This design comes from an exercise in tuning for small area on the open sky130 flow, not from production work. In this exercise RTL edits were held to simulation tests only and were not proved equivalent to the original. The series may have gaps, and a smaller design here may also do less where the tests do not look. Power and IR-drop figures of this design are not reliable: the tool's default activity estimate is inflated in some of its runs.

==> run.sh <==
#!/bin/bash
# synth_recipe.tcl (not shown) runs the flow's synth.tcl, then flattens the netlist and writes it again
# the make line also repeats each setting of config.mk as NAME=value (left out here)
make -C /OpenROAD-flow-scripts/flow DESIGN_CONFIG=/design/flow/config.mk WORK_HOME=/design/flow/orfs CLKGATE_MAP_FILE= SYNTH_SCRIPT=/design/flow/synth_recipe.tcl finish
==> config.mk <==
export PLATFORM = sky130hd
export DESIGN_NAME = gyn_datapath
export DESIGN_NICKNAME = gyn_datapath
export VERILOG_FILES = /design/flow/design.v
export SDC_FILE = /design/flow/constraint.sdc
export NUM_CORES = 4
export LEC_CHECK = 0
export CAP_MARGIN = 20
export CORE_MARGIN = 2
export CORE_UTILIZATION = 30
export GPL_ROUTABILITY_DRIVEN = 1
export PLACE_DENSITY = 0.45
export SLEW_MARGIN = 20
==> constraint.sdc <==
create_clock -name core_clock -period 7.0 [get_ports {clk}]
set_input_delay 1.4000 -clock core_clock [delete_from_list [all_inputs] [get_ports {clk}]]
set_output_delay 1.4000 -clock core_clock [all_outputs]
set_load 0.01 [all_outputs]
==> design.v <==
`timescale 1ns / 1ps
module alu64(
    input  [63:0]  A,
    input  [63:0]  B,
	input  [5:0]   shamt,
    input  [3:0]   aluctrl,
	input          CLK,
    output reg [63:0]  Z
);
reg [63:0] alu_out;
always @(*) begin
	alu_out = 64'b0;           
	case(aluctrl)
		4'b0000:  begin  
						alu_out = A + B; 
				 end
		4'b0001:  begin  
						alu_out = A - B; 
				 end
		4'b0010:  begin  
						alu_out = A & B; 
				  end
		4'b0011:  begin  
						alu_out = A | B; 
				  end
		4'b0100:  begin  
						alu_out= A ^ B;
				 end				  
		4'b0110:  begin  
						if ( A == B ) 
						begin
							alu_out[0] = 1'b1;
						end
				  end
		4'b1001: begin  
				        if (A < B) begin
						    alu_out[0] = 1'b1;
						end
				 end
		4'b1100: begin  
                        alu_out = A >> shamt;				      
				 end
		4'b1101:    begin  
				        if (A != B) begin
						    alu_out[0] = 1'b1;
						  end
	    				end
		default: begin
						alu_out = 64'b0;      
					end
	endcase
end
always @(posedge CLK) begin
	    Z <= alu_out;
end
endmodule
`timescale 1ns / 1ps
module controller(
    input [5:0] opcode,
	 input clk,
    output reg [3:0] aluctrl,
    output reg alusrc,
    output reg memtoreg,
    output reg memWrite,
    output reg regWrite,
	 output reg branch,
	 output reg jump,
	 output reg jal
    );
reg [3:0] ctrl;
reg src;
reg M2R;
reg memW;
reg regW;
reg j;
reg br;
reg jAndLink;
always @(*) begin
    ctrl = 4'b0000;
	 src = 1'b0;
	 memW = 1'b0;
	 regW = 1'b0;
	 M2R = 1'b0;
	 j = 1'b0;
	 br = 1'b0;
	 jAndLink = 1'b0;
	 case(opcode)
	     6'b00_0000: begin     
				regW = 1'b1;
		  end
        6'b00_0011: begin    
				src = 1'b1;
				memW = 1'b1;
				M2R = 1'b0;
		  end
		  6'b00_0110: begin    
				src = 1'b1;
				regW = 1'b1;
				M2R = 1'b1;
		  end
		  6'b00_1000: begin    
            ctrl = 4'b0000;
				j = 1;
				br = 1'b0;
				src = 1'b0;
				M2R = 1'b0;
		  end
		  6'b00_1001: begin    
            ctrl = 4'b0000;
				src = 1'b0;
				br = 1;
				M2R = 1'b0;
		  end
		  6'b00_1110: begin    
				regW = 1'b1;
		  end
		  6'b00_1111: begin    
  				src = 1'b1;
				regW = 1'b1;
		  end
		  6'b01_0001: begin    
            ctrl = 4'b0001;
				regW = 1'b1;
		  end
		  6'b01_0010: begin    
            ctrl = 4'b0001;
				src = 1'b1;
				regW = 1'b1;
		  end
		  6'b01_0011: begin    
           ctrl = 4'b0010;
				regW = 1'b1;
		  end
		  6'b01_0100: begin    
            ctrl = 4'b0011;
				regW = 1'b1;
		  end
		  6'b01_0101: begin    
	            ctrl = 4'b0100;
				regW = 1'b1;
		  end
		  6'b01_1000: begin    
            ctrl = 4'b1100;
				src = 1'b0;
				regW = 1'b1;
		  end
		  6'b01_1001: begin    
            ctrl = 4'b0010;
				src = 1'b1;
				regW = 1'b1;
		  end
		  6'b01_1010: begin    
            ctrl = 4'b0011;
				src = 1'b1;
				regW = 1'b1;
		  end
		  6'b01_1011: begin    
            ctrl = 4'b0100;
				src = 1'b1;
				regW = 1'b1;
		  end
		  6'b01_1101: begin    
            ctrl = 4'b1001;
				regW = 1'b1;
		  end
		  6'b10_0001: begin    
            ctrl = 4'b0110;
				regW = 1'b1;
		  end
		  6'b10_0010: begin    
            ctrl = 4'b1101;
			regW = 1'b1;
		  end
		  6'b11_1011: begin    
		    j = 1'b1;
		    jAndLink = 1'b1;
			regW = 1'b1;
			br = 1'b0;
			src = 1'b0;
			M2R = 1'b0;
		  end
		  default: begin
		      ctrl = 4'b0000;
			  src = 1'b0;
			  memW = 1'b0;
			  regW = 1'b0;
			  M2R = 1'b0;
			  j = 1'b0;
			  jAndLink = 1'b0;
			  br = 1'b0;
		  end
    endcase
end
always @(posedge clk) begin
	     aluctrl <= ctrl;
	     alusrc <= src;
	     memtoreg <= M2R;
	     memWrite <= memW;
	     regWrite <= regW;
		 jump <= j;
		 branch <= br;
		 jal <= jAndLink;
end
endmodule
`timescale 1ns / 1ps
module gyn_regfile8(
	input [3:0] r0addr,
	input [3:0] r1addr,
    input [71:0] wdata,
	input read_en,
    input wena,
    input [3:0] waddr,
	input CLK,
	input reset,
    output reg [71:0] r0data,
    output reg [71:0] r1data
    );
	reg [71:0] R0;
	reg [71:0] R1;
	reg [71:0] R2;
	reg [71:0] R3;
	reg [71:0] R4;
	reg [71:0] R5;
	reg [71:0] R6;
	reg [71:0] R7;
	always @(posedge CLK) begin
		if (reset)
		begin    
			R0 <= 0;
			R1 <= 0;
			R2 <= 0;
			R3 <= 0;
			R4 <= 0;
			R5 <= 0;
			R6 <= 0;
			R7 <= 0;
		end
		else
		begin			
			if (wena)
			begin
				case(waddr)
					4'b0000: 
						begin
							R0 <= 72'b0;
						end
					4'b0001: 
						begin
							R1 <= wdata;
						end
					4'b0010:
						begin
							R2 <= wdata;
						end
					4'b0011: 
						begin
							R3 <= wdata;
						end
					4'b0100:
						begin
							R4 <= wdata;
						end
					4'b0101:
						begin
							R5 <= wdata;
						end
					4'b0110:
						begin
							R6 <= wdata;
						end
					4'b0111:
						begin
							R7 <= wdata;
						end
					default:
					    begin
						    R0 <= 72'b0;
						end
				endcase
			end
		end
	end  
	always @(*) begin
			if (read_en) begin
				case(r0addr)
				4'b0000:  
					begin
						r0data = R0;
					end
				4'b0001: 
					begin
						r0data = R1;
					end
				4'b0010:
					begin
						r0data = R2;
					end
				4'b0011: 
					begin
						r0data = R3;
					end
				4'b0100:
					begin
						r0data = R4;
					end
				4'b0101:
					begin
						r0data = R5;
					end
				4'b0110:
					begin
						r0data = R6;
					end
				4'b0111:
					begin
						r0data = R7;
					end
			    default:
				    begin
					    r0data = 72'b0;
					end
			endcase
			case(r1addr)
				4'b0000:  
					begin
						r1data = R0;
					end
				4'b0001: 
					begin
						r1data = R1;
					end
				4'b0010:
					begin
						r1data = R2;
					end
				4'b0011: 
					begin
						r1data = R3;
					end
				4'b0100:
					begin
						r1data = R4;
					end
				4'b0101:
					begin
						r1data = R5;
					end
				4'b0110:
					begin
						r1data = R6;
					end
				4'b0111:
					begin
						r1data = R7;
					end
				default:
				    begin
					    r1data = 72'b0;
					end
			endcase
		end else begin
			r0data = 72'b0;
			r1data = 72'b0;
		end
	end
endmodule
`timescale 1ns / 1ps
module gyn_datapath(
	input clk,
	input reset,
	input [1:0] thread_num,
	input [8:0] instrMem_addr,
	input [31:0] instrMemOut,
	input [71:0] dMemOut,
	output [7:0] dMemAddr,
	output [71:0] dMemIn,
	output dMem_wena,
	output PCsel,
	output [8:0]  jump_address,
	output regfile_wena,
	output [1:0] regfile_wthread,
	output [3:0] regfile_waddr,
	output [71:0] regfile_wdata
);
	wire [42:0] pipe1;  
	wire [243:0] pipe2; 
	wire [230:0] pipe3; 
	wire [163:0] pipe4; 
	reg [1:0] thread_num_stage1;
	reg [1:0] thread_num_stage2;
	reg [1:0] thread_num_stage3;
	reg [1:0] thread_num_stage4;
	reg [71:0] r1Out_stage2;
	reg [71:0] r2Out_stage2;
	reg jal_stage3;
	reg jal_stage4;
	reg [8:0] link_addr_stage1;
	reg [8:0] link_addr_stage2;
	reg [8:0] link_addr_stage3;
	reg [8:0] link_addr_stage4;
	reg [7:0] control_stage2;
    reg [7:0] control_stage3;
    reg [7:0] r2Out_ctrl_stage3;
	reg [7:0] r1Out_ctrl_stage3;
	reg [7:0] r1Out_ctrl_stage4;
	reg [3:0] destinationID_stage2;
	reg [3:0] destinationID_stage3;
	reg [3:0] destinationID_stage4;
	reg memtoreg_stage3;
	reg memWrite_stage3;
	reg regWrite_stage3;
	reg branch_stage3;
	reg jump_stage3;
	reg memtoreg_stage4;
	reg regWrite_stage4;
	reg [5:0]  shamt_stage2;
	reg [63:0] extended_data_stage2;
	reg [63:0] Rb_stage3;
	reg [63:0] Ra_stage3;
	reg [63:0] ALU_stage4;
	wire [71:0] r1Out_thread0;
	wire [71:0] r2Out_thread0;
	wire [71:0] r1Out_thread1;
	wire [71:0] r2Out_thread1;
	wire [71:0] r1Out_thread2;
	wire [71:0] r2Out_thread2;
	wire [71:0] r1Out_thread3;
	wire [71:0] r2Out_thread3;
	wire [71:0] r1Out;
	wire [71:0] r2Out;
	wire [3:0] r1Addr;
	wire [3:0] r2Addr;
	wire regfile_wena0;
	wire regfile_wena1;
	wire regfile_wena2;
	wire regfile_wena3;
	wire [63:0] extended_data;
	wire [5:0] opcode;
	wire [3:0] aluctrl_c;
	wire alusrc;
	wire memtoreg;
	wire memWrite;
	wire regWrite;
	wire branch;
	wire jump;
	wire jal;
	wire [63:0] aluOut;
	wire [63:0] aluA;
	wire [63:0] aluB;
	wire [5:0] shamt;
	wire [3:0] aluctrl;   
	wire [8:0] jal_addr; 
	assign r1Addr = pipe1[21:18]; 
	assign r2Addr = pipe1[17:14]; 
	assign jal_addr = pipe4[158:150] + 1'b1;
	assign regfile_wdata = pipe4[159] ? {63'b0, jal_addr} : (pipe4[133] ? {pipe4[149:142], pipe4[67:4]} : {pipe4[141:134], pipe4[131:68]}); 
	assign regfile_wena0 = pipe4[132] && (!pipe4[163]) && (!pipe4[162]); 
	assign regfile_wena1 = pipe4[132] && (!pipe4[163]) && (pipe4[162]); 
	assign regfile_wena2 = pipe4[132] && (pipe4[163])  && (!pipe4[162]); 
	assign regfile_wena3 = pipe4[132] && (pipe4[163])  && (pipe4[162]); 
	assign r1Out = pipe1[42] ? (pipe1[41] ? r1Out_thread3 : r1Out_thread2) : (pipe1[41] ? r1Out_thread1 : r1Out_thread0);
	assign r2Out = pipe1[42] ? (pipe1[41] ? r2Out_thread3 : r2Out_thread2) : (pipe1[41] ? r2Out_thread1 : r2Out_thread0);
	assign regfile_waddr = pipe4[3:0];  
	assign opcode = pipe1[31:26];
   	assign extended_data = {{50{pipe1[13]}}, pipe1[13:0]};  
	assign PCsel = (pipe3[136] && pipe3[4]) || pipe3[135];
	assign jump_address = pipe3[145:137];
	assign aluA = pipe2[201:138];
	assign aluB = pipe2[205] ? pipe2[67:4] : pipe2[137:74];
	assign shamt = pipe2[73:68];
	assign aluctrl = pipe2[209:206];
	assign dMem_wena = pipe3[133];
	assign dMemIn = {pipe3[216:209], pipe3[67:4]}; 
	assign dMemAddr = pipe3[75:68];  
	assign regfile_wena = pipe4[132];
	assign regfile_wthread = pipe4[163:162];
	assign pipe1[42:41] = thread_num_stage1;
	assign pipe1[40:32] = link_addr_stage1;
	assign pipe1[31:0] = instrMemOut; 
	assign pipe2[243:242] = thread_num_stage2;
	assign pipe2[237] = jal;
	assign pipe2[236:228] = link_addr_stage2;
	assign pipe2[227:220] = r2Out_stage2[71:64];
    assign pipe2[219:212] = r1Out_stage2[71:64];
	assign pipe2[211:202] = {branch, jump, aluctrl_c, alusrc, memtoreg, memWrite, regWrite};
	assign pipe2[201:138] = r1Out_stage2[63:0];
	assign pipe2[137:74] = r2Out_stage2[63:0]; 	
	assign pipe2[73:68] = shamt_stage2;
	assign pipe2[67:4] = extended_data_stage2;
	assign pipe2[3:0] = destinationID_stage2;
	assign pipe3[230:229] = thread_num_stage3;
	assign pipe3[226] = jal_stage3;
	assign pipe3[225:217] = link_addr_stage3;
	assign pipe3[216:209] = r2Out_ctrl_stage3;
	assign pipe3[208:201] = r1Out_ctrl_stage3;
   	assign pipe3[200:137] = Ra_stage3;
   	assign pipe3[136] = branch_stage3;
   	assign pipe3[135] = jump_stage3;
   	assign pipe3[134] = memtoreg_stage3;
	assign pipe3[133] = memWrite_stage3;
	assign pipe3[132] = regWrite_stage3;
	assign pipe3[131:68] = aluOut;
	assign pipe3[67:4] = Rb_stage3;
	assign pipe3[3:0] = destinationID_stage3;
	assign pipe4[163:162] = thread_num_stage4;
	assign pipe4[159] = jal_stage4;
	assign pipe4[158:150] = link_addr_stage4;
	assign pipe4[149:142] = dMemOut[71:64];
	assign pipe4[141:134] = r1Out_ctrl_stage4;
   	assign pipe4[133] = memtoreg_stage4;
	assign pipe4[132] = regWrite_stage4;
	assign pipe4[131:68] = ALU_stage4;
	assign pipe4[67:4] = dMemOut[63:0];
	assign pipe4[3:0] = destinationID_stage4;
	controller ctrller(
	   .opcode(opcode),
		.clk(clk),
		.aluctrl(aluctrl_c),
		.alusrc(alusrc),
		.memtoreg(memtoreg),
		.memWrite(memWrite),
		.regWrite(regWrite),
		.branch(branch),
		.jump(jump),
		.jal(jal)
    );
	gyn_regfile8 registerFile0(
		.r0addr(r1Addr), 
		.r1addr(r2Addr), 
		.wdata(regfile_wdata), 
		.read_en((!pipe1[42]) && (!pipe1[41])),
		.wena(regfile_wena0), 
		.waddr(regfile_waddr), 
		.CLK(clk), 
		.reset(reset), 
		.r0data(r1Out_thread0), 
		.r1data(r2Out_thread0)
	);
	gyn_regfile8 registerFile1(
		.r0addr(r1Addr), 
		.r1addr(r2Addr), 
		.wdata(regfile_wdata), 
		.read_en((!pipe1[42]) && (pipe1[41])),
		.wena(regfile_wena1), 
		.waddr(regfile_waddr), 
		.CLK(clk), 
		.reset(reset), 
		.r0data(r1Out_thread1), 
		.r1data(r2Out_thread1)
	);
	gyn_regfile8 registerFile2(
		.r0addr(r1Addr), 
		.r1addr(r2Addr), 
		.wdata(regfile_wdata), 
		.read_en((pipe1[42]) && (!pipe1[41])),
		.wena(regfile_wena2), 
		.waddr(regfile_waddr), 
		.CLK(clk), 
		.reset(reset), 
		.r0data(r1Out_thread2), 
		.r1data(r2Out_thread2)
	);
	gyn_regfile8 registerFile3(  
		.r0addr(r1Addr), 
		.r1addr(r2Addr), 
		.wdata(regfile_wdata), 
		.read_en((pipe1[42]) && (pipe1[41])),
		.wena(regfile_wena3), 
		.waddr(regfile_waddr), 
		.CLK(clk), 
		.reset(reset), 
		.r0data(r1Out_thread3), 
		.r1data(r2Out_thread3)
	);
	alu64 alu(
	    .A(aluA),
		.B(aluB),
		.shamt(shamt),
		.aluctrl(aluctrl),
		.CLK(clk),   
		.Z(aluOut)         
	);
	always @ (posedge clk) begin
	if(reset)
	begin
		thread_num_stage1 <= 0;
		thread_num_stage2 <= 0;
		thread_num_stage3 <= 0;
		thread_num_stage4 <= 0;
		r1Out_stage2 <= 0;
		r2Out_stage2 <= 0;
	    destinationID_stage2 <= 0;
		destinationID_stage3 <= 0;
		destinationID_stage4 <= 0;
		memtoreg_stage3 <= 0;
		memWrite_stage3 <= 0;
		regWrite_stage3 <= 0;
		branch_stage3 <= 0;
		jump_stage3 <= 0;
		memtoreg_stage4 <= 0;
		regWrite_stage4 <= 0;
		shamt_stage2 <= 0;
		extended_data_stage2 <= 0;
		Rb_stage3 <= 0;
		Ra_stage3 <= 0;
		ALU_stage4 <= 0;
		control_stage2 <= 0;
		control_stage3 <= 0;
		r2Out_ctrl_stage3 <= 0;
		r1Out_ctrl_stage3 <= 0;
		r1Out_ctrl_stage4 <= 0;
	    jal_stage3 <= 0;
	    jal_stage4 <= 0;
	    link_addr_stage1 <= 0;
	    link_addr_stage2 <= 0;
	    link_addr_stage3 <= 0;
	    link_addr_stage4 <= 0;
	end
	else begin	
		thread_num_stage1 <= thread_num;
		thread_num_stage2 <= pipe1[42:41];
		thread_num_stage3 <= pipe2[243:242];
		thread_num_stage4 <= pipe3[230:229];
		r1Out_stage2 <= r1Out;
		r2Out_stage2 <= r2Out;
		destinationID_stage2 <= pipe1[25:22];
		destinationID_stage3 <= pipe2[3:0];
		destinationID_stage4 <= pipe3[3:0];
		memtoreg_stage3 <= pipe2[204];
		memWrite_stage3 <= pipe2[203];
		regWrite_stage3 <= pipe2[202];
		memtoreg_stage4 <= pipe3[134];
		regWrite_stage4 <= pipe3[132];
		shamt_stage2 <= pipe1[13:8];
		extended_data_stage2 <= extended_data;
		Rb_stage3 <= pipe2[137:74];
		ALU_stage4 <= pipe3[131:68];
		branch_stage3 <= pipe2[211];
		jump_stage3 <= pipe2[210];
		Ra_stage3 <= pipe2[201:138];
		control_stage2 <= pipe4[141:134];
		control_stage3 <= pipe2[219:212];
		r2Out_ctrl_stage3 <= pipe2[227:220];
		r1Out_ctrl_stage3 <= pipe2[219:212];
		r1Out_ctrl_stage4 <= pipe3[208:201];
	    jal_stage3 <= pipe2[237];
	    jal_stage4 <= pipe3[226];
	    link_addr_stage1 <= instrMem_addr;
	    link_addr_stage2 <= pipe1[40:32];
	    link_addr_stage3 <= pipe2[236:228];
	    link_addr_stage4 <= pipe3[225:217];
	end
	end
endmodule
==> impl_results.md, run 1 <==
* Clock buf/inv share at 0.07412
* R2r setup slk at 1.44 ns
* Crit path capture: regfile_wdata[33]
* RSZ-0062 raised after global routing: no
* Final cell count without fillers at 20580
* Core area at approximately 400000 um^2
* 1st-iter DRT viols at about 23000
* Number of global-route vias before repair at 118200
* Hold Vio Cnt, Final at 0
* Critical path's slowest cell: clkdlybuf4s50_1
* Gpl congestion at roughly 1
* Most frequent cell after synthesis: nand2_1
* Non-clock buffers at 682
* F_max at between 150 and 200 MHz
* Post-Place Worst Slack at 1.543 ns
* Largest net degree at the start of global routing at 177
* Signal inverters at 266
* Clock Skew at 0.07153 ns
* Fin Hold WS at 0.4324 ns
* Global route overflow at 0
* Syn_area_per_cell at about 7.6 um^2
* CP endpoint kind: primary output
* Sequential cell count at around 2500
* Commonest non-fill, non-tap cell in the layout: nand2_1
* Arr. time, crit path at 4.24 ns
* Commonest non-fill, non-tap cells in the layout: nand2_1 (4171), dfxtp_1 (2470), a21oi_1 (2271), a22oi_1 (1162), a31oi_1 (600)
* # rows at around 230
* Area of the multi-input gates at 63310 um^2
* Slew Limit Fails at 0
* Final Cycle Share at 0.8051
* Post-synth top cells: nand2_1 (4206), dfxtp_1 (2475), a21oi_1 (2278)
* Post-CTS Resized at 0
* Register area share after synthesis at 0.4129
* Post-synth EDFFs at 0
* Initial antenna violation count at 48
* Clock Path Buffers at 4
* Area grow syn2layout at 14.74%
* CLK BUF at 438
* Nets at roughly 15000
* CTS buffer count at 298
* Hold Path End: ALU_stage4[39]
* Slew headroom at 0.1792
* Hold WC Path Type: reg2reg
* Buffering overhead at 0.05010
* Max stage delay on crit path at 1.02 ns
* Cells after DPL at 19980
* Min Tclk post-route at 5.636 ns
* Routed Antenna Nets at 0
* Die ar. at roughly 410000 um^2
* Ordered cell list for the critical path: buf_4 > mux2i_1 > nor2_2 > buf_4 > clkdlybuf4s50_1
* Initial core utilization at 0.3009
* R2R Path End: alu.Z[62]
* Critical path fanouts, max at 37
* Vias/cell at 6.218
* Fillers at around 42000
* Hold-fix buffers, CTS at 0
* Synth top area cells: dfxtp_1 (41%), nand2_1 (13%), a21oi_1 (9.5%)
* Seq cells post-synth at 2475
* Reg2Reg Launch Point: ctrller.alusrc
* Layout cells sized above 1 at 0.07522
* Seq area share at 0.3600
* Multi-input gates at 11300
* First-pass GRT wire length at 979100 um
* Dominant kind of cell: multi-input gates
* Finish-stage setup viols at 0
* Startpoint Class: flip-flop
* Max Cap Viol at 0
* TritonCTS clock tree: yes
* Clk root buf: clkbuf_16
* Multi-input logic portion of the cell area at 0.4598
* Synth Flop Type: dfxtp_1
* Synthesis Warnings at 4
* Synth unique cells at 103
* Post-Syn Area at 120000 um^2
* Hold Path Depth at 1
* Path depth of the worst reg2reg path at 15
* Area leader, netlist: dfxtp_1
* Clock-pin slew on the worst setup and hold paths at 0.06 ns
* Run status: no timing/DRC/antenna violations
* Die Wd at between 600 and 700 um
* N_taps at 5265
* Synth async-reset ratio at 0
* H-tree depth at 5
-- run 1: worst max-delay path: cells and delay by family, from the launching register on --
kind / cells / cell delay, ns
buffers and inverters: 3 / 1.97
flip-flops: 1 / 0.91
multiplexers: 1 / 0.18
AND/OR/NAND/NOR: 1 / 0.17
-- run 1: cells by family (layout without fill, tap and decap cells) --
kind of cell,Yosys count,in the layout,synth area share
AO/OA/AOI/OAI,5498,5498,0.2964
XOR/XNOR,21,21,0.001533
adder cells (fa/ha/maj),209,209,0.02192
buffers and inverters,1985,1490,0.06615
flip-flops,2475,2475,0.4129
multiplexers,209,209,0.02328
other,0,50,0
AND/OR/NAND/NOR,5360,5360,0.1779
-- run 1: layer usage --
metal	vias to the layer above	global-route usage	share of wire
li1	54690	-	-
met1	62360	0.4197	0.38
met2	8781	0.5113	0.43
met3	2088	0.07988	0.11
met4	44	0.2212	0.077
met5	-	0	0.00041
**Run 1: routing view**

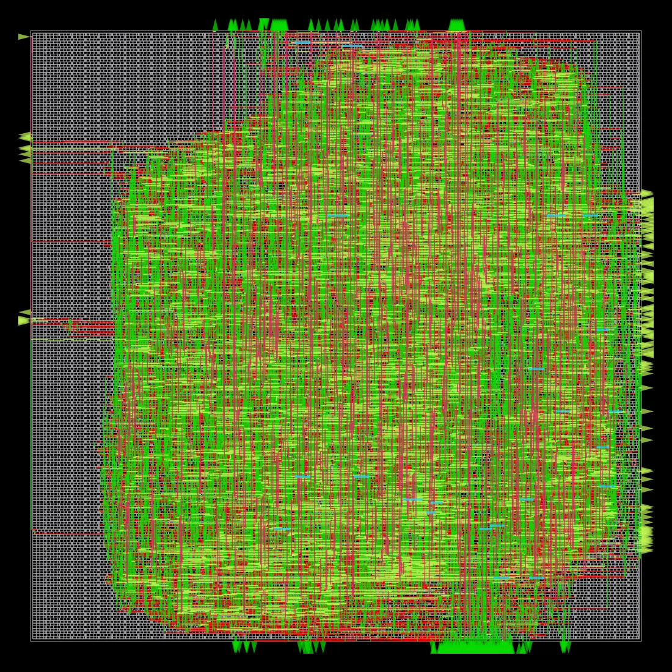
met1 wire length: 274500 um
wire per inst: 34.76 um
DR vias: 128000
drt total wl: 715300 um
top routing layer in use: met5

**Run 1: I/O nets highlighted**

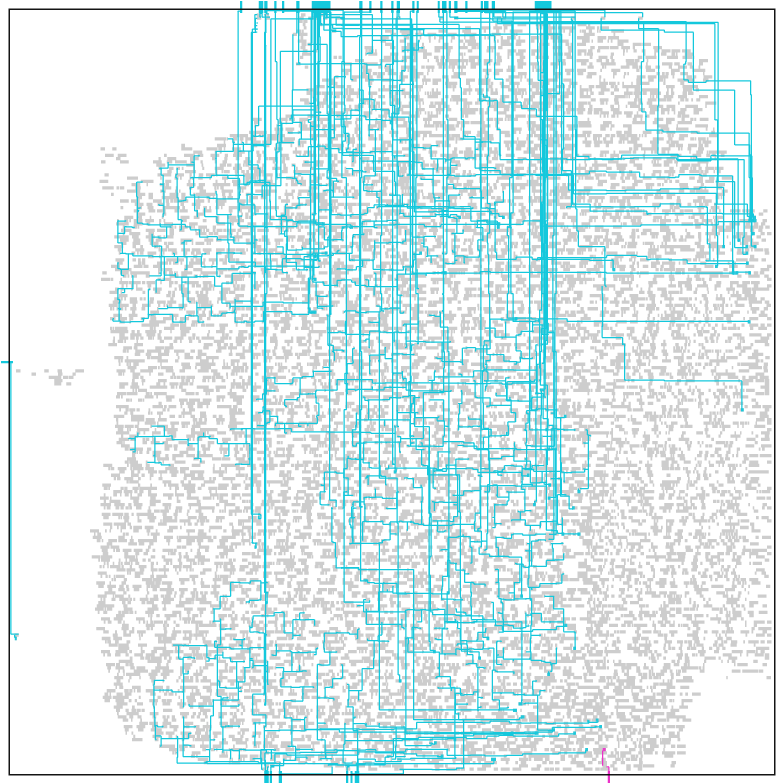
Key: magenta = `PCsel` [direction output, edge bottom, end cells 1, buffers 1, wire 20.0 um]; cyan = `regfile_wdata` [direction output, edge 61 top, 10 bottom, 1 left, end cells 72, buffers 113, wire 43.3 mm]
I/O Pins: 287
Buffers on Ports: 286

**Run 1: wiring heat map**

The die is cut into 32 by 32 equal tiles; black is low, pale yellow is high, scaled to the fullest tile. Values are wire area over tile area, all layers added.
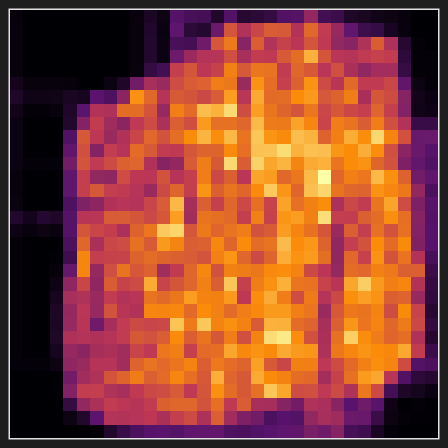
14% of the tiles are nearly empty. The emptiest ninth of the die: top left. 53% of the tiles are over half the peak. The mean over all tiles is 0.31.
GRT Resource Usage Total: 0.3349

--- run 2 (changed files replaced; the others as in run 1) ---
==> design.v <==
`timescale 1ns / 1ps
module alu64(
    input  [63:0] A,
    input  [63:0] B,
    input  [5:0]  shamt,
    input         c_sub,
    input         c_arith,
    input         c_and,
    input         c_or,
    input         c_xor,
    input         c_shr,
    input         c_seq,
    input         c_sne,
    input         c_slt,
    output [63:0] Z
);
    wire [63:0] bx = B ^ {64{c_sub}};
    wire [65:0] s  = {1'b0, A, 1'b1} + {1'b0, bx, c_sub};
    wire [63:0] sum  = s[64:1];
    wire        cout = s[65];
    wire [63:0] vx = A ^ B;
    wire        eq = ~|vx;
    wire [63:0] shr = A >> shamt;
    assign Z = ({64{c_arith}} & sum)
             | ({64{c_and}} & (A & B))
             | ({64{c_or}}  & (A | B))
             | ({64{c_xor}} & vx)
             | ({64{c_shr}} & shr)
             | {63'b0, (c_seq & eq) | (c_sne & ~eq) | (c_slt & ~cout)};
endmodule
`timescale 1ns / 1ps
module controller(
    input            clk,
    input      [5:0] opcode,
    output reg       c_sub,     
    output reg       c_arith,   
    output reg       c_and,
    output reg       c_or,
    output reg       c_xor,
    output reg       c_shr,
    output reg       c_seq,
    output reg       c_sne,
    output reg       c_slt,
    output reg       alusrc,
    output reg       memtoreg,
    output reg       memWrite,
    output reg       regWrite,
    output reg       branch,
    output reg       jump,
    output reg       jal,
    output           is_jal     
);
    reg sub, arith, an, o, x, shr, seq, sne, slt, src, m2r, memw, regw, br, j, jl;
    assign is_jal = (opcode == 6'b11_1011);
    always @(*) begin
        sub = 1'b0; arith = 1'b1; an = 1'b0; o = 1'b0; x = 1'b0; shr = 1'b0;
        seq = 1'b0; sne = 1'b0; slt = 1'b0; src = 1'b0; m2r = 1'b0; memw = 1'b0;
        regw = 1'b0; br = 1'b0; j = 1'b0; jl = 1'b0;
        case (opcode)
            6'b00_0000: regw = 1'b1;                                   
            6'b00_0011: begin src = 1'b1; memw = 1'b1; end             
            6'b00_0110: begin src = 1'b1; regw = 1'b1; m2r = 1'b1; end  
            6'b00_1000: j = 1'b1;                                      
            6'b00_1001: br = 1'b1;                                     
            6'b00_1110: regw = 1'b1;                                   
            6'b00_1111: begin src = 1'b1; regw = 1'b1; end             
            6'b01_0001: begin sub = 1'b1; regw = 1'b1; end             
            6'b01_0010: begin sub = 1'b1; src = 1'b1; regw = 1'b1; end  
            6'b01_0011: begin arith = 1'b0; an = 1'b1; regw = 1'b1; end              
            6'b01_0100: begin arith = 1'b0; o = 1'b1; regw = 1'b1; end               
            6'b01_0101: begin arith = 1'b0; x = 1'b1; regw = 1'b1; end               
            6'b01_1000: begin arith = 1'b0; shr = 1'b1; regw = 1'b1; end             
            6'b01_1001: begin arith = 1'b0; an = 1'b1; src = 1'b1; regw = 1'b1; end  
            6'b01_1010: begin arith = 1'b0; o = 1'b1; src = 1'b1; regw = 1'b1; end   
            6'b01_1011: begin arith = 1'b0; x = 1'b1; src = 1'b1; regw = 1'b1; end   
            6'b01_1101: begin arith = 1'b0; sub = 1'b1; slt = 1'b1; regw = 1'b1; end  
            6'b10_0001: begin arith = 1'b0; seq = 1'b1; regw = 1'b1; end             
            6'b10_0010: begin arith = 1'b0; sne = 1'b1; regw = 1'b1; end             
            6'b11_1011: begin j = 1'b1; jl = 1'b1; regw = 1'b1; end    
            default: ;
        endcase
    end
    always @(posedge clk) begin
        c_sub <= sub; c_arith <= arith; c_and <= an; c_or <= o; c_xor <= x;
        c_shr <= shr; c_seq <= seq; c_sne <= sne; c_slt <= slt;
        alusrc <= src; memtoreg <= m2r; memWrite <= memw; regWrite <= regw;
        branch <= br; jump <= j; jal <= jl;
    end
endmodule
`timescale 1ns / 1ps
module gyn_regfile8(
    input         CLK,
    input         reset,
    input         wena,       
    input  [1:0]  wthread,
    input  [2:0]  waddr,
    input  [71:0] wdata,
    input  [1:0]  rthread,
    input  [3:0]  r0addr,
    input  [3:0]  r1addr,
    output [71:0] r0data,
    output [71:0] r1data
);
    reg [72*28-1:0] R;        
    reg [27:0] valid;
    genvar t, r;
    generate
        for (t = 0; t < 4; t = t + 1) begin : g_t
            for (r = 1; r < 8; r = r + 1) begin : g_r
                wire we = wena && (wthread == t) && (waddr == r);
                always @(posedge CLK) begin
                    if (we) R[72*(t*7+r-1) +: 72] <= wdata;
                    if (reset) valid[t*7+r-1] <= 1'b0;
                    else if (we) valid[t*7+r-1] <= 1'b1;
                end
            end
        end
    endgenerate
    wire [72*8-1:0] T;        
    assign T[71:0] = 72'b0;
    generate
        for (r = 1; r < 8; r = r + 1) begin : g_sel
            wire s0 = (rthread == 2'd0) & valid[0*7+r-1];
            wire s1 = (rthread == 2'd1) & valid[1*7+r-1];
            wire s2 = (rthread == 2'd2) & valid[2*7+r-1];
            wire s3 = (rthread == 2'd3) & valid[3*7+r-1];
            assign T[72*r +: 72] = ({72{s0}} & R[72*(0*7+r-1) +: 72]) | ({72{s1}} & R[72*(1*7+r-1) +: 72])
                        | ({72{s2}} & R[72*(2*7+r-1) +: 72]) | ({72{s3}} & R[72*(3*7+r-1) +: 72]);
        end
    endgenerate
    wire [7:0] a0 = 8'd1 << r0addr[2:0];
    wire [7:0] a1 = 8'd1 << r1addr[2:0];
    wire [7:1] p0 = a0[7:1] & {7{~r0addr[3]}};
    wire [7:1] p1 = a1[7:1] & {7{~r1addr[3]}};
    assign r0data = ({72{p0[1]}} & T[72*1 +: 72]) | ({72{p0[2]}} & T[72*2 +: 72]) | ({72{p0[3]}} & T[72*3 +: 72])
                  | ({72{p0[4]}} & T[72*4 +: 72]) | ({72{p0[5]}} & T[72*5 +: 72]) | ({72{p0[6]}} & T[72*6 +: 72])
                  | ({72{p0[7]}} & T[72*7 +: 72]);
    assign r1data = ({72{p1[1]}} & T[72*1 +: 72]) | ({72{p1[2]}} & T[72*2 +: 72]) | ({72{p1[3]}} & T[72*3 +: 72])
                  | ({72{p1[4]}} & T[72*4 +: 72]) | ({72{p1[5]}} & T[72*5 +: 72]) | ({72{p1[6]}} & T[72*6 +: 72])
                  | ({72{p1[7]}} & T[72*7 +: 72]);
endmodule
`timescale 1ns / 1ps
module gyn_datapath(
	input clk,
	input reset,
	input [1:0] thread_num,
	input [8:0] instrMem_addr,
	input [31:0] instrMemOut,
	input [71:0] dMemOut,
	output [7:0] dMemAddr,
	output [71:0] dMemIn,
	output dMem_wena,
	output PCsel,
	output [8:0]  jump_address,
	output regfile_wena,
	output [1:0] regfile_wthread,
	output [3:0] regfile_waddr,
	output [71:0] regfile_wdata
);
	reg [1:0] thr1;
	reg [8:0] link1;
	always @(posedge clk) begin
		if (reset) begin
			thr1 <= 2'd0;
			link1 <= 9'd0;
		end else begin
			thr1 <= thread_num;
			link1 <= instrMem_addr;
		end
	end
	wire c_sub, c_arith, c_and, c_or, c_xor, c_shr, c_seq, c_sne, c_slt;
	wire alusrc2, memtoreg2, memWrite2, regWrite2, branch2, jump2, jal2;
	wire is_jal1;
	controller ctrller(
		.clk(clk), .opcode(instrMemOut[31:26]),
		.c_sub(c_sub), .c_arith(c_arith), .c_and(c_and), .c_or(c_or), .c_xor(c_xor),
		.c_shr(c_shr), .c_seq(c_seq), .c_sne(c_sne), .c_slt(c_slt),
		.alusrc(alusrc2), .memtoreg(memtoreg2), .memWrite(memWrite2),
		.regWrite(regWrite2), .branch(branch2), .jump(jump2), .jal(jal2),
		.is_jal(is_jal1)
	);
	reg [1:0]  thr2;
	reg [3:0]  dest2;
	reg [13:0] imm2;      
	reg [3:0]  ra2, rb2;
	always @(posedge clk) begin
		thr2 <= thr1;
		ra2 <= instrMemOut[21:18];
		rb2 <= instrMemOut[17:14];
		if (reset) begin
			dest2 <= 4'd0;
			imm2 <= 14'd0;
		end else begin
			dest2 <= instrMemOut[25:22];
			imm2 <= is_jal1 ? {5'd0, link1} : instrMemOut[13:0];
		end
	end
	reg        we5;
	reg [1:0]  thr5;
	reg [2:0]  addr5;
	reg [71:0] data5;
	wire [71:0] ra_data, rb_data;
	gyn_regfile8 registerFile(
		.CLK(clk), .reset(reset),
		.wena(we5), .wthread(thr5), .waddr(addr5), .wdata(data5),
		.rthread(thr2), .r0addr(ra2), .r1addr(rb2),
		.r0data(ra_data), .r1data(rb_data)
	);
	wire [63:0] aluB = alusrc2 ? {{50{imm2[13]}}, imm2} : rb_data[63:0];
	wire [63:0] aluOut;
	alu64 alu(
		.A(ra_data[63:0]), .B(aluB), .shamt(imm2[13:8]),
		.c_sub(c_sub), .c_arith(c_arith), .c_and(c_and), .c_or(c_or), .c_xor(c_xor),
		.c_shr(c_shr), .c_seq(c_seq), .c_sne(c_sne), .c_slt(c_slt),
		.Z(aluOut)
	);
	wire [8:0] link_p1 = imm2[8:0] + 9'd1;
	wire jal_m = jal2 & ~reset;
	reg [63:0] Z3;
	reg [71:0] rb3;
	reg [8:0]  ja3;
	reg [7:0]  ctrlA3;    
	reg [1:0]  thr3;
	reg [3:0]  dest3;
	reg memWrite3, regWrite3, memtoreg3, branch3, jump3, jal3;
	always @(posedge clk) begin
		Z3 <= {aluOut[63:9], jal_m ? link_p1[8] : aluOut[8], aluOut[7:0]};
		rb3 <= rb_data;
		ja3 <= ra_data[8:0];
		ctrlA3 <= jal_m ? link_p1[7:0] : ra_data[71:64];
		dest3 <= dest2;
		if (reset) begin
			thr3 <= 2'd0;
			memWrite3 <= 1'b0;
			regWrite3 <= 1'b0;
			memtoreg3 <= 1'b0;
			branch3 <= 1'b0;
			jump3 <= 1'b0;
			jal3 <= 1'b0;
		end else begin
			thr3 <= thr2;
			memWrite3 <= memWrite2;
			regWrite3 <= regWrite2;
			memtoreg3 <= memtoreg2;
			branch3 <= branch2;
			jump3 <= jump2;
			jal3 <= jal2;
		end
	end
	assign dMemAddr = Z3[7:0];
	assign dMemIn = rb3;
	assign dMem_wena = memWrite3;
	assign PCsel = (branch3 & rb3[0]) | jump3;
	assign jump_address = ja3;
	reg [63:0] alu4;
	reg [7:0]  ctrl4;
	reg [1:0]  thr4;
	reg [3:0]  dest4;
	reg regWrite4, memtoreg4;
	wire kill = reset | jal3;
	always @(posedge clk) begin
		thr4 <= thr3;
		regWrite4 <= regWrite3;
		memtoreg4 <= memtoreg3;
		alu4[63:9] <= kill ? 55'd0 : Z3[63:9];
		alu4[8] <= reset ? 1'b0 : Z3[8];
		alu4[7:0] <= reset ? 8'd0 : (jal3 ? ctrlA3 : Z3[7:0]);
		ctrl4 <= kill ? 8'd0 : ctrlA3;
		dest4 <= reset ? 4'd0 : dest3;
	end
	assign regfile_wena = regWrite4;
	assign regfile_wthread = thr4;
	assign regfile_waddr = dest4;
	assign regfile_wdata = memtoreg4 ? dMemOut : {ctrl4, alu4};
	always @(posedge clk) begin
		we5 <= ~reset & regWrite4 & ~dest4[3] & (dest4[2:0] != 3'd0);
		thr5 <= thr4;
		addr5 <= dest4[2:0];
		data5 <= regfile_wdata;
	end
endmodule
==> config.mk <==
export PLATFORM = sky130hd
export DESIGN_NAME = gyn_datapath
export DESIGN_NICKNAME = gyn_datapath
export VERILOG_FILES = /design/flow/design.v
export SDC_FILE = /design/flow/constraint.sdc
export NUM_CORES = 4
export LEC_CHECK = 0
export CAP_MARGIN = 20
export CORE_MARGIN = 2
export CORE_UTILIZATION = 45
export GPL_ROUTABILITY_DRIVEN = 1
export PLACE_DENSITY = 0.55
export SLEW_MARGIN = 20
**Run 2: wiring heat map**

The die is cut into 24 by 24 equal tiles; black is low, pale yellow is high, scaled to the fullest tile. Values are wire area over tile area, all layers added.
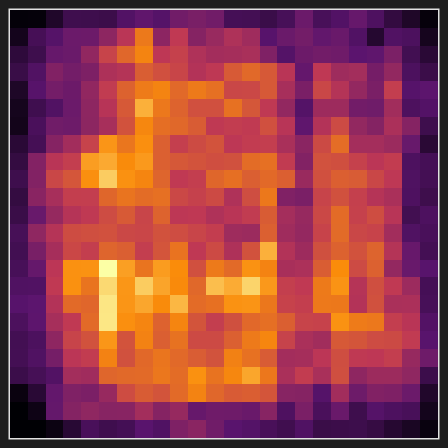
The emptiest ninth of the die: top right. The densest ninth of the die: middle. The fullest tile reaches 0.83. The mean over all tiles is 0.38. 1.0% of the tiles are nearly empty. 47% of the tiles are over half the peak.
wire per inst: 43.24 um
GRT Resource Usage Total: 0.4134

**Run 2: sequential cells coloured by netlist name**

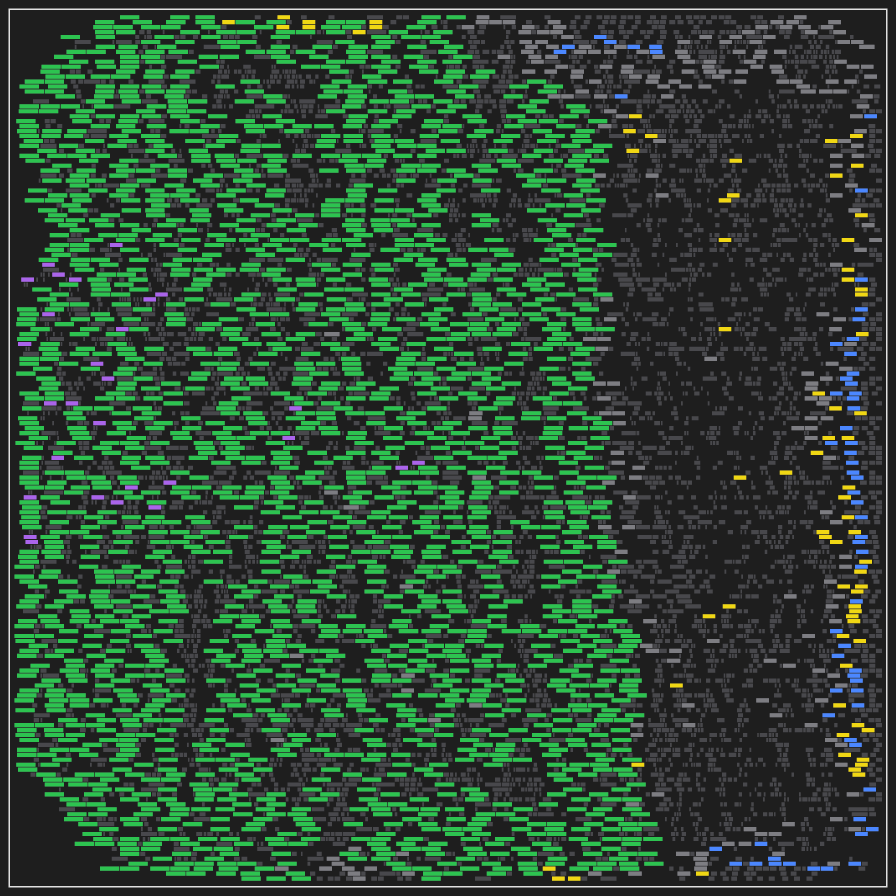
Key: purple = `registerFile.valid` [sequential cells 28, where left middle]; yellow = `rb3` [sequential cells 72]; blue = `alu4` [sequential cells 64, where a vertical strip on the right]; green = `registerFile.R` [sequential cells 2016]
post-layout util: 0.5396
Seq area share: 0.5610
Register Area: 68720 um^2

==> run 2 against run 1 <==
  * Now fails the layout checks on negative setup slack
  * Via count down 39%
  * Utilization up 19 points
  * Count of clock-buffer cells in the layout down 65
  * Global-route usage up 7.9 points
  * Hold slack worse by 0.11 ns
  * Synthesized cell count down 53%
  * Critical path type is now reg2reg
  * Critical endpoint is now Z3[48]
  * Largest cell class is now flip-flops and latches
==> impl_results.md, run 2 <==
* Run status: complete, but fails checks
* Layout Check Fails: negative setup slack
* Critical path fanouts, max at 25
* Area leader, netlist: edfxtp_1
* Final Cycle Share at 1.002
* F_max at 142.6 MHz
* Met2 Routed Length at 207300 um
* WL met3 at roughly 68000 um
* Area grow syn2layout at 19.48%
* Arr. time, crit path at between 7 and 8 ns
* Hold-fix buffers, CTS at 0
* Commonest non-fill, non-tap cell in the layout: edfxtp_1
* Met2 usage at 0.5992
* Min Tclk post-route at approximately 7.0 ns
* Hold Vio Cnt, Final at 0
* Synth top area cells: edfxtp_1 (59%), dfxtp_1 (7.9%), a221oi_1 (3.5%)
* Hold WC Path Type: reg2reg
* Critical path's slowest cell: a221oi_1
* Seq cells post-synth at 2422
* Layout cells sized above 1 at 0.1850
* Reg2Reg Launch Point: thr2[1]
* H-tree depth at 5
* Fillers at 18750
* Startpoint Class: flip-flop
* Synth async-reset ratio at 0
* Cells after DPL at ~11000
* Synthesis Warnings at 3
* Slew Limit Fails at 0
* RSZ-0062 raised after global routing: no
* Die Wd at 481.3 um
* Clk root buf: clkbuf_16
* CP delay by family, top: compound AO/OA/AOI/OAI gates
* Initial antenna violation count at 50
* Routed Antenna Nets at 0
* Initial core utilization at 0.4516
* Finish-stage setup viols at 1
* DR vias at between 70000 and 80000
* Final worst setup slack at -0.01300 ns
* Fin Hold WS at 0.3186 ns
* Commonest non-fill, non-tap cells in the layout: edfxtp_1 (2016), buf_4 (707), a221oi_1 (412), nand2_1 (382), dfxtp_1 (368)
* Post-synth EDFFs at 2016
* First-pass GRT wire length at 645700 um
* Slew headroom at 0.1412
* Buffers on Ports at 286
* Post-Syn Area at approximately 100000 um^2
* Synth Flop Type: edfxtp_1
* Post-CTS Resized at 2
* Post-synth top cells: edfxtp_1 (2016), a221oi_1 (415), dfxtp_1 (406)
* I/O Pins at 287
* Hold Path End: memtoreg4
* Final cell count without fillers at 11340
* R2R Path End: Z3[48]
* Clock Path Buffers at 4
* Crit path buf inv count at 5
* Drt total wl at approximately 500000 um
* Crit path capture: Z3[48]
* Met1 wire length at 182700 um
* Most frequent cell after synthesis: edfxtp_1
* Die ar. at 231700 um^2
* # rows at 175
* Max stage delay on crit path at a little under 0.8 ns
* Number of global-route vias before repair at roughly 73000
* Register area share after synthesis at 0.6697
## run 2: changes by cell type after synthesis, moves of 554 or more
cell      delta
nand2_1   -3820
clkbuf_1  -1026
a22oi_1    -877
dfxtp_1   -2069
a21oi_1   -1945
a31oi_1    -585
a222oi_1   -554
edfxtp_1  +2016
## run 2: layout make-up
| class | count | area [um^2] | area share |
|---|---|---|---|
| Inverter | 175 | 663.1 | 0.005413 |
| Sequential cell | 2422 | 68720 | 0.5610 |
| Antenna cell | 34 | 85.08 | 0.0006945 |
| Clock buffer | 373 | 7677 | 0.06267 |
| Timing Repair Buffer | 1047 | 9256 | 0.07555 |
| Tap cell | 3009 | 3765 | 0.03073 |
| Multi-Input combinational cell | 4173 | 31400 | 0.2563 |
| Clock inverter | 106 | 942.2 | 0.007690 |
## run 2: cell families after synthesis
group                      Yosys count  share of synthesized area
and+or+nand+nor                   1283                    0.06303
AOI/OAI and AO/OA                 2310                     0.1671
muxes                              256                    0.03436
xor gates and xnor gates           126                    0.01076
adders and majority gates          198                    0.02416
DFF                               2422                     0.6697
buffers and inverters              740                    0.03087
**Run 2: I/O nets highlighted**

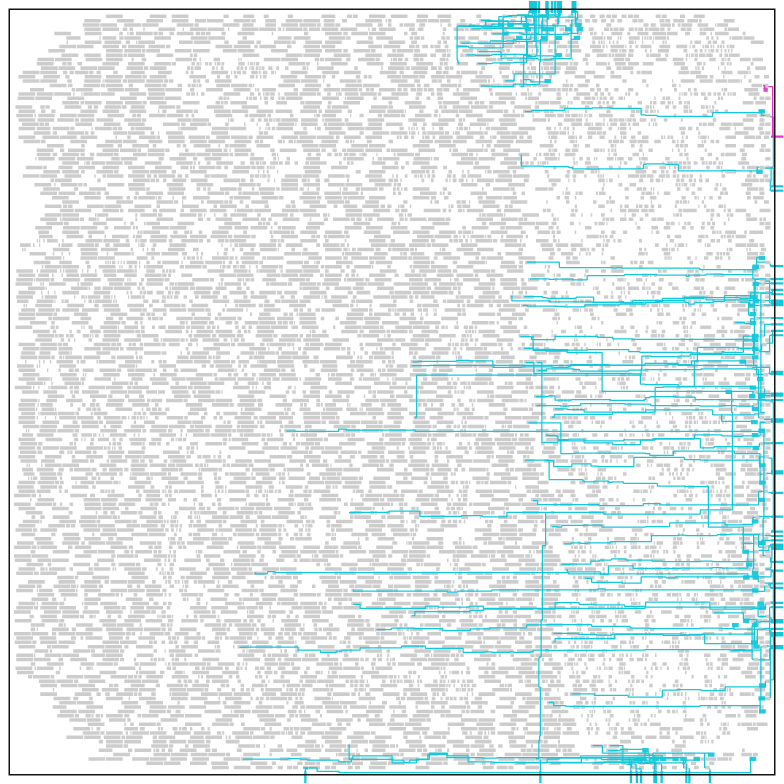

--- run 3 (changed files replaced; the others as in run 2) ---
removed: run.sh
==> design.v <==
`timescale 1ns / 1ps
module alu64(
    input  [63:0] A,
    input  [63:0] B,
    input  [5:0]  shamt,
    input         c_sub,     
    input         c_arith,   
    input         c_lg,      
    input         c_lp,      
    input         c_shr,
    input         c_seq,
    input         c_sne,
    input         c_slt,
    output [63:0] Z
);
    wire [63:0] bx = B ^ {64{c_sub}};
    wire [63:0] g0 = A & bx;
    wire [63:0] p0 = A ^ bx;
    reg [63:0] G, P;
    reg [64:0] c;
    integer i, l;
    always @(*) begin
        G = g0;
        P = p0;
        for (l = 1; l < 64; l = l * 2)
            for (i = 2*l-1; i < 64; i = i + 2*l) begin
                G[i] = G[i] | (P[i] & G[i-l]);
                P[i] = P[i] & P[i-l];
            end
        for (l = 16; l >= 1; l = l / 2)
            for (i = 3*l-1; i < 64; i = i + 2*l) begin
                G[i] = G[i] | (P[i] & G[i-l]);
                P[i] = P[i] & P[i-l];
            end
        c[0] = c_sub;
        for (i = 0; i < 64; i = i + 1)
            c[i+1] = G[i] | (P[i] & c_sub);
    end
    wire [63:0] sum = p0 ^ c[63:0];
    wire [63:0] lgc = ({64{c_lg}} & g0) | ({64{c_lp}} & p0);
    wire        eq  = ~|p0;
    wire [63:0] shr = A >> shamt;
    assign Z = (c_arith ? sum : lgc)
             | ({64{c_shr}} & shr)
             | {63'b0, (c_seq & eq) | (c_sne & ~eq) | (c_slt & ~c[64])};
endmodule
`timescale 1ns / 1ps
module controller(
    input            clk,
    input      [5:0] opcode,
    output reg       c_sub,     
    output reg       c_arith,   
    output reg       c_lg,      
    output reg       c_lp,      
    output reg       c_shr,
    output reg       c_seq,
    output reg       c_sne,
    output reg       c_slt,
    output reg       alusrc,
    output reg       memtoreg,
    output reg       memWrite,
    output reg       regWrite,
    output reg       branch,
    output reg       jump,
    output reg       jal,
    output           is_jal     
);
    reg sub, arith, an, o, x, shr, seq, sne, slt, src, m2r, memw, regw, br, j, jl;
    assign is_jal = (opcode == 6'b11_1011);
    always @(*) begin
        sub = 1'b0; arith = 1'b1; an = 1'b0; o = 1'b0; x = 1'b0; shr = 1'b0;
        seq = 1'b0; sne = 1'b0; slt = 1'b0; src = 1'b0; m2r = 1'b0; memw = 1'b0;
        regw = 1'b0; br = 1'b0; j = 1'b0; jl = 1'b0;
        case (opcode)
            6'b00_0000: regw = 1'b1;                                   
            6'b00_0011: begin src = 1'b1; memw = 1'b1; end             
            6'b00_0110: begin src = 1'b1; regw = 1'b1; m2r = 1'b1; end  
            6'b00_1000: j = 1'b1;                                      
            6'b00_1001: br = 1'b1;                                     
            6'b00_1110: regw = 1'b1;                                   
            6'b00_1111: begin src = 1'b1; regw = 1'b1; end             
            6'b01_0001: begin sub = 1'b1; regw = 1'b1; end             
            6'b01_0010: begin sub = 1'b1; src = 1'b1; regw = 1'b1; end  
            6'b01_0011: begin arith = 1'b0; an = 1'b1; regw = 1'b1; end              
            6'b01_0100: begin arith = 1'b0; o = 1'b1; regw = 1'b1; end               
            6'b01_0101: begin arith = 1'b0; x = 1'b1; regw = 1'b1; end               
            6'b01_1000: begin arith = 1'b0; shr = 1'b1; regw = 1'b1; end             
            6'b01_1001: begin arith = 1'b0; an = 1'b1; src = 1'b1; regw = 1'b1; end  
            6'b01_1010: begin arith = 1'b0; o = 1'b1; src = 1'b1; regw = 1'b1; end   
            6'b01_1011: begin arith = 1'b0; x = 1'b1; src = 1'b1; regw = 1'b1; end   
            6'b01_1101: begin arith = 1'b0; sub = 1'b1; slt = 1'b1; regw = 1'b1; end  
            6'b10_0001: begin arith = 1'b0; seq = 1'b1; regw = 1'b1; end             
            6'b10_0010: begin arith = 1'b0; sne = 1'b1; regw = 1'b1; end             
            6'b11_1011: begin j = 1'b1; jl = 1'b1; regw = 1'b1; end    
            default: ;
        endcase
    end
    always @(posedge clk) begin
        c_sub <= sub; c_arith <= arith; c_lg <= an | o; c_lp <= o | x;
        c_shr <= shr; c_seq <= seq; c_sne <= sne; c_slt <= slt;
        alusrc <= src; memtoreg <= m2r; memWrite <= memw; regWrite <= regw;
        branch <= br; jump <= j; jal <= jl;
    end
endmodule
`timescale 1ns / 1ps
module gyn_regfile8(
    input         CLK,
    input         reset,
    input         wena,       
    input  [1:0]  wthread,
    input  [2:0]  waddr,
    input  [71:0] wdata,
    input  [3:0]  rthread,    
    input  [7:1]  r0sel,      
    input  [7:1]  r1sel,
    output [71:0] r0data,
    output [71:0] r1data
);
    reg [72*28-1:0] R;        
    reg [27:0] valid;
    genvar t, r;
    generate
        for (t = 0; t < 4; t = t + 1) begin : g_t
            for (r = 1; r < 8; r = r + 1) begin : g_r
                wire we = wena && (wthread == t) && (waddr == r);
                always @(posedge CLK) begin
                    if (we) R[72*(t*7+r-1) +: 72] <= wdata;
                    if (reset) valid[t*7+r-1] <= 1'b0;
                    else if (we) valid[t*7+r-1] <= 1'b1;
                end
            end
        end
    endgenerate
    wire [72*8-1:0] T;        
    assign T[71:0] = 72'b0;
    generate
        for (r = 1; r < 8; r = r + 1) begin : g_sel
            gyn_sel4 tsel(
                .s({rthread[3] & valid[3*7+r-1], rthread[2] & valid[2*7+r-1],
                    rthread[1] & valid[1*7+r-1], rthread[0] & valid[0*7+r-1]}),
                .d({R[72*(3*7+r-1) +: 72], R[72*(2*7+r-1) +: 72], R[72*(1*7+r-1) +: 72], R[72*(0*7+r-1) +: 72]}),
                .y(T[72*r +: 72]));
        end
    endgenerate
    gyn_sel7 psel0(.s(r0sel), .d(T[72*8-1:72]), .y(r0data));
    gyn_sel7 psel1(.s(r1sel), .d(T[72*8-1:72]), .y(r1data));
endmodule
module gyn_sel4(
    input  [3:0]      s,
    input  [4*72-1:0] d,
    output [71:0]     y
);
    assign y = ({72{s[0]}} & d[0 +: 72]) | ({72{s[1]}} & d[72 +: 72])
             | ({72{s[2]}} & d[144 +: 72]) | ({72{s[3]}} & d[216 +: 72]);
endmodule
module gyn_sel7(
    input  [6:0]      s,
    input  [7*72-1:0] d,
    output [71:0]     y
);
    assign y = ({72{s[0]}} & d[0 +: 72]) | ({72{s[1]}} & d[72 +: 72])
             | ({72{s[2]}} & d[144 +: 72]) | ({72{s[3]}} & d[216 +: 72])
             | ({72{s[4]}} & d[288 +: 72]) | ({72{s[5]}} & d[360 +: 72])
             | ({72{s[6]}} & d[432 +: 72]);
endmodule
`timescale 1ns / 1ps
module gyn_datapath(
	input clk,
	input reset,
	input [1:0] thread_num,
	input [8:0] instrMem_addr,
	input [31:0] instrMemOut,
	input [71:0] dMemOut,
	output [7:0] dMemAddr,
	output [71:0] dMemIn,
	output dMem_wena,
	output PCsel,
	output [8:0]  jump_address,
	output regfile_wena,
	output [1:0] regfile_wthread,
	output [3:0] regfile_waddr,
	output [71:0] regfile_wdata
);
	reg [1:0] thr1;
	reg [8:0] link1;
	always @(posedge clk) begin
		if (reset) begin
			thr1 <= 2'd0;
			link1 <= 9'd0;
		end else begin
			thr1 <= thread_num;
			link1 <= instrMem_addr;
		end
	end
	wire c_sub, c_arith, c_lg, c_lp, c_shr, c_seq, c_sne, c_slt;
	wire alusrc2, memtoreg2, memWrite2, regWrite2, branch2, jump2, jal2;
	wire is_jal1;
	controller ctrller(
		.clk(clk), .opcode(instrMemOut[31:26]),
		.c_sub(c_sub), .c_arith(c_arith), .c_lg(c_lg), .c_lp(c_lp),
		.c_shr(c_shr), .c_seq(c_seq), .c_sne(c_sne), .c_slt(c_slt),
		.alusrc(alusrc2), .memtoreg(memtoreg2), .memWrite(memWrite2),
		.regWrite(regWrite2), .branch(branch2), .jump(jump2), .jal(jal2),
		.is_jal(is_jal1)
	);
	reg [3:0]  ts2;       
	reg [3:0]  dest2;
	reg [13:0] imm2;      
	reg [7:1]  pa2, pb2;  
	wire [15:0] ra_dec = 16'd1 << instrMemOut[21:18];
	wire [15:0] rb_dec = 16'd1 << instrMemOut[17:14];
	always @(posedge clk) begin
		ts2 <= 4'd1 << thr1;
		pa2 <= ra_dec[7:1];
		pb2 <= rb_dec[7:1];
		if (reset) begin
			dest2 <= 4'd0;
			imm2 <= 14'd0;
		end else begin
			dest2 <= instrMemOut[25:22];
			imm2 <= is_jal1 ? {5'd0, link1} : instrMemOut[13:0];
		end
	end
	reg        we5;
	reg [1:0]  thr5;
	reg [2:0]  addr5;
	reg [71:0] data5;
	wire [71:0] ra_data, rb_data;
	gyn_regfile8 registerFile(
		.CLK(clk), .reset(reset),
		.wena(we5), .wthread(thr5), .waddr(addr5), .wdata(data5),
		.rthread(ts2), .r0sel(pa2), .r1sel(pb2),
		.r0data(ra_data), .r1data(rb_data)
	);
	wire [63:0] aluB = alusrc2 ? {{50{imm2[13]}}, imm2} : rb_data[63:0];
	wire [63:0] aluOut;
	alu64 alu(
		.A(ra_data[63:0]), .B(aluB), .shamt(imm2[13:8]),
		.c_sub(c_sub), .c_arith(c_arith), .c_lg(c_lg), .c_lp(c_lp),
		.c_shr(c_shr), .c_seq(c_seq), .c_sne(c_sne), .c_slt(c_slt),
		.Z(aluOut)
	);
	wire [8:0] link_p1 = imm2[8:0] + 9'd1;
	wire jal_m = jal2 & ~reset;
	reg [63:0] Z3;
	reg [71:0] rb3;
	reg [8:0]  ja3;
	reg [7:0]  ctrlA3;    
	reg [1:0]  thr3;
	reg [3:0]  dest3;
	reg memWrite3, regWrite3, memtoreg3, branch3, jump3, jal3;
	always @(posedge clk) begin
		Z3 <= {aluOut[63:9], jal_m ? link_p1[8] : aluOut[8], aluOut[7:0]};
		rb3 <= rb_data;
		ja3 <= ra_data[8:0];
		ctrlA3 <= jal_m ? link_p1[7:0] : ra_data[71:64];
		dest3 <= dest2;
		if (reset) begin
			thr3 <= 2'd0;
			memWrite3 <= 1'b0;
			regWrite3 <= 1'b0;
			memtoreg3 <= 1'b0;
			branch3 <= 1'b0;
			jump3 <= 1'b0;
			jal3 <= 1'b0;
		end else begin
			thr3 <= {ts2[3] | ts2[2], ts2[3] | ts2[1]};
			memWrite3 <= memWrite2;
			regWrite3 <= regWrite2;
			memtoreg3 <= memtoreg2;
			branch3 <= branch2;
			jump3 <= jump2;
			jal3 <= jal2;
		end
	end
	assign dMemAddr = Z3[7:0];
	assign dMemIn = rb3;
	assign dMem_wena = memWrite3;
	assign PCsel = (branch3 & rb3[0]) | jump3;
	assign jump_address = ja3;
	reg [63:0] alu4;
	reg [7:0]  ctrl4;
	reg [1:0]  thr4;
	reg [3:0]  dest4;
	reg regWrite4, memtoreg4;
	wire kill = reset | jal3;
	always @(posedge clk) begin
		thr4 <= thr3;
		regWrite4 <= regWrite3;
		memtoreg4 <= memtoreg3;
		alu4[63:9] <= kill ? 55'd0 : Z3[63:9];
		alu4[8] <= reset ? 1'b0 : Z3[8];
		alu4[7:0] <= reset ? 8'd0 : (jal3 ? ctrlA3 : Z3[7:0]);
		ctrl4 <= kill ? 8'd0 : ctrlA3;
		dest4 <= reset ? 4'd0 : dest3;
	end
	assign regfile_wena = regWrite4;
	assign regfile_wthread = thr4;
	assign regfile_waddr = dest4;
	assign regfile_wdata = memtoreg4 ? dMemOut : {ctrl4, alu4};
	always @(posedge clk) begin
		we5 <= ~reset & regWrite4 & ~dest4[3] & (dest4[2:0] != 3'd0);
		thr5 <= thr4;
		addr5 <= dest4[2:0];
		data5 <= regfile_wdata;
	end
endmodule
==> flow/run.sh <==
#!/bin/bash
# The standard layout (standard.sh: standard synthesis and ORFS flow), with two changes:
#  - port buffers are the smallest buffer cell, sky130_fd_sc_hd__buf_1;
#  - clock tree synthesis inserts no dummy loads.
# make's full output goes to standard.log; ORFS writes each step's log under orfs/logs/.
set -euo pipefail
export BUFFER_PORTS_ARGS="-buffer_cell sky130_fd_sc_hd__buf_1"
export CTS_ARGS="-sink_clustering_enable -repair_clock_nets -dont_use_dummy_load -buf_list sky130_fd_sc_hd__clkbuf_8 -sink_clustering_size 16 -sink_clustering_max_diameter 50"
bash standard.sh finish > standard.log 2>&1
==> standard.sh <==
#!/bin/bash
# synth_recipe.tcl (not shown) runs the flow's synth.tcl, then flattens the netlist and writes it again
# the make line also repeats each setting of config.mk as NAME=value (left out here)
make -C /OpenROAD-flow-scripts/flow DESIGN_CONFIG=/design/flow/config.mk WORK_HOME=/design/flow/orfs CLKGATE_MAP_FILE= SYNTH_SCRIPT=/design/flow/synth_recipe.tcl "${@:-finish}"
==> config.mk <==
export PLATFORM = sky130hd
export DESIGN_NAME = gyn_datapath
export DESIGN_NICKNAME = gyn_datapath
export VERILOG_FILES = /design/flow/design.v
export SDC_FILE = /design/flow/constraint.sdc
export NUM_CORES = 4
export LEC_CHECK = 0
export CAP_MARGIN = 20
export CORE_MARGIN = 2
export CORE_UTILIZATION = 60
export CTS_BUF_LIST = sky130_fd_sc_hd__clkbuf_8
export CTS_CLUSTER_DIAMETER = 50
export CTS_CLUSTER_SIZE = 16
export GPL_ROUTABILITY_DRIVEN = 1
export PLACE_DENSITY = 0.68
export SLEW_MARGIN = 20
export SYNTH_HIERARCHICAL = 1
export SYNTH_MINIMUM_KEEP_SIZE = 0
**Run 3: I/O nets highlighted**

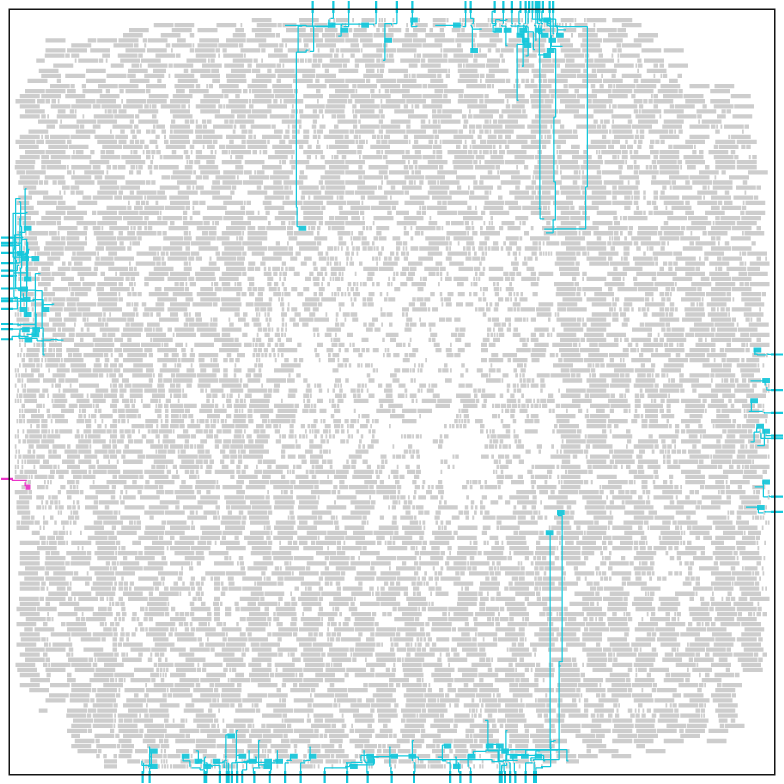
Key: magenta = `PCsel` [direction output, edge left, end cells 1, buffers 1, wire 11.5 um]; cyan = `regfile_wdata` [direction output, edge 30 bottom, 21 top, 14 left, 7 right, end cells 72, buffers 72, wire 2830 um]

**Run 3: routing view**

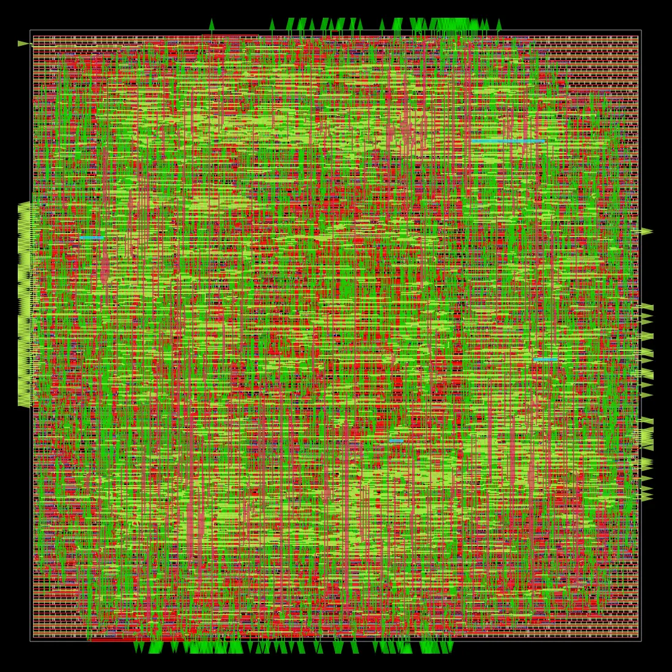
DR vias: 65420
wire per inst: 36.22 um
Met2 Routed Length: 143900 um

==> run 3 against run 2 <==
  * Now clean on timing, DRC and antenna
  * Utilization increased by 9.7 points
  * Design area down 15%
  * Highest routed layer unchanged
==> impl_results.md, run 3 <==
* Area grow syn2layout at 5.288%
* Post-synth top cells: edfxtp_1 (2016), a22oi_1 (1244), nand2_1 (613)
* Largest net degree at the start of global routing at 71
* F_max at ~150 MHz
* Crit path capture: Z3[0]
* Critical path fanouts, max at 32
* Post-synth EDFFs at roughly 2000
* Run status: no timing/DRC/antenna violations
* Vias/cell at 7.268
* Synth unique cells at just under 90
* Synth Area in Adders at 0.009268
* Hold-fix buffers, CTS at 0
* Startpoint Class: flip-flop
* Hold WC Path Type: reg2reg
* Clock-pin slew on the worst setup and hold paths at roughly 0.10 ns
* Final Cycle Share at 0.9303
* Final worst setup slack at roughly 0.49 ns
* Clock Path Buffers at 3
* Finish-stage setup viols at 0
* First-pass GRT wire length at between 400000 and 500000 um
* Slew Limit Fails at 0
* Area of the multi-input gates at 25890 um^2
* Routing usage on met3 at 0.09224
* Synth top area cells: edfxtp_1 (61%), a22oi_1 (9.5%), dfxtp_1 (8.4%)
* Layout cells sized above 1 at 0.1220
* R2r setup slk at 0.49 ns
* Crit path buf inv count at 2
* H-tree depth at 4
* Register area share after synthesis at 0.6982
* Routed Antenna Nets at 0
* WL met3 at about 44000 um
* Core area at ~160000 um^2
* Cells after DPL at 8794
* Post-Synth Simple-Gate Area at 0.05467
* I/O Pins at 287
* GRT Resource Usage Total at 0.3808
* Fin Hold WS at approximately 0.32 ns
* Initial core utilization at 0.6048
* Post-Place Worst Slack at approximately 1 ns
* Post-CTS Resized at 0
* Arr. time, crit path at 7.39 ns
* Met1 wire length at 121200 um
* Register Area at 68910 um^2
* Top routing layer in use: met5
* Most frequent cell after synthesis: edfxtp_1
* Buffers on Ports at 286
* Die Wd at 409.3 um
* Fillers at 12060
* CTS buffer count at 191
* RSZ-0062 raised after global routing: no
* CP delay by family, top: simple AND/OR/NAND/NOR gates
* Met1 Resource Use GR at 0.5356
* Critical path's slowest cell: nor4_1
* Post-layout util at 0.6368
* Min Tclk post-route at 6.512 ns
* Crit. path cell count at 16
* Max Cap Viol at 0
* Synth Flop Type: edfxtp_1
* Compound-cell area share of the yosys netlist at 0.1495
* XOR/XNOR Fraction of Synth Area at 0.007376
* Hold Vio Cnt, Final at 0
* Path depth of the worst reg2reg path at 16
* Slew headroom at 0.1104
* Main combinational cell family by area after synthesis: compound AO/OA/AOI/OAI gates
* Clk root buf: clkbuf_8
* Hold Path Depth at 0
* Synth async-reset ratio at 0
* Final cell count without fillers at 9002
* Reg2Reg Launch Point: ts2[3]
* Drt total wl at 326000 um
* Gpl congestion at ~1.0
* Met2 usage at 0.5675
* Global route overflow at 0
==> run 3: layout make-up <==
type	instances	share of cell area
antenna	15	0.0003617
clock buffer	191	0.02533
inverter	109	0.003943
multi-input combinational	3560	0.2495
sequential	2429	0.6641
tap	2175	0.02623
timing repair buffer	523	0.03054
==> run 3: worst reg2reg max path, delay by kind of cell, from the launching register on <==
| kind | cells | cell delay [ns] |
|---|---|---|
| AOI/OAI and AO/OA | 5 | 0.87 |
| xor gates and xnor gates | 1 | 0.42 |
| adders and majority gates | 1 | 0.38 |
| buffers and inverters | 2 | 0.54 |
| DFF | 1 | 0.57 |
| muxes | 1 | 0.28 |
| and+or+nand+nor | 6 | 3.32 |
==> run 3: logic make-up after synthesis <==
kind of cell	Yosys count
and+or+nand+nor	1175
muxes	301
AOI/OAI and AO/OA	1928
adders and majority gates	73
buffers and inverters	592
DFF	2429
xor gates and xnor gates	83
**Run 3: flops by top-level scope**

Bar = 100 um.
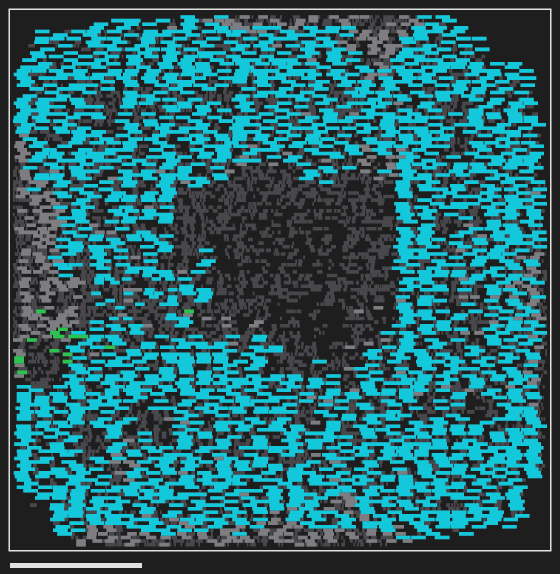

==> inputs of run 4 (changes only) <==
--- a/config.mk
+++ b/config.mk
@@ -7,12 +7,12 @@
 export LEC_CHECK = 0
 export CAP_MARGIN = 20
 export CORE_MARGIN = 2
-export CORE_UTILIZATION = 60
+export CORE_UTILIZATION = 70
 export CTS_BUF_LIST = sky130_fd_sc_hd__clkbuf_8
 export CTS_CLUSTER_DIAMETER = 50
 export CTS_CLUSTER_SIZE = 16
 export GPL_ROUTABILITY_DRIVEN = 1
-export PLACE_DENSITY = 0.68
+export PLACE_DENSITY = 0.78
 export SLEW_MARGIN = 20
 export SYNTH_HIERARCHICAL = 1
 export SYNTH_MINIMUM_KEEP_SIZE = 0
**Run 4: flops by top-level scope**

Bar = 100 um.
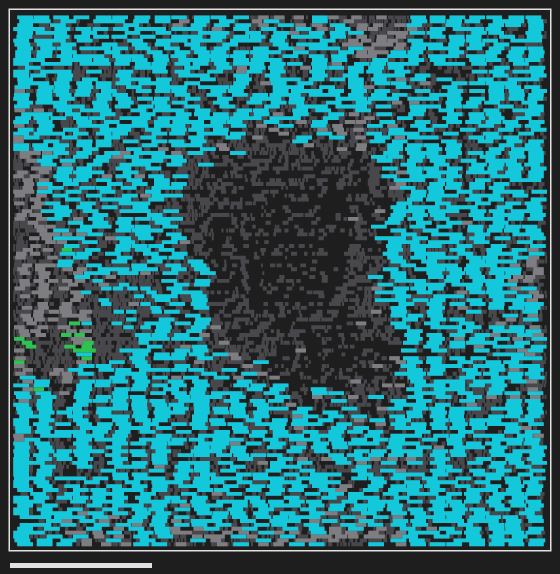
Key: green = `ctrller` [sequential cells 15]; cyan = `registerFile` [sequential cells 2044, where widely spread]
Die ar.: 143800 um^2
post-layout util: 0.7337
final cell count without fillers: 8598

**Run 4: sequential cells coloured by netlist name**

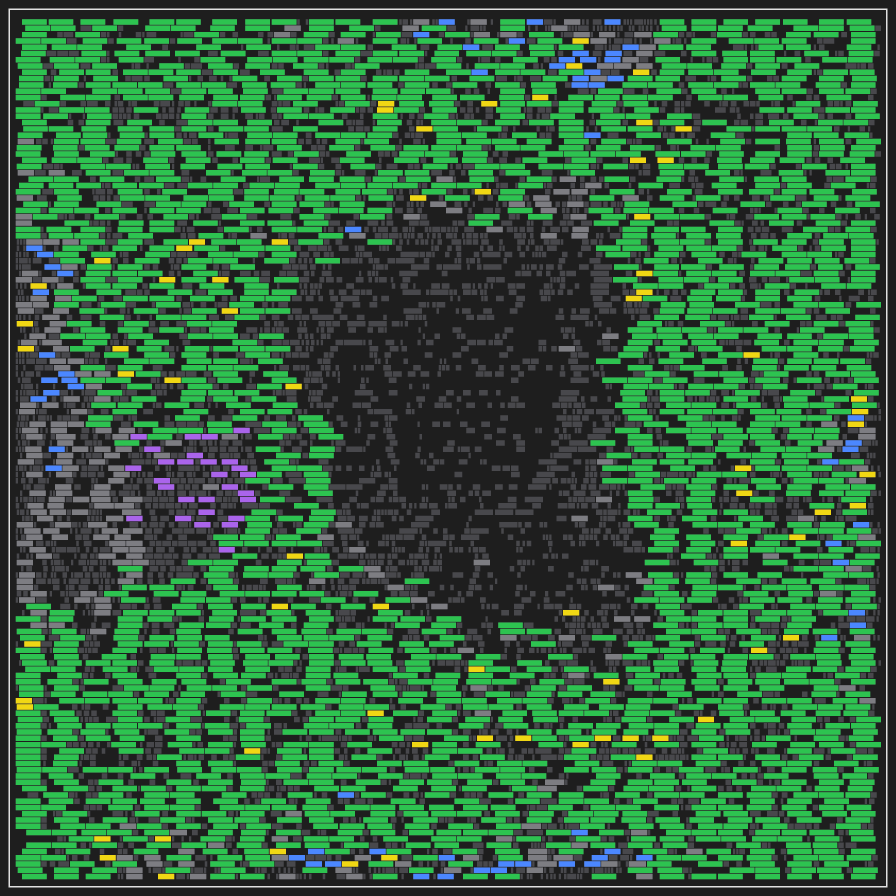
Key: yellow = `rb3` [sequential cells 72, where widely spread]; purple = `registerFile.valid` [sequential cells 28, where left middle]; green = `registerFile.R` [sequential cells 2016, where widely spread]; blue = `alu4` [sequential cells 64, where widely spread]
Seq area share: 0.6721
Register Area: 68890 um^2

==> run 4 against run 3 <==
  * Still clean
  * Utilization grew 9.7 points
  * Design area shrank 1.2%
  * Setup slack gained 0.25 ns
  * Synthesized cell count is the same
  * Die area shrank 14%
  * Sequential cell count is the same
  * Sequential share of layout area grew 0.80 points
  * Critical path type unchanged
  * Largest cell class unchanged
  * Highest routed layer unchanged
==> impl_results.md, run 4 <==
* Run status: no timing/DRC/antenna violations
* Core area at 139700 um^2
* TritonCTS clock tree: yes
* Hold WC Path Type: reg2reg
* Register area share after synthesis at 0.6982
* R2R Path End: Z3[35]
* Area leader, netlist: edfxtp_1
* Post-Synth Simple-Gate Area at 0.05467
* Crit. path cell count at 20
* # rows at around 140
* Clock Skew at about 0.14 ns
* Slew Limit Fails at 0
* Crit path capture: Z3[35]
* Clock-pin slew on the worst setup and hold paths at 0.10 ns
* Most frequent cell after synthesis: edfxtp_1
* CP delay by family, top: compound AO/OA/AOI/OAI gates
* Synth async-reset ratio at 0
* Syn_area_per_cell at 14.98 um^2
* H-tree depth at 4
* Fillers at 8756
* XOR/XNOR Fraction of Synth Area at 0.007376
* Fin Hold WS at roughly 0.32 ns
* Post-CTS Resized at 0
* Post-synthesis mux area share at 0.03891
* R2r setup slk at 0.74 ns
* F_max at approximately 160 MHz
* Max Cap Viol at 0
* Hold Path End: memtoreg4
* Vias/cell at 7.745
* Synthesis Warnings at 10
* Synth Area in Adders at 0.009268
* Reg2Reg Launch Point: ts2[1]
* 1st-iter DRT viols at 14080
* Initial core utilization at 0.7054
* Commonest non-fill, non-tap cells in the layout: edfxtp_1 (2016), a22oi_1 (1244), nand2_1 (612), dfxtp_1 (384), buf_1 (285)
* Global route overflow at 0
* Critical path fanouts, max at 53
* Nets at 6902
* First-pass GRT wire length at 455100 um
[run 4: layer usage]
layer  share of wire  vias up  GRT usage
met3            0.17     1325     0.1598
met2            0.43     6604     0.6543
met5         0.00041        -   0.005146
li1                -    26280          -
met4           0.064       12     0.2324
met1            0.34    32360     0.6123
[run 4: cell type report]
type	count	area, um^2	share of cell area
Sequential cell	2429	68890	0.6721
Multi-Input combinational cell	3560	25890	0.2526
Timing Repair Buffer	428	2404	0.02345
Clock buffer	184	2532	0.02471
Inverter	109	409.1	0.003992
Antenna cell	12	30.03	0.0002930
Tap cell	1876	2347	0.02290
[run 4: per-module statistics from Yosys, one instance, submodules excluded]
module	area [um^2]	copies in the design	flops+latches	cells inside
alu64	8309	1	0	1082
controller	772.0	1	15	84
gyn_regfile8	61990	1	2044	2189
gyn_sel4	1735	7	0	248
gyn_datapath	10250	1	370	802
gyn_sel7	2542	2	0	344
**Run 4: I/O nets highlighted**

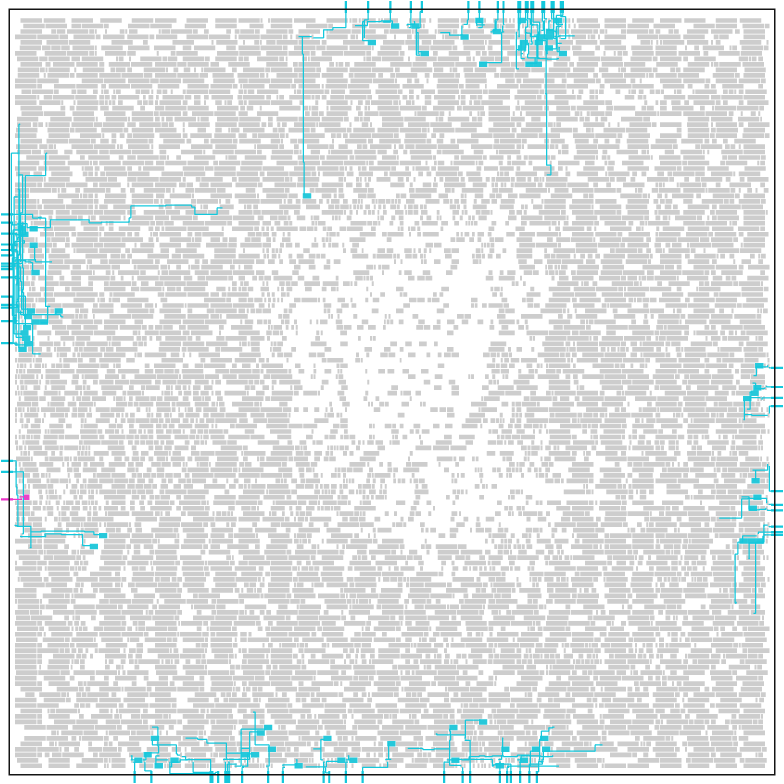

==> inputs of run 5 (changes only) <==
--- a/config.mk
+++ b/config.mk
@@ -7,12 +7,12 @@
 export LEC_CHECK = 0
 export CAP_MARGIN = 20
 export CORE_MARGIN = 2
-export CORE_UTILIZATION = 70
+export CORE_UTILIZATION = 80
 export CTS_BUF_LIST = sky130_fd_sc_hd__clkbuf_8
 export CTS_CLUSTER_DIAMETER = 50
 export CTS_CLUSTER_SIZE = 16
 export GPL_ROUTABILITY_DRIVEN = 1
-export PLACE_DENSITY = 0.78
+export PLACE_DENSITY = 0.87
 export SLEW_MARGIN = 20
 export SYNTH_HIERARCHICAL = 1
 export SYNTH_MINIMUM_KEEP_SIZE = 0
**Run 5: I/O nets highlighted**

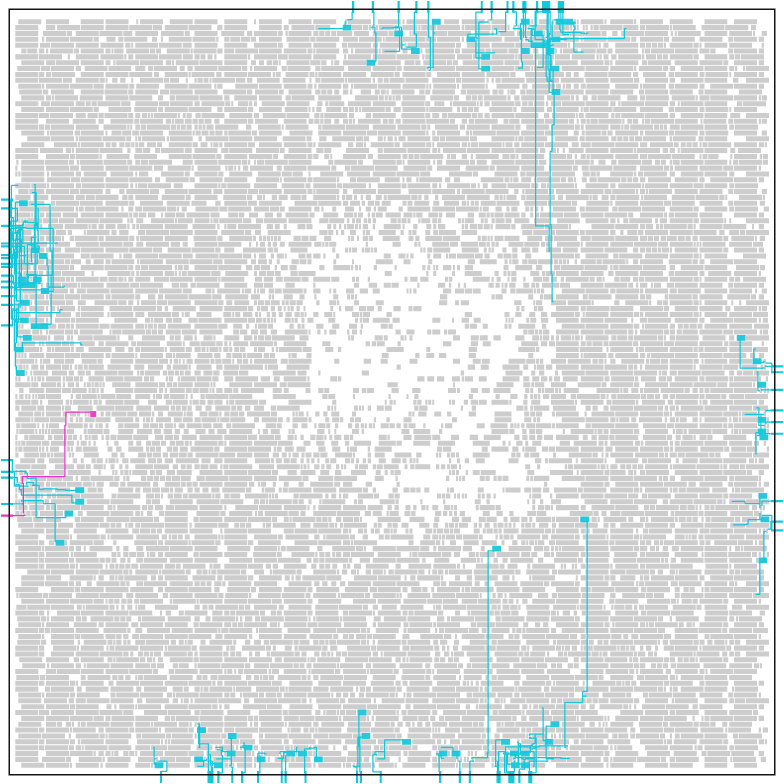
Key: cyan = `regfile_wdata` [direction output, edge 25 bottom, 19 left, 19 top, 9 right, end cells 72, buffers 72, wire 3240 um]; magenta = `PCsel` [direction output, edge left, end cells 1, buffers 1, wire 86.0 um]

==> run 5 against run 4 <==
  * Utilization increased by 10 points
  * Design area decreased by 0.17%
  * Global-route usage increased by 6.5 points
  * Count of clock-buffer cells in the layout decreased by 4
  * Critical path type unchanged
==> impl_results.md, run 5 <==
* Run status: no timing/DRC/antenna violations
* Post-Syn Nets at 6771
* Finish-stage setup viols at 0
* RSZ-0062 raised after global routing: no
* Synth unique cells at 87
* Synth async-reset ratio at 0
* Syn_area_per_cell at 14.98 um^2
* Sequential cell count at 2429
* Synth top area cells: edfxtp_1 (61%), a22oi_1 (9.5%), dfxtp_1 (8.4%)
* Buffering overhead at 0.02493
* GRT Resource Usage Total at 0.5184
* Clock Skew at 0.1482 ns
* Startpoint Class: flip-flop
* Final worst setup slack at 0.6241 ns
* Chip height at 355.0 um
* H-tree depth at 4
* CTS buffer count at between 150 and 200
* DR vias at 70170
* Synth Flop Type: edfxtp_1
* Cells after DPL at 8179
* CP delay by family, top: compound AO/OA/AOI/OAI gates
* Crit path buf inv count at 1
* Number of global-route vias before repair at 67450
* Drt total wl at 329800 um
* Hold WC Path Type: reg2reg
* Non-clock buffers at 458
* Drt pass-1 iters at 22
* Clock Path Buffers at 3
* Post-synth top cells: edfxtp_1 (2016), a22oi_1 (1244), nand2_1 (613)
* 1st-iter DRT viols at ~19000
* N_taps at 1625
* Clock buf/inv share at 0.02421
* Worst slew pin tran at 1.218 ns
* CP Class: reg2reg
* Buffers on Ports at about 290
* Commonest non-fill, non-tap cells in the layout: edfxtp_1 (2016), a22oi_1 (1244), nand2_1 (612), dfxtp_1 (377), buf_1 (285)
* CLK BUF at 180
* Post-Place Worst Slack at 1.004 ns
* Critical path's slowest cell: a222oi_1
* Initial antenna violation count at 23
* Most frequent cell after synthesis: edfxtp_1
* Area of the multi-input gates at between 20000 and 30000 um^2
* CP required at 7.78 ns
* Layout cells sized above 1 at 0.1109
* Slew Limit Fails at 0
* Area leader, netlist: edfxtp_1
* Slew headroom at 0.1869
* Die ar. at 126000 um^2
* Area grow syn2layout at 3.826%
* Core area at between 100000 and 150000 um^2
* Cells after Synth at 6581
* Max stage delay on crit path at 0.85 ns
* Clock-pin slew on the worst setup and hold paths at 0.10 ns
* Ordered cell list for the critical path: and2_4 > a22oi_1 > nand2_1 > a222oi_1 > nand3_1 > inv_1 > o21ai_0 > xor2_1 > ha_1 > nand4_1 > nor2_1 > nand2_1 > a31oi_1 > nor2_4 > o31ai_2 > a2111oi_0 > nor3_1 > xnor2_1 > o21ai_0
* Post-CTS Resized at 0
* Largest net degree at the start of global routing at 70
* Nets at 6928
* CP endpoint kind: flip-flop
* Fillers at 5515
* Multi-input logic portion of the cell area at 0.2530
* Max Cap Viol at 0
* Initial core utilization at 0.8076
* Post-CTS Setup Inserts at 0
* Yosys top cell area share at 0.6143
* Critical path fanouts, max at 45
* Wire per inst at 39.32 um
* Antenna diode count at 26
* Seq cells post-synth at 2429
* Final Cycle Share at 0.9108
* Multi-input gates at 3560
* Arr. time, crit path at 7.15 ns
* Min Tclk post-route at 6.376 ns
* Final cell count without fillers at 8387
* Hold Vio Cnt, Final at 0
* First-pass GRT wire length at 462000 um
* Dominant kind of cell: flip-flops and latches
* Signal inverters at 109
* Routed Antenna Nets at 0
* Die Wd at 355.0 um
* I/O Pins at 287
* Final instance area at roughly 100000 um^2
* Synthesis Warnings at 10
* Gpl congestion at 1.058
* Global route overflow at 0
* Fin Hold WS at around 0.33 ns
* Register area share after synthesis at 0.6982
* Post-synth EDFFs at 2016
* Vias/cell at 8.367
* Clk root buf: clkbuf_8
* Hold-fix buffers, CTS at 0
* Post-Syn Area at slightly below 100000 um^2
* Reg with most FFs: registerFile.R
* F_max at ~160 MHz
* # rows at about 130
* Commonest non-fill, non-tap cell in the layout: edfxtp_1
* TritonCTS clock tree: yes
* Worst skew pair latency at 1.01 ns
**Run 5: sequential cells coloured by netlist name**

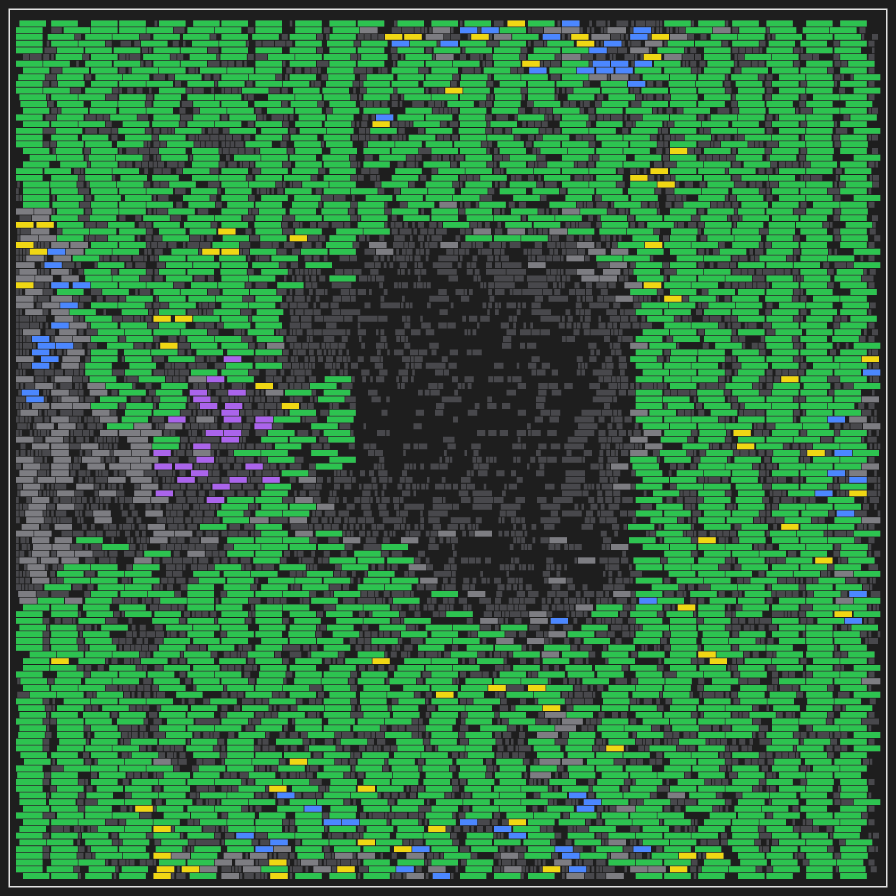
Key: purple = `registerFile.valid` [sequential cells 28, where left middle]; yellow = `rb3` [sequential cells 72, where widely spread]; green = `registerFile.R` [sequential cells 2016, where widely spread]; blue = `alu4` [sequential cells 64, where widely spread]
Seq area share: 0.6733
post-layout util: 0.8385
Register Area: 68900 um^2

[run 5: worst paths after layout]
path / startpoint / end / slack (ns) / cells after the start
setup / recovery: ts2[3] / Z3[55] / 0.62 / 19
setup reg to reg: ts2[3] / Z3[55] / 0.62 / 19
hold / removal: memtoreg3 / memtoreg4 / 0.33 / 0
hold reg to reg: memtoreg3 / memtoreg4 / 0.33 / 0
[run 5: cells by family (layout without fill, tap and decap cells)]
group,count (synthesis),count (layout),share of synthesized area
AOI/OAI and AO/OA,1928,1928,0.1495
xor gates and xnor gates,83,83,0.007376
adders and majority gates,73,73,0.009268
buffers and inverters,592,747,0.04209
DFF,2429,2429,0.6982
muxes,301,301,0.03891
other,0,26,0
and+or+nand+nor,1175,1175,0.05467
[run 5: per-layer routing]
layer / vias to the layer above / part of all wire / track usage
li1: 26350 / - / -
met1: 32590 / 0.30 / 0.6742
met2: 8943 / 0.42 / 0.7396
met3: 2263 / 0.19 / 0.1992
met4: 22 / 0.089 / 0.3346
met5: - / 0.00054 / 0
**Run 5: routing view**

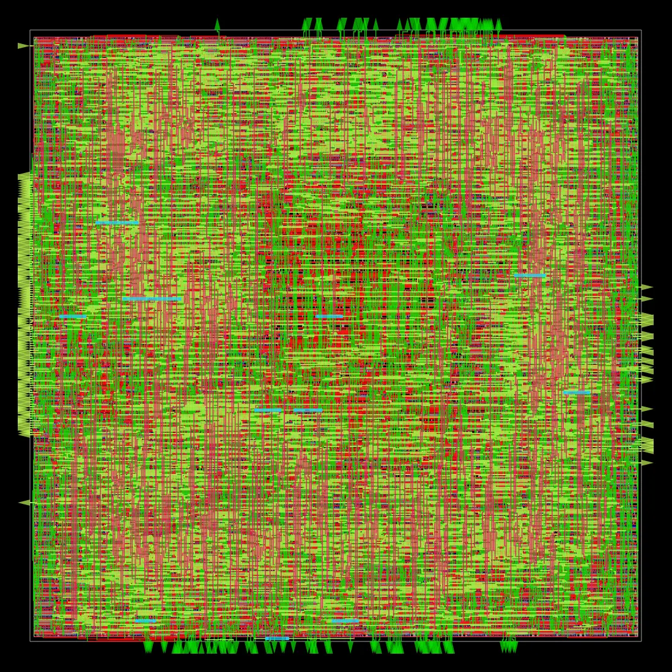

==> inputs of run 6 (changes only) <==
==> config.mk (replaced) <==
export PLATFORM = sky130hd
export DESIGN_NAME = gyn_datapath
export DESIGN_NICKNAME = gyn_datapath
export VERILOG_FILES = /design/flow/design.v
export SDC_FILE = /design/flow/constraint.sdc
export NUM_CORES = 4
export LEC_CHECK = 0
export CAP_MARGIN = 10
export CORE_MARGIN = 2
export CORE_UTILIZATION = 70
export CTS_BUF_LIST = sky130_fd_sc_hd__clkbuf_8
export CTS_CLUSTER_DIAMETER = 50
export CTS_CLUSTER_SIZE = 16
export GPL_ROUTABILITY_DRIVEN = 1
export PLACE_DENSITY = 0.78
export SLEW_MARGIN = 10
export SYNTH_HIERARCHICAL = 1
export SYNTH_MINIMUM_KEEP_SIZE = 0
**Run 6: routing view**

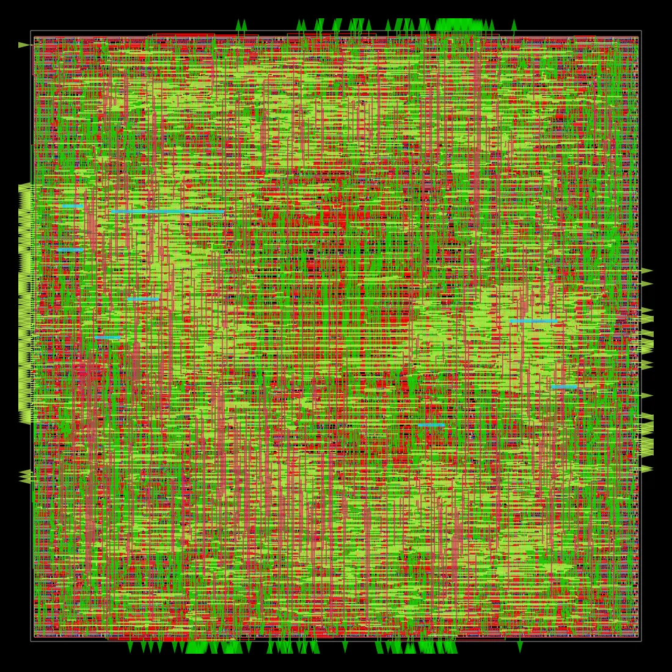
wire per inst: 38.04 um
drt total wl: 327300 um
GRT Resource Usage Total: 0.4534
Met2 Routed Length: 140700 um
WL met3: 55120 um

==> run 6 against run 5 <==
  * Count of clock-buffer cells in the layout rose by 4
  * Sequential cell count did not move
  * Critical path type unchanged
==> impl_results.md, run 6 <==
* Run status: no timing/DRC/antenna violations
* Routed Antenna Nets at 0
* Slew headroom at 0.1694
* Worst setup startpoint: ts2[1]
* Layout cells sized above 1 at 0.1051
* Hold WC Path Type: reg2reg
* XOR/XNOR Fraction of Synth Area at 0.007376
* Multi-input gates at 3560
* Met1 wire length at 110700 um
* Synth Flop Type: edfxtp_1
* Final worst setup slack at 0.6847 ns
* Path depth of the worst reg2reg path at 20
* Compound-cell area share of the yosys netlist at 0.1495
* RSZ-0062 raised after global routing: no
* Drt pass-1 iters at 13
* CP required at ~7.8 ns
* 1st-iter DRT viols at 14190
* Gpl congestion at around 1.0
* Post-synth EDFFs at 2016
* Finish-stage setup viols at 0
* Worst skew pair latency at around 0.96 ns
* Buffers on Ports at approximately 290
* Seq cells post-synth at 2429
* Post-Syn Nets at 6771
* Hold Path Depth at 0
* Buffering overhead at 0.02326
* Post-CTS Setup Inserts at 0
* Die Wd at about 380 um
* Largest net degree at the start of global routing at 71
* Multi-input logic portion of the cell area at 0.2526
* Final instance area at about 100000 um^2
* Initial core utilization at 0.7054
* CP endpoint kind: flip-flop
* Arr. time, crit path at 7.06 ns
* DR vias at 66480
* Met2 usage at 0.6543
* Clk root buf: clkbuf_8
* Worst slew pin tran at 1.246 ns
* Number of global-route vias before repair at roughly 63000
* Synth async-reset ratio at 0
* CP delay by family, top: compound AO/OA/AOI/OAI gates
* Reg2Reg Launch Point: ts2[1]
* Area leader, netlist: edfxtp_1
* Vias/cell at 7.728
* Layer with the highest usage: met2
* Area grow syn2layout at 3.989%
* CTS buffer count at 184
* Fillers at 8762
* Ordered cell list for the critical path: and2_4 > buf_4 > a22oi_1 > nand2_1 > a22oi_1 > nand3_1 > inv_1 > o21ai_0 > xor2_1 > ha_1 > and2_1 > a221o_1 > a21oi_1 > o211ai_2 > o21ai_0 > nand2b_1 > a21oi_1 > o21bai_1 > xnor2_1 > o21ai_0
* Non-clock buffers at about 430
* Crit. path cell count at 20
* Global route overflow at 0
* # rows at ~140
* H-tree depth at 4
* Final Cycle Share at 0.9022
* Yosys top cell area share at 0.6143
* Commonest non-fill, non-tap cell in the layout: edfxtp_1
* Startpoint Class: flip-flop
* Clock-pin slew on the worst setup and hold paths at 0.10 ns
* F_max at about 160 MHz
* Chip height at 379.2 um
* Cells after Synth at 6581
* Signal inverters at around 110
* Nets at just under 7000
* Routing usage on met3 at 0.1598
* Dominant kind of cell: flip-flops and latches
* Hold Vio Cnt, Final at 0
* Top routing layer in use: met5
* Critical path fanouts, max at 53
* First-pass GRT wire length at between 400000 and 500000 um
* Post-synth top cells: edfxtp_1 (2016), a22oi_1 (1244), nand2_1 (613)
* Sequential cell count at around 2400
* Register area share after synthesis at 0.6982
**Run 6: I/O nets highlighted**

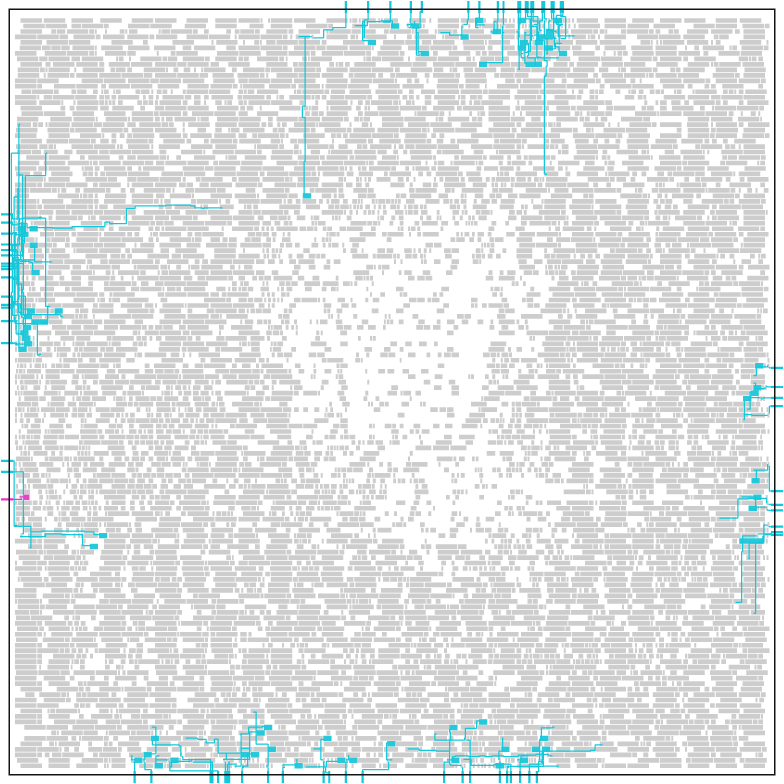
Key: magenta = `PCsel` [direction output, edge left, end cells 1, buffers 1, wire 7.80 um]; cyan = `regfile_wdata` [direction output, edge 24 bottom, 21 top, 17 left, 10 right, end cells 72, buffers 72, wire 3050 um]

## run 6: cell counts after synthesis
No cell type changed its count.
## run 6: cells by family (layout without fill, tap and decap cells)
| logic type | count (synthesis) | after routing |
|---|---|---|
| fa+ha+maj | 73 | 73 |
| xor+xnor | 83 | 83 |
| mux | 301 | 301 |
| compound gates | 1928 | 1928 |
| flops | 2429 | 2429 |
| buf+inv | 592 | 720 |
| other cells | 0 | 17 |
| simple gates | 1175 | 1175 |
## run 6: stage by stage
stage	hold WS, ns	instances	utilization
3_3_place_gp	0.3103	8401	0.7152
2_1_floorplan	0.3096	6581	-
6_report	0.3170	8602	0.7336
4_1_cts	0.3171	8585	0.7333
3_5_place_dp	0.3138	8401	0.7152
5_1_grt	0.3248	8590	0.7334
## run 6: worst paths after layout
path,end,slack [ns]
max,Z3[35],0.68
min,memtoreg4,0.32
max reg2reg,Z3[35],0.68
min reg2reg,memtoreg4,0.32
**Run 6: wiring heat map**

The die is cut into 38 by 38 equal tiles; black is low, pale yellow is high, scaled to the fullest tile. Values are wire area over tile area, all layers added.
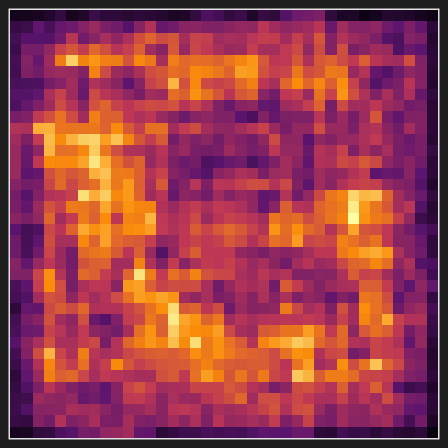

==> inputs of run 7 (changes only) <==
==> run.sh (new file) <==
#!/bin/bash
# synth_recipe.tcl (not shown) runs the flow's synth.tcl, then flattens the netlist and writes it again
# the make line also repeats each setting of config.mk as NAME=value (left out here)
make -C /OpenROAD-flow-scripts/flow DESIGN_CONFIG=/design/flow/config.mk WORK_HOME=/design/flow/orfs CLKGATE_MAP_FILE= SYNTH_SCRIPT=/design/flow/synth_recipe.tcl finish
==> config.mk (replaced) <==
export PLATFORM = sky130hd
export DESIGN_NAME = gyn_datapath
export DESIGN_NICKNAME = gyn_datapath
export VERILOG_FILES = /design/flow/design.v
export SDC_FILE = /design/flow/constraint.sdc
export NUM_CORES = 4
export LEC_CHECK = 0
export CAP_MARGIN = 20
export CORE_MARGIN = 2
export CORE_UTILIZATION = 60
export CTS_BUF_LIST = sky130_fd_sc_hd__clkbuf_8
export CTS_CLUSTER_DIAMETER = 50
export CTS_CLUSTER_SIZE = 16
export GPL_ROUTABILITY_DRIVEN = 1
export PLACE_DENSITY = 0.68
export SLEW_MARGIN = 20
export SYNTH_HIERARCHICAL = 1
export SYNTH_MINIMUM_KEEP_SIZE = 0
removed: flow/run.sh
removed: standard.sh
**Run 7: wiring heat map**

The die is cut into 20 by 20 equal tiles; black is low, pale yellow is high, scaled to the fullest tile. Values are wire area over tile area, all layers added.
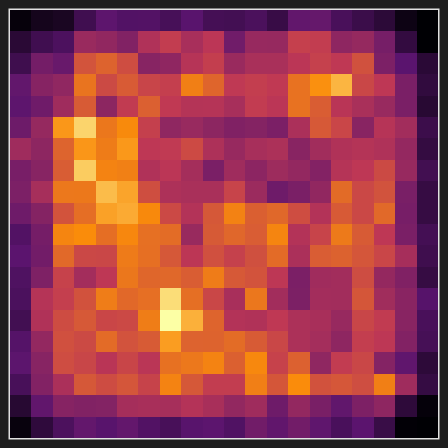
The fullest tile reaches 0.79. The mean over all tiles is 0.36. 1.5% of the tiles are nearly empty.
drt total wl: 336700 um
wire per inst: 36.95 um
GRT Resource Usage Total: 0.3954

**Run 7: routing view**

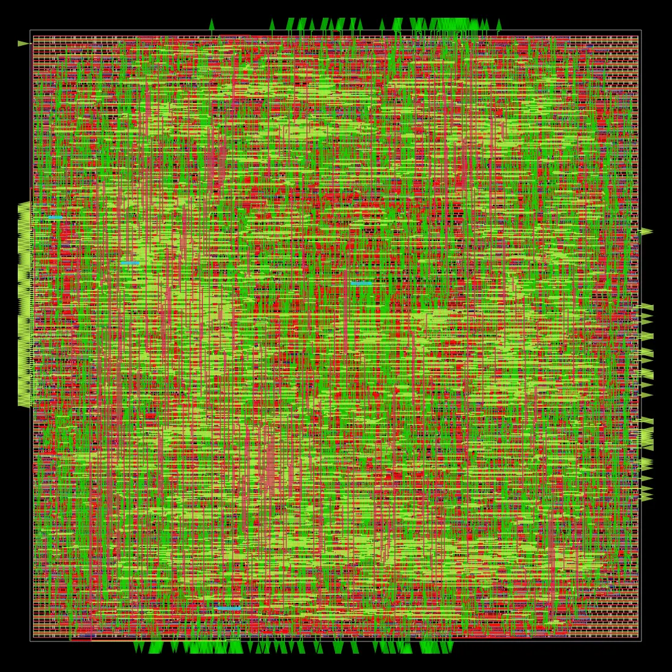
met1 wire length: 122900 um
Met2 Routed Length: 146100 um

==> run 7 against run 6 <==
  * Still clean on timing, DRC and antenna
  * Synthesized cell count unchanged
  * Global-route usage decreased by 5.8 points
  * Critical path depth increased by 1
  * Sequential share of layout area decreased by 2.6 points
  * Clock skew decreased by 0.073 ns
  * Cell count increased by 5.9%
  * Wire length increased by 2.9%
  * Non-clock buffer count increased by 55
  * Hold slack improved by 0.012 ns
  * Maximum frequency increased by 3.0%
==> impl_results.md, run 7 <==
* # rows at around 150
* Layout cells sized above 1 at 0.1221
* Hold Path End: regWrite4
* Post-layout util at 0.6543
* Core area at 163000 um^2
* Die Wd at 409.3 um
* Drt pass-1 iters at 11
* Syn_area_per_cell at 14.98 um^2
* I/O Pins at 287
* CP Class: reg2reg
* 1st-iter DRT viols at 12500
* Crit path buf inv count at 4
* Synthesis Warnings at 10
* CP delay by family, top: compound AO/OA/AOI/OAI gates
* Clk root buf: clkbuf_8
* H-tree depth at 4
* Slew headroom at 0.2279
* Hold Path Depth at 0
* Clock Path Buffers at 3
* Gpl congestion at 1.015
* Most frequent cell after synthesis: edfxtp_1
* Post-Place Worst Slack at 1.238 ns
* Reg2Reg Launch Point: ts2[2]
* Cells after DPL at between 8000 and 9000
* Area leader, netlist: edfxtp_1
* CP endpoint kind: flip-flop
* Max stage delay on crit path at 0.82 ns
* Ordered cell list for the critical path: and2_4 > buf_4 > a22oi_1 > nand2_1 > a222oi_1 > nand3_1 > inv_1 > o21ai_0 > xor2_1 > ha_1 > nand4_1 > nor2_1 > nand2_1 > a31oi_1 > buf_4 > nor2_4 > o21bai_1 > a21o_1 > a21oi_1 > o311ai_0 > buf_4
* Vias/cell at about 7.2
* Layer with the highest usage: met2
* Met1 Resource Use GR at 0.5542
* Max Cap Viol at 0
* Post-synth EDFFs at between 2000 and 2500
* Synth async-reset ratio at 0
* Area grow syn2layout at 8.185%
* Slew Limit Fails at 0
* Register area share after synthesis at 0.6982
* Arr. time, crit path at 7.08 ns
* Final instance area at 106600 um^2
* Yosys top cell area share at 0.6143
* Commonest non-fill, non-tap cell in the layout: edfxtp_1
* Global route overflow at 0
* R2R Path End: Z3[38]
* Critical path's slowest cell: and2_4
* Crit path capture: Z3[38]
* Buffers on Ports at approximately 290
* Run status: no timing/DRC/antenna violations
* Die ar. at 167500 um^2
* Clock-pin slew on the worst setup and hold paths at 0.10 ns
* Hold-fix buffers, CTS at 0
* Finish-stage setup viols at 0
* Chip height at 409.3 um
* Min Tclk post-route at 6.132 ns
* Post-Syn Nets at between 6000 and 7000
* Final cell count without fillers at approximately 9100
* Worst setup startpoint: ts2[2]
* R2r setup slk at 0.87 ns
* Worst skew pair latency at between 1 and 1.5 ns
* Routing usage on met3 at 0.1127
* Clock Skew at roughly 0.066 ns
* Cells after Synth at 6581
* TritonCTS clock tree: yes
* Critical path fanouts, max at 39
* Seq cells post-synth at around 2400
* RSZ-0062 raised after global routing: no
* Commonest non-fill, non-tap cells in the layout: edfxtp_1 (2016), a22oi_1 (1244), nand2_1 (612), dfxtp_1 (380), clkdlybuf4s50_1 (285)
* Crit. path cell count at 21
* Worst slew pin tran at 1.157 ns
* Post-synth top cells: edfxtp_1 (2016), a22oi_1 (1244), nand2_1 (613)
-- run 7: cells by family (layout without fill, tap and decap cells) --
| family | Yosys count | in the layout | share of synthesized area |
|---|---|---|---|
| adder cells (fa/ha/maj) | 73 | 73 | 0.009268 |
| buffers and inverters | 592 | 939 | 0.04209 |
| AO/OA/AOI/OAI | 1928 | 1928 | 0.1495 |
| multiplexers | 301 | 301 | 0.03891 |
| other | 0 | 8 | 0 |
| AND/OR/NAND/NOR | 1175 | 1175 | 0.05467 |
| XOR/XNOR | 83 | 83 | 0.007376 |
| flip-flops | 2429 | 2429 | 0.6982 |
-- run 7: layout make-up --
class | instances | area [um^2]
sequential | 2429 | 68890
fill | 11650 | 56340
multi-input combinational | 3560 | 25890
timing repair buffer | 482 | 4745
clock buffer | 205 | 2821
tap | 2175 | 2721
clock inverter | 143 | 1119
inverter | 109 | 409.1
antenna | 8 | 20.02
-- run 7: metal layers --
metal,wire length (um),up-vias,share of wire
met3,49800,966,0.15
li1,-,26580,-
met2,146100,5477,0.43
met4,17760,8,0.053
met1,122900,32610,0.37
met5,43,-,0.00013
**Run 7: flops by top-level scope**

Bar = 100 um.
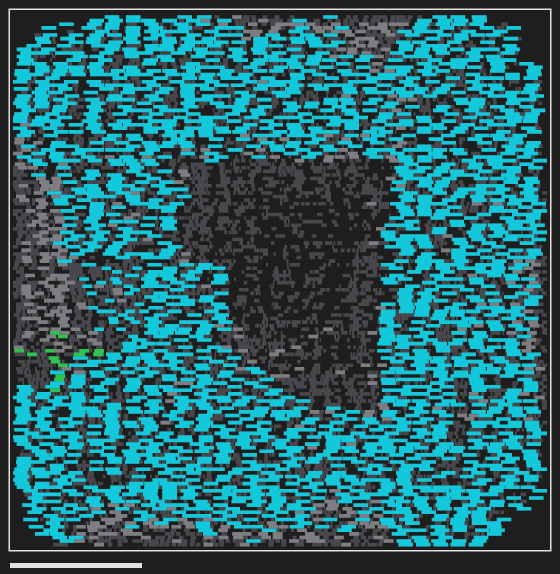

==> inputs of run 8 (changes only) <==
--- a/design.v
+++ b/design.v
@@ -150,18 +150,44 @@
     input  [4*72-1:0] d,
     output [71:0]     y
 );
-    assign y = ({72{s[0]}} & d[0 +: 72]) | ({72{s[1]}} & d[72 +: 72])
-             | ({72{s[2]}} & d[144 +: 72]) | ({72{s[3]}} & d[216 +: 72]);
+    wire [71:0] n0, n1;
+    gyn_aoi3 g0(.s(s[2:0]), .d(d[0 +: 3*72]), .y(n0));
+    gyn_nand2w g1(.a({72{s[3]}}), .b(d[216 +: 72]), .y(n1));
+    gyn_nand2w g2(.a(n0), .b(n1), .y(y));
 endmodule
 module gyn_sel7(
     input  [6:0]      s,
     input  [7*72-1:0] d,
     output [71:0]     y
 );
-    assign y = ({72{s[0]}} & d[0 +: 72]) | ({72{s[1]}} & d[72 +: 72])
-             | ({72{s[2]}} & d[144 +: 72]) | ({72{s[3]}} & d[216 +: 72])
-             | ({72{s[4]}} & d[288 +: 72]) | ({72{s[5]}} & d[360 +: 72])
-             | ({72{s[6]}} & d[432 +: 72]);
+    wire [71:0] n0, n1, n2;
+    gyn_aoi3 g0(.s(s[2:0]), .d(d[0 +: 3*72]), .y(n0));
+    gyn_aoi3 g1(.s(s[5:3]), .d(d[3*72 +: 3*72]), .y(n1));
+    gyn_nand2w g2(.a({72{s[6]}}), .b(d[432 +: 72]), .y(n2));
+    gyn_nand3w g3(.a(n0), .b(n1), .c(n2), .y(y));
+endmodule
+module gyn_aoi3(
+    input  [2:0]      s,
+    input  [3*72-1:0] d,
+    output [71:0]     y
+);
+    assign y = ~(({72{s[0]}} & d[0 +: 72]) | ({72{s[1]}} & d[72 +: 72])
+               | ({72{s[2]}} & d[144 +: 72]));
+endmodule
+module gyn_nand2w(
+    input  [71:0] a,
+    input  [71:0] b,
+    output [71:0] y
+);
+    assign y = ~(a & b);
+endmodule
+module gyn_nand3w(
+    input  [71:0] a,
+    input  [71:0] b,
+    input  [71:0] c,
+    output [71:0] y
+);
+    assign y = ~(a & b & c);
 endmodule
 `timescale 1ns / 1ps
 module gyn_datapath(
==> flow/run.sh (new file) <==
#!/bin/bash
# The standard layout (standard.sh: standard synthesis and ORFS flow), with two changes:
#  - port buffers are the smallest buffer cell, sky130_fd_sc_hd__buf_1;
#  - clock tree synthesis inserts no dummy loads.
# make's full output goes to standard.log; ORFS writes each step's log under orfs/logs/.
set -euo pipefail
export BUFFER_PORTS_ARGS="-buffer_cell sky130_fd_sc_hd__buf_1"
export CTS_ARGS="-sink_clustering_enable -repair_clock_nets -dont_use_dummy_load -buf_list sky130_fd_sc_hd__clkbuf_8 -sink_clustering_size 16 -sink_clustering_max_diameter 50"
bash standard.sh finish > standard.log 2>&1
==> standard.sh (new file) <==
#!/bin/bash
# synth_recipe.tcl (not shown) runs the flow's synth.tcl, then flattens the netlist and writes it again
# the make line also repeats each setting of config.mk as NAME=value (left out here)
make -C /OpenROAD-flow-scripts/flow DESIGN_CONFIG=/design/flow/config.mk WORK_HOME=/design/flow/orfs CLKGATE_MAP_FILE= SYNTH_SCRIPT=/design/flow/synth_recipe.tcl "${@:-finish}"
==> config.mk (replaced) <==
export PLATFORM = sky130hd
export DESIGN_NAME = gyn_datapath
export DESIGN_NICKNAME = gyn_datapath
export VERILOG_FILES = /design/flow/design.v
export SDC_FILE = /design/flow/constraint.sdc
export NUM_CORES = 4
export LEC_CHECK = 0
export CAP_MARGIN = 10
export CORE_MARGIN = 2
export CORE_UTILIZATION = 70
export CTS_BUF_LIST = sky130_fd_sc_hd__clkbuf_8
export CTS_CLUSTER_DIAMETER = 50
export CTS_CLUSTER_SIZE = 16
export GPL_ROUTABILITY_DRIVEN = 1
export PLACE_DENSITY = 0.78
export SLEW_MARGIN = 10
export SYNTH_HIERARCHICAL = 1
export SYNTH_MINIMUM_KEEP_SIZE = 0
removed: run.sh
**Run 8: flops by top-level scope**

Bar = 100 um.
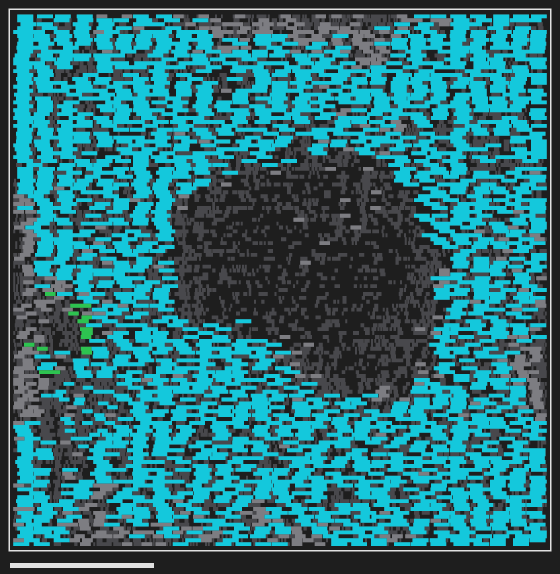
Key: cyan = `registerFile` [sequential cells 2044, where widely spread]; green = `ctrller` [sequential cells 15, where left middle]
post-layout util: 0.7419
Die ar.: 141200 um^2

**Run 8: sequential cells coloured by netlist name**

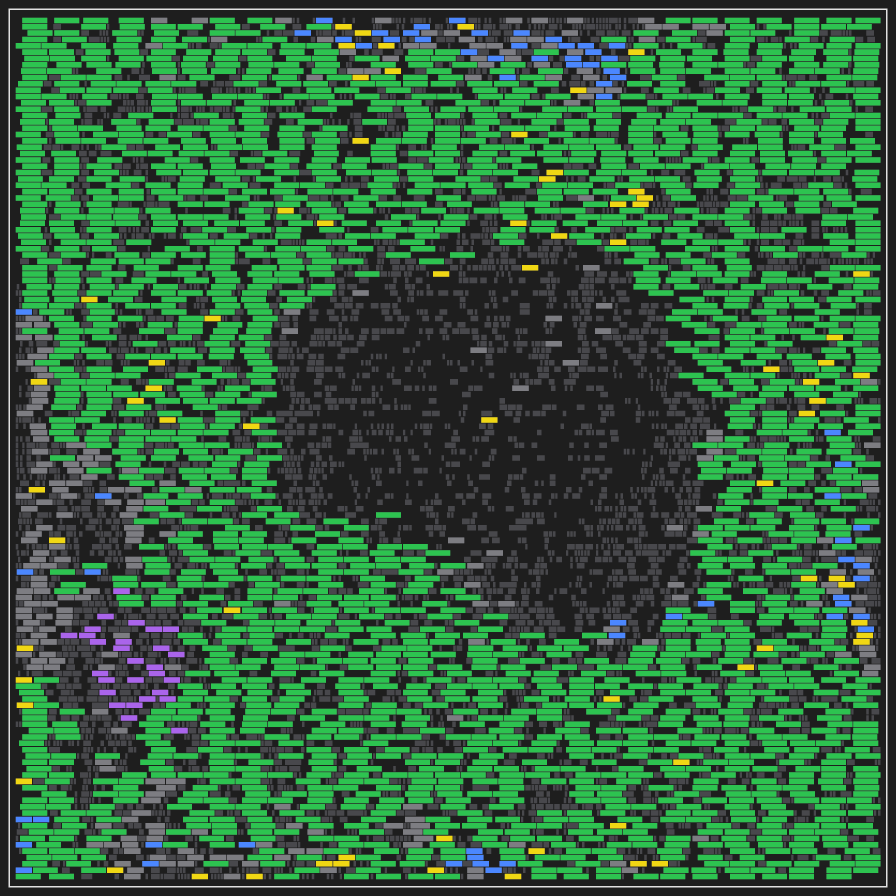
Key: purple = `registerFile.valid` [sequential cells 28, where bottom left]; blue = `alu4` [sequential cells 64, where widely spread]; green = `registerFile.R` [sequential cells 2016, where widely spread]; yellow = `rb3` [sequential cells 72, where widely spread]
Another 249 sequential cells are not coloured.
Register Area: 68880 um^2
Seq area share: 0.6760

==> run 8 against run 7 <==
  * The layout now fails its checks (negative setup slack)
  * Critical path depth down 2
  * Via count up 4.2%
  * Global-route usage up 7.7 points
  * Register-to-register slack worse by 0.93 ns
  * Synthesized area down 1.8%
  * Sequential cell count unchanged
  * Highest routed layer unchanged
==> impl_results.md, run 8 <==
* H-tree depth at 4
* Multi-input gates at 3717
* Post-synth EDFFs at 2016
* Met2 Routed Length at 144900 um
* Synth async-reset ratio at 0
* Top routing layer in use: met5
* CP endpoint kind: flip-flop
* Reg with most FFs: registerFile.R
* Buffering overhead at 0.02973
* Final cell count without fillers at 8776
* Crit path buf inv count at 4
* Clock-pin slew on the worst setup and hold paths at 0.10 ns
* Area of the multi-input gates at 24710 um^2
* Run status: complete, but fails checks
* Critical path's slowest cell: o311ai_0
* Crit path capture: Z3[53]
* CTS buffer count at 186
* Cells after Synth at 6674
* XOR/XNOR Fraction of Synth Area at 0.007696
* Finish-stage setup viols at 1
* Compound-cell area share of the yosys netlist at 0.1157
* # rows at ~140
* Post-synthesis mux area share at 0.03265
* N_taps at between 1500 and 2000
* Commonest non-fill, non-tap cells in the layout: edfxtp_1 (2016), nand2_1 (1401), a222oi_1 (809), dfxtp_1 (391), buf_1 (285)
* Commonest non-fill, non-tap cell in the layout: edfxtp_1
* Crit. path cell count at 19
* Largest net degree at the start of global routing at 86
* Post-Synth Simple-Gate Area at 0.08685
* Post-CTS Resized at 0
* Final worst setup slack at -0.05890 ns
* Fin Hold WS at 0.3202 ns
* Multi-input logic portion of the cell area at 0.2425
* Layout Check Fails: negative setup slack
* Ordered cell list for the critical path: and2_4 > buf_4 > a222oi_1 > nand2_1 > a222oi_1 > nand3_1 > inv_1 > o21ai_0 > xor2_1 > ha_1 > and4_1 > nor4b_1 > buf_4 > a21boi_2 > o31ai_1 > buf_4 > a21oi_1 > nor2_1 > o311ai_0
* CP Class: reg2reg
* Initial antenna violation count at 26
* Synth Flop Type: edfxtp_1
* Routing usage on met3 at 0.1745
* Core area at between 100000 and 150000 um^2
* Hold WC Path Type: reg2reg
* Fillers at between 8000 and 9000
* Main combinational cell family by area after synthesis: compound AO/OA/AOI/OAI gates
* Seq cells post-synth at around 2400
* Post-Syn Area at between 90000 and 100000 um^2
* Most frequent cell after synthesis: edfxtp_1
* Gpl congestion at ~1.1
==> run 8: cell types whose count changed after synthesis, moves of 8 or more <==
cell,before,now
a21oi_1,106,114
a222oi_1,160,809
a22oi_1,1244,17
a22oi_2,70,0
buf_2,157,126
buf_6,161,179
clkbuf_8,49,0
mux2_2,146,104
mux2i_1,103,194
mux4_2,51,2
nand2_1,613,1402
o21ai_0,147,138
==> run 8: modules after synthesis (local to each module, per instance), excerpt <==
module | times used | cell area, um^2 | flops+latches
alu64 | 1 | 8328 | 0
gyn_regfile8 | 1 | 61990 | 2044
gyn_nand2w | 16 | 270.3 | 0
gyn_aoi3 | 11 | 940.9 | 0
controller | 1 | 772.0 | 15
gyn_datapath | 1 | 10250 | 370
gyn_nand3w | 2 | 360.3 | 0
==> run 8: worst min-delay path by stage <==
| stage | slack, ns | from | cells past startpoint | to |
|---|---|---|---|---|
| floorplan | 0.31 | dest2[0] | 0 | dest3[0] |
| global placement | 0.31 | memtoreg3 | 0 | memtoreg4 |
| detailed placement | 0.31 | memtoreg3 | 0 | memtoreg4 |
| CTS | 0.31 | thr3[1] | 0 | thr4[1] |
| global route | 0.33 | thr3[1] | 0 | thr4[1] |
| finish | 0.32 | thr3[1] | 0 | thr4[1] |

==> gallery <==
Wiring heat map.
Plate I
The die is cut into 20 by 20 equal tiles; black is low, pale yellow is high, scaled to the fullest tile. Values are wire area over tile area, all layers added.
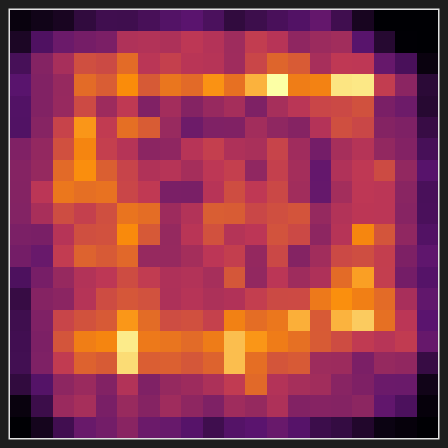
Plate II
The die is cut into 38 by 38 equal tiles; black is low, pale yellow is high, scaled to the fullest tile. Values are wire area over tile area, all layers added.
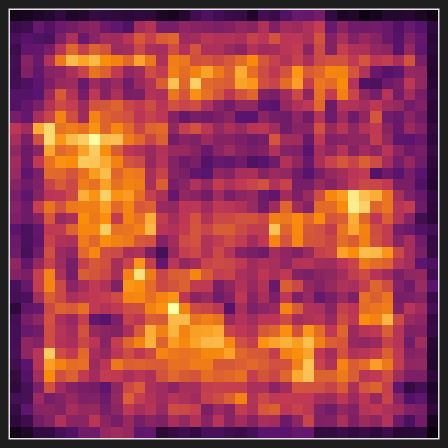
Plate III
The die is cut into 38 by 38 equal tiles; black is low, pale yellow is high, scaled to the fullest tile. Values are wire area over tile area, all layers added.
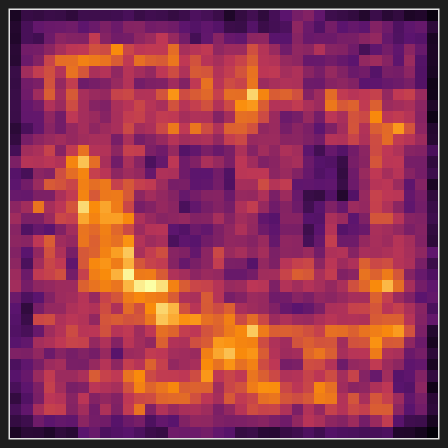
run 3: Plate I
run 8: Plate III
run 4: Plate II

Key to Plate I:
The fullest tile reaches 0.78. The mean over all tiles is 0.34. 2.2% of the tiles are nearly empty.


==> gallery <==
Routing view.
picture 1
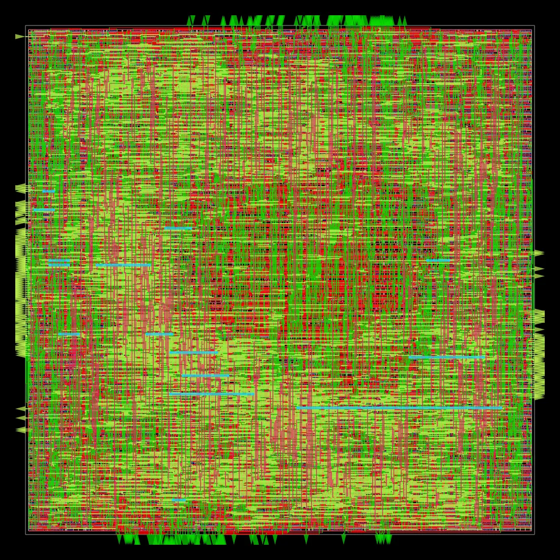
picture 2
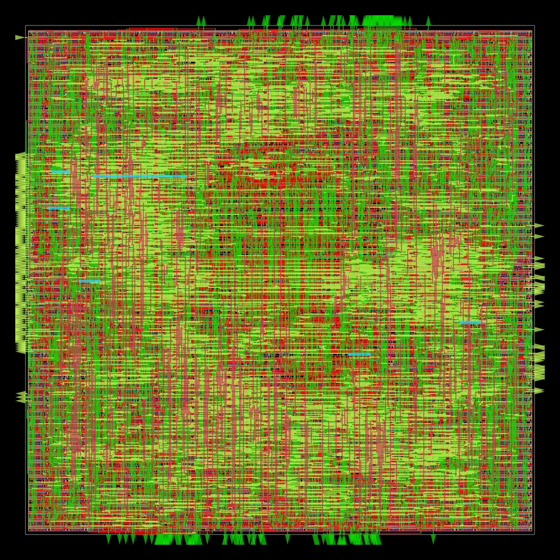
picture 3
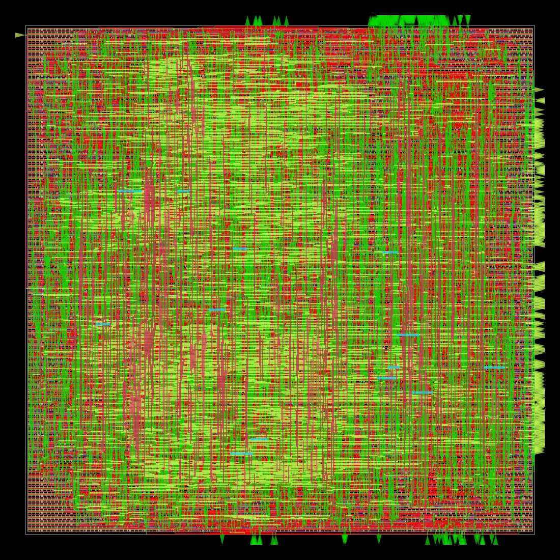
Of these, most wire: picture 3
- run 8 = picture 1
- run 4 = picture 2
- run 2 = picture 3

-- afterwards: timing with drivers on the ports --
In the flow no input, the clock included, has a driving cell. The finished layouts below were timed again as built, in two steps. Step 1 assumes that a clkbuf_16 drives the clock port and a buf_2 every other input. Step 2 times the ports against the registers' clock, not the clock port: input delays grow and output delays shrink by t, the midpoint of the rising clock arrivals with the driver on. Three values: no drivers, after step 1, after step 2; two values: the first two.
run	t, ns	setup slack, ns	hold slack, ns
run 1	1.062	1.364 / 1.247 / 1.438	0.432 / 0.432 / 0.432
run 2	1.034	-0.013 / -0.013 / -0.013	0.319 / 0.319 / 0.319
run 3	1.081	0.488 / 0.488 / 0.488	0.322 / 0.322 / 0.322
run 4	0.977	0.738 / 0.738 / 0.738	0.317 / 0.317 / 0.317
run 5	1.028	0.624 / 0.624 / 0.624	0.331 / 0.331 / 0.331
run 6	0.979	0.685 / 0.685 / 0.685	0.317 / 0.317 / 0.317
run 7	1.086	0.868 / 0.868 / 0.868	0.329 / 0.329 / 0.329
run 8	1.001	-0.059 / -0.059 / -0.059	0.320 / 0.320 / 0.320
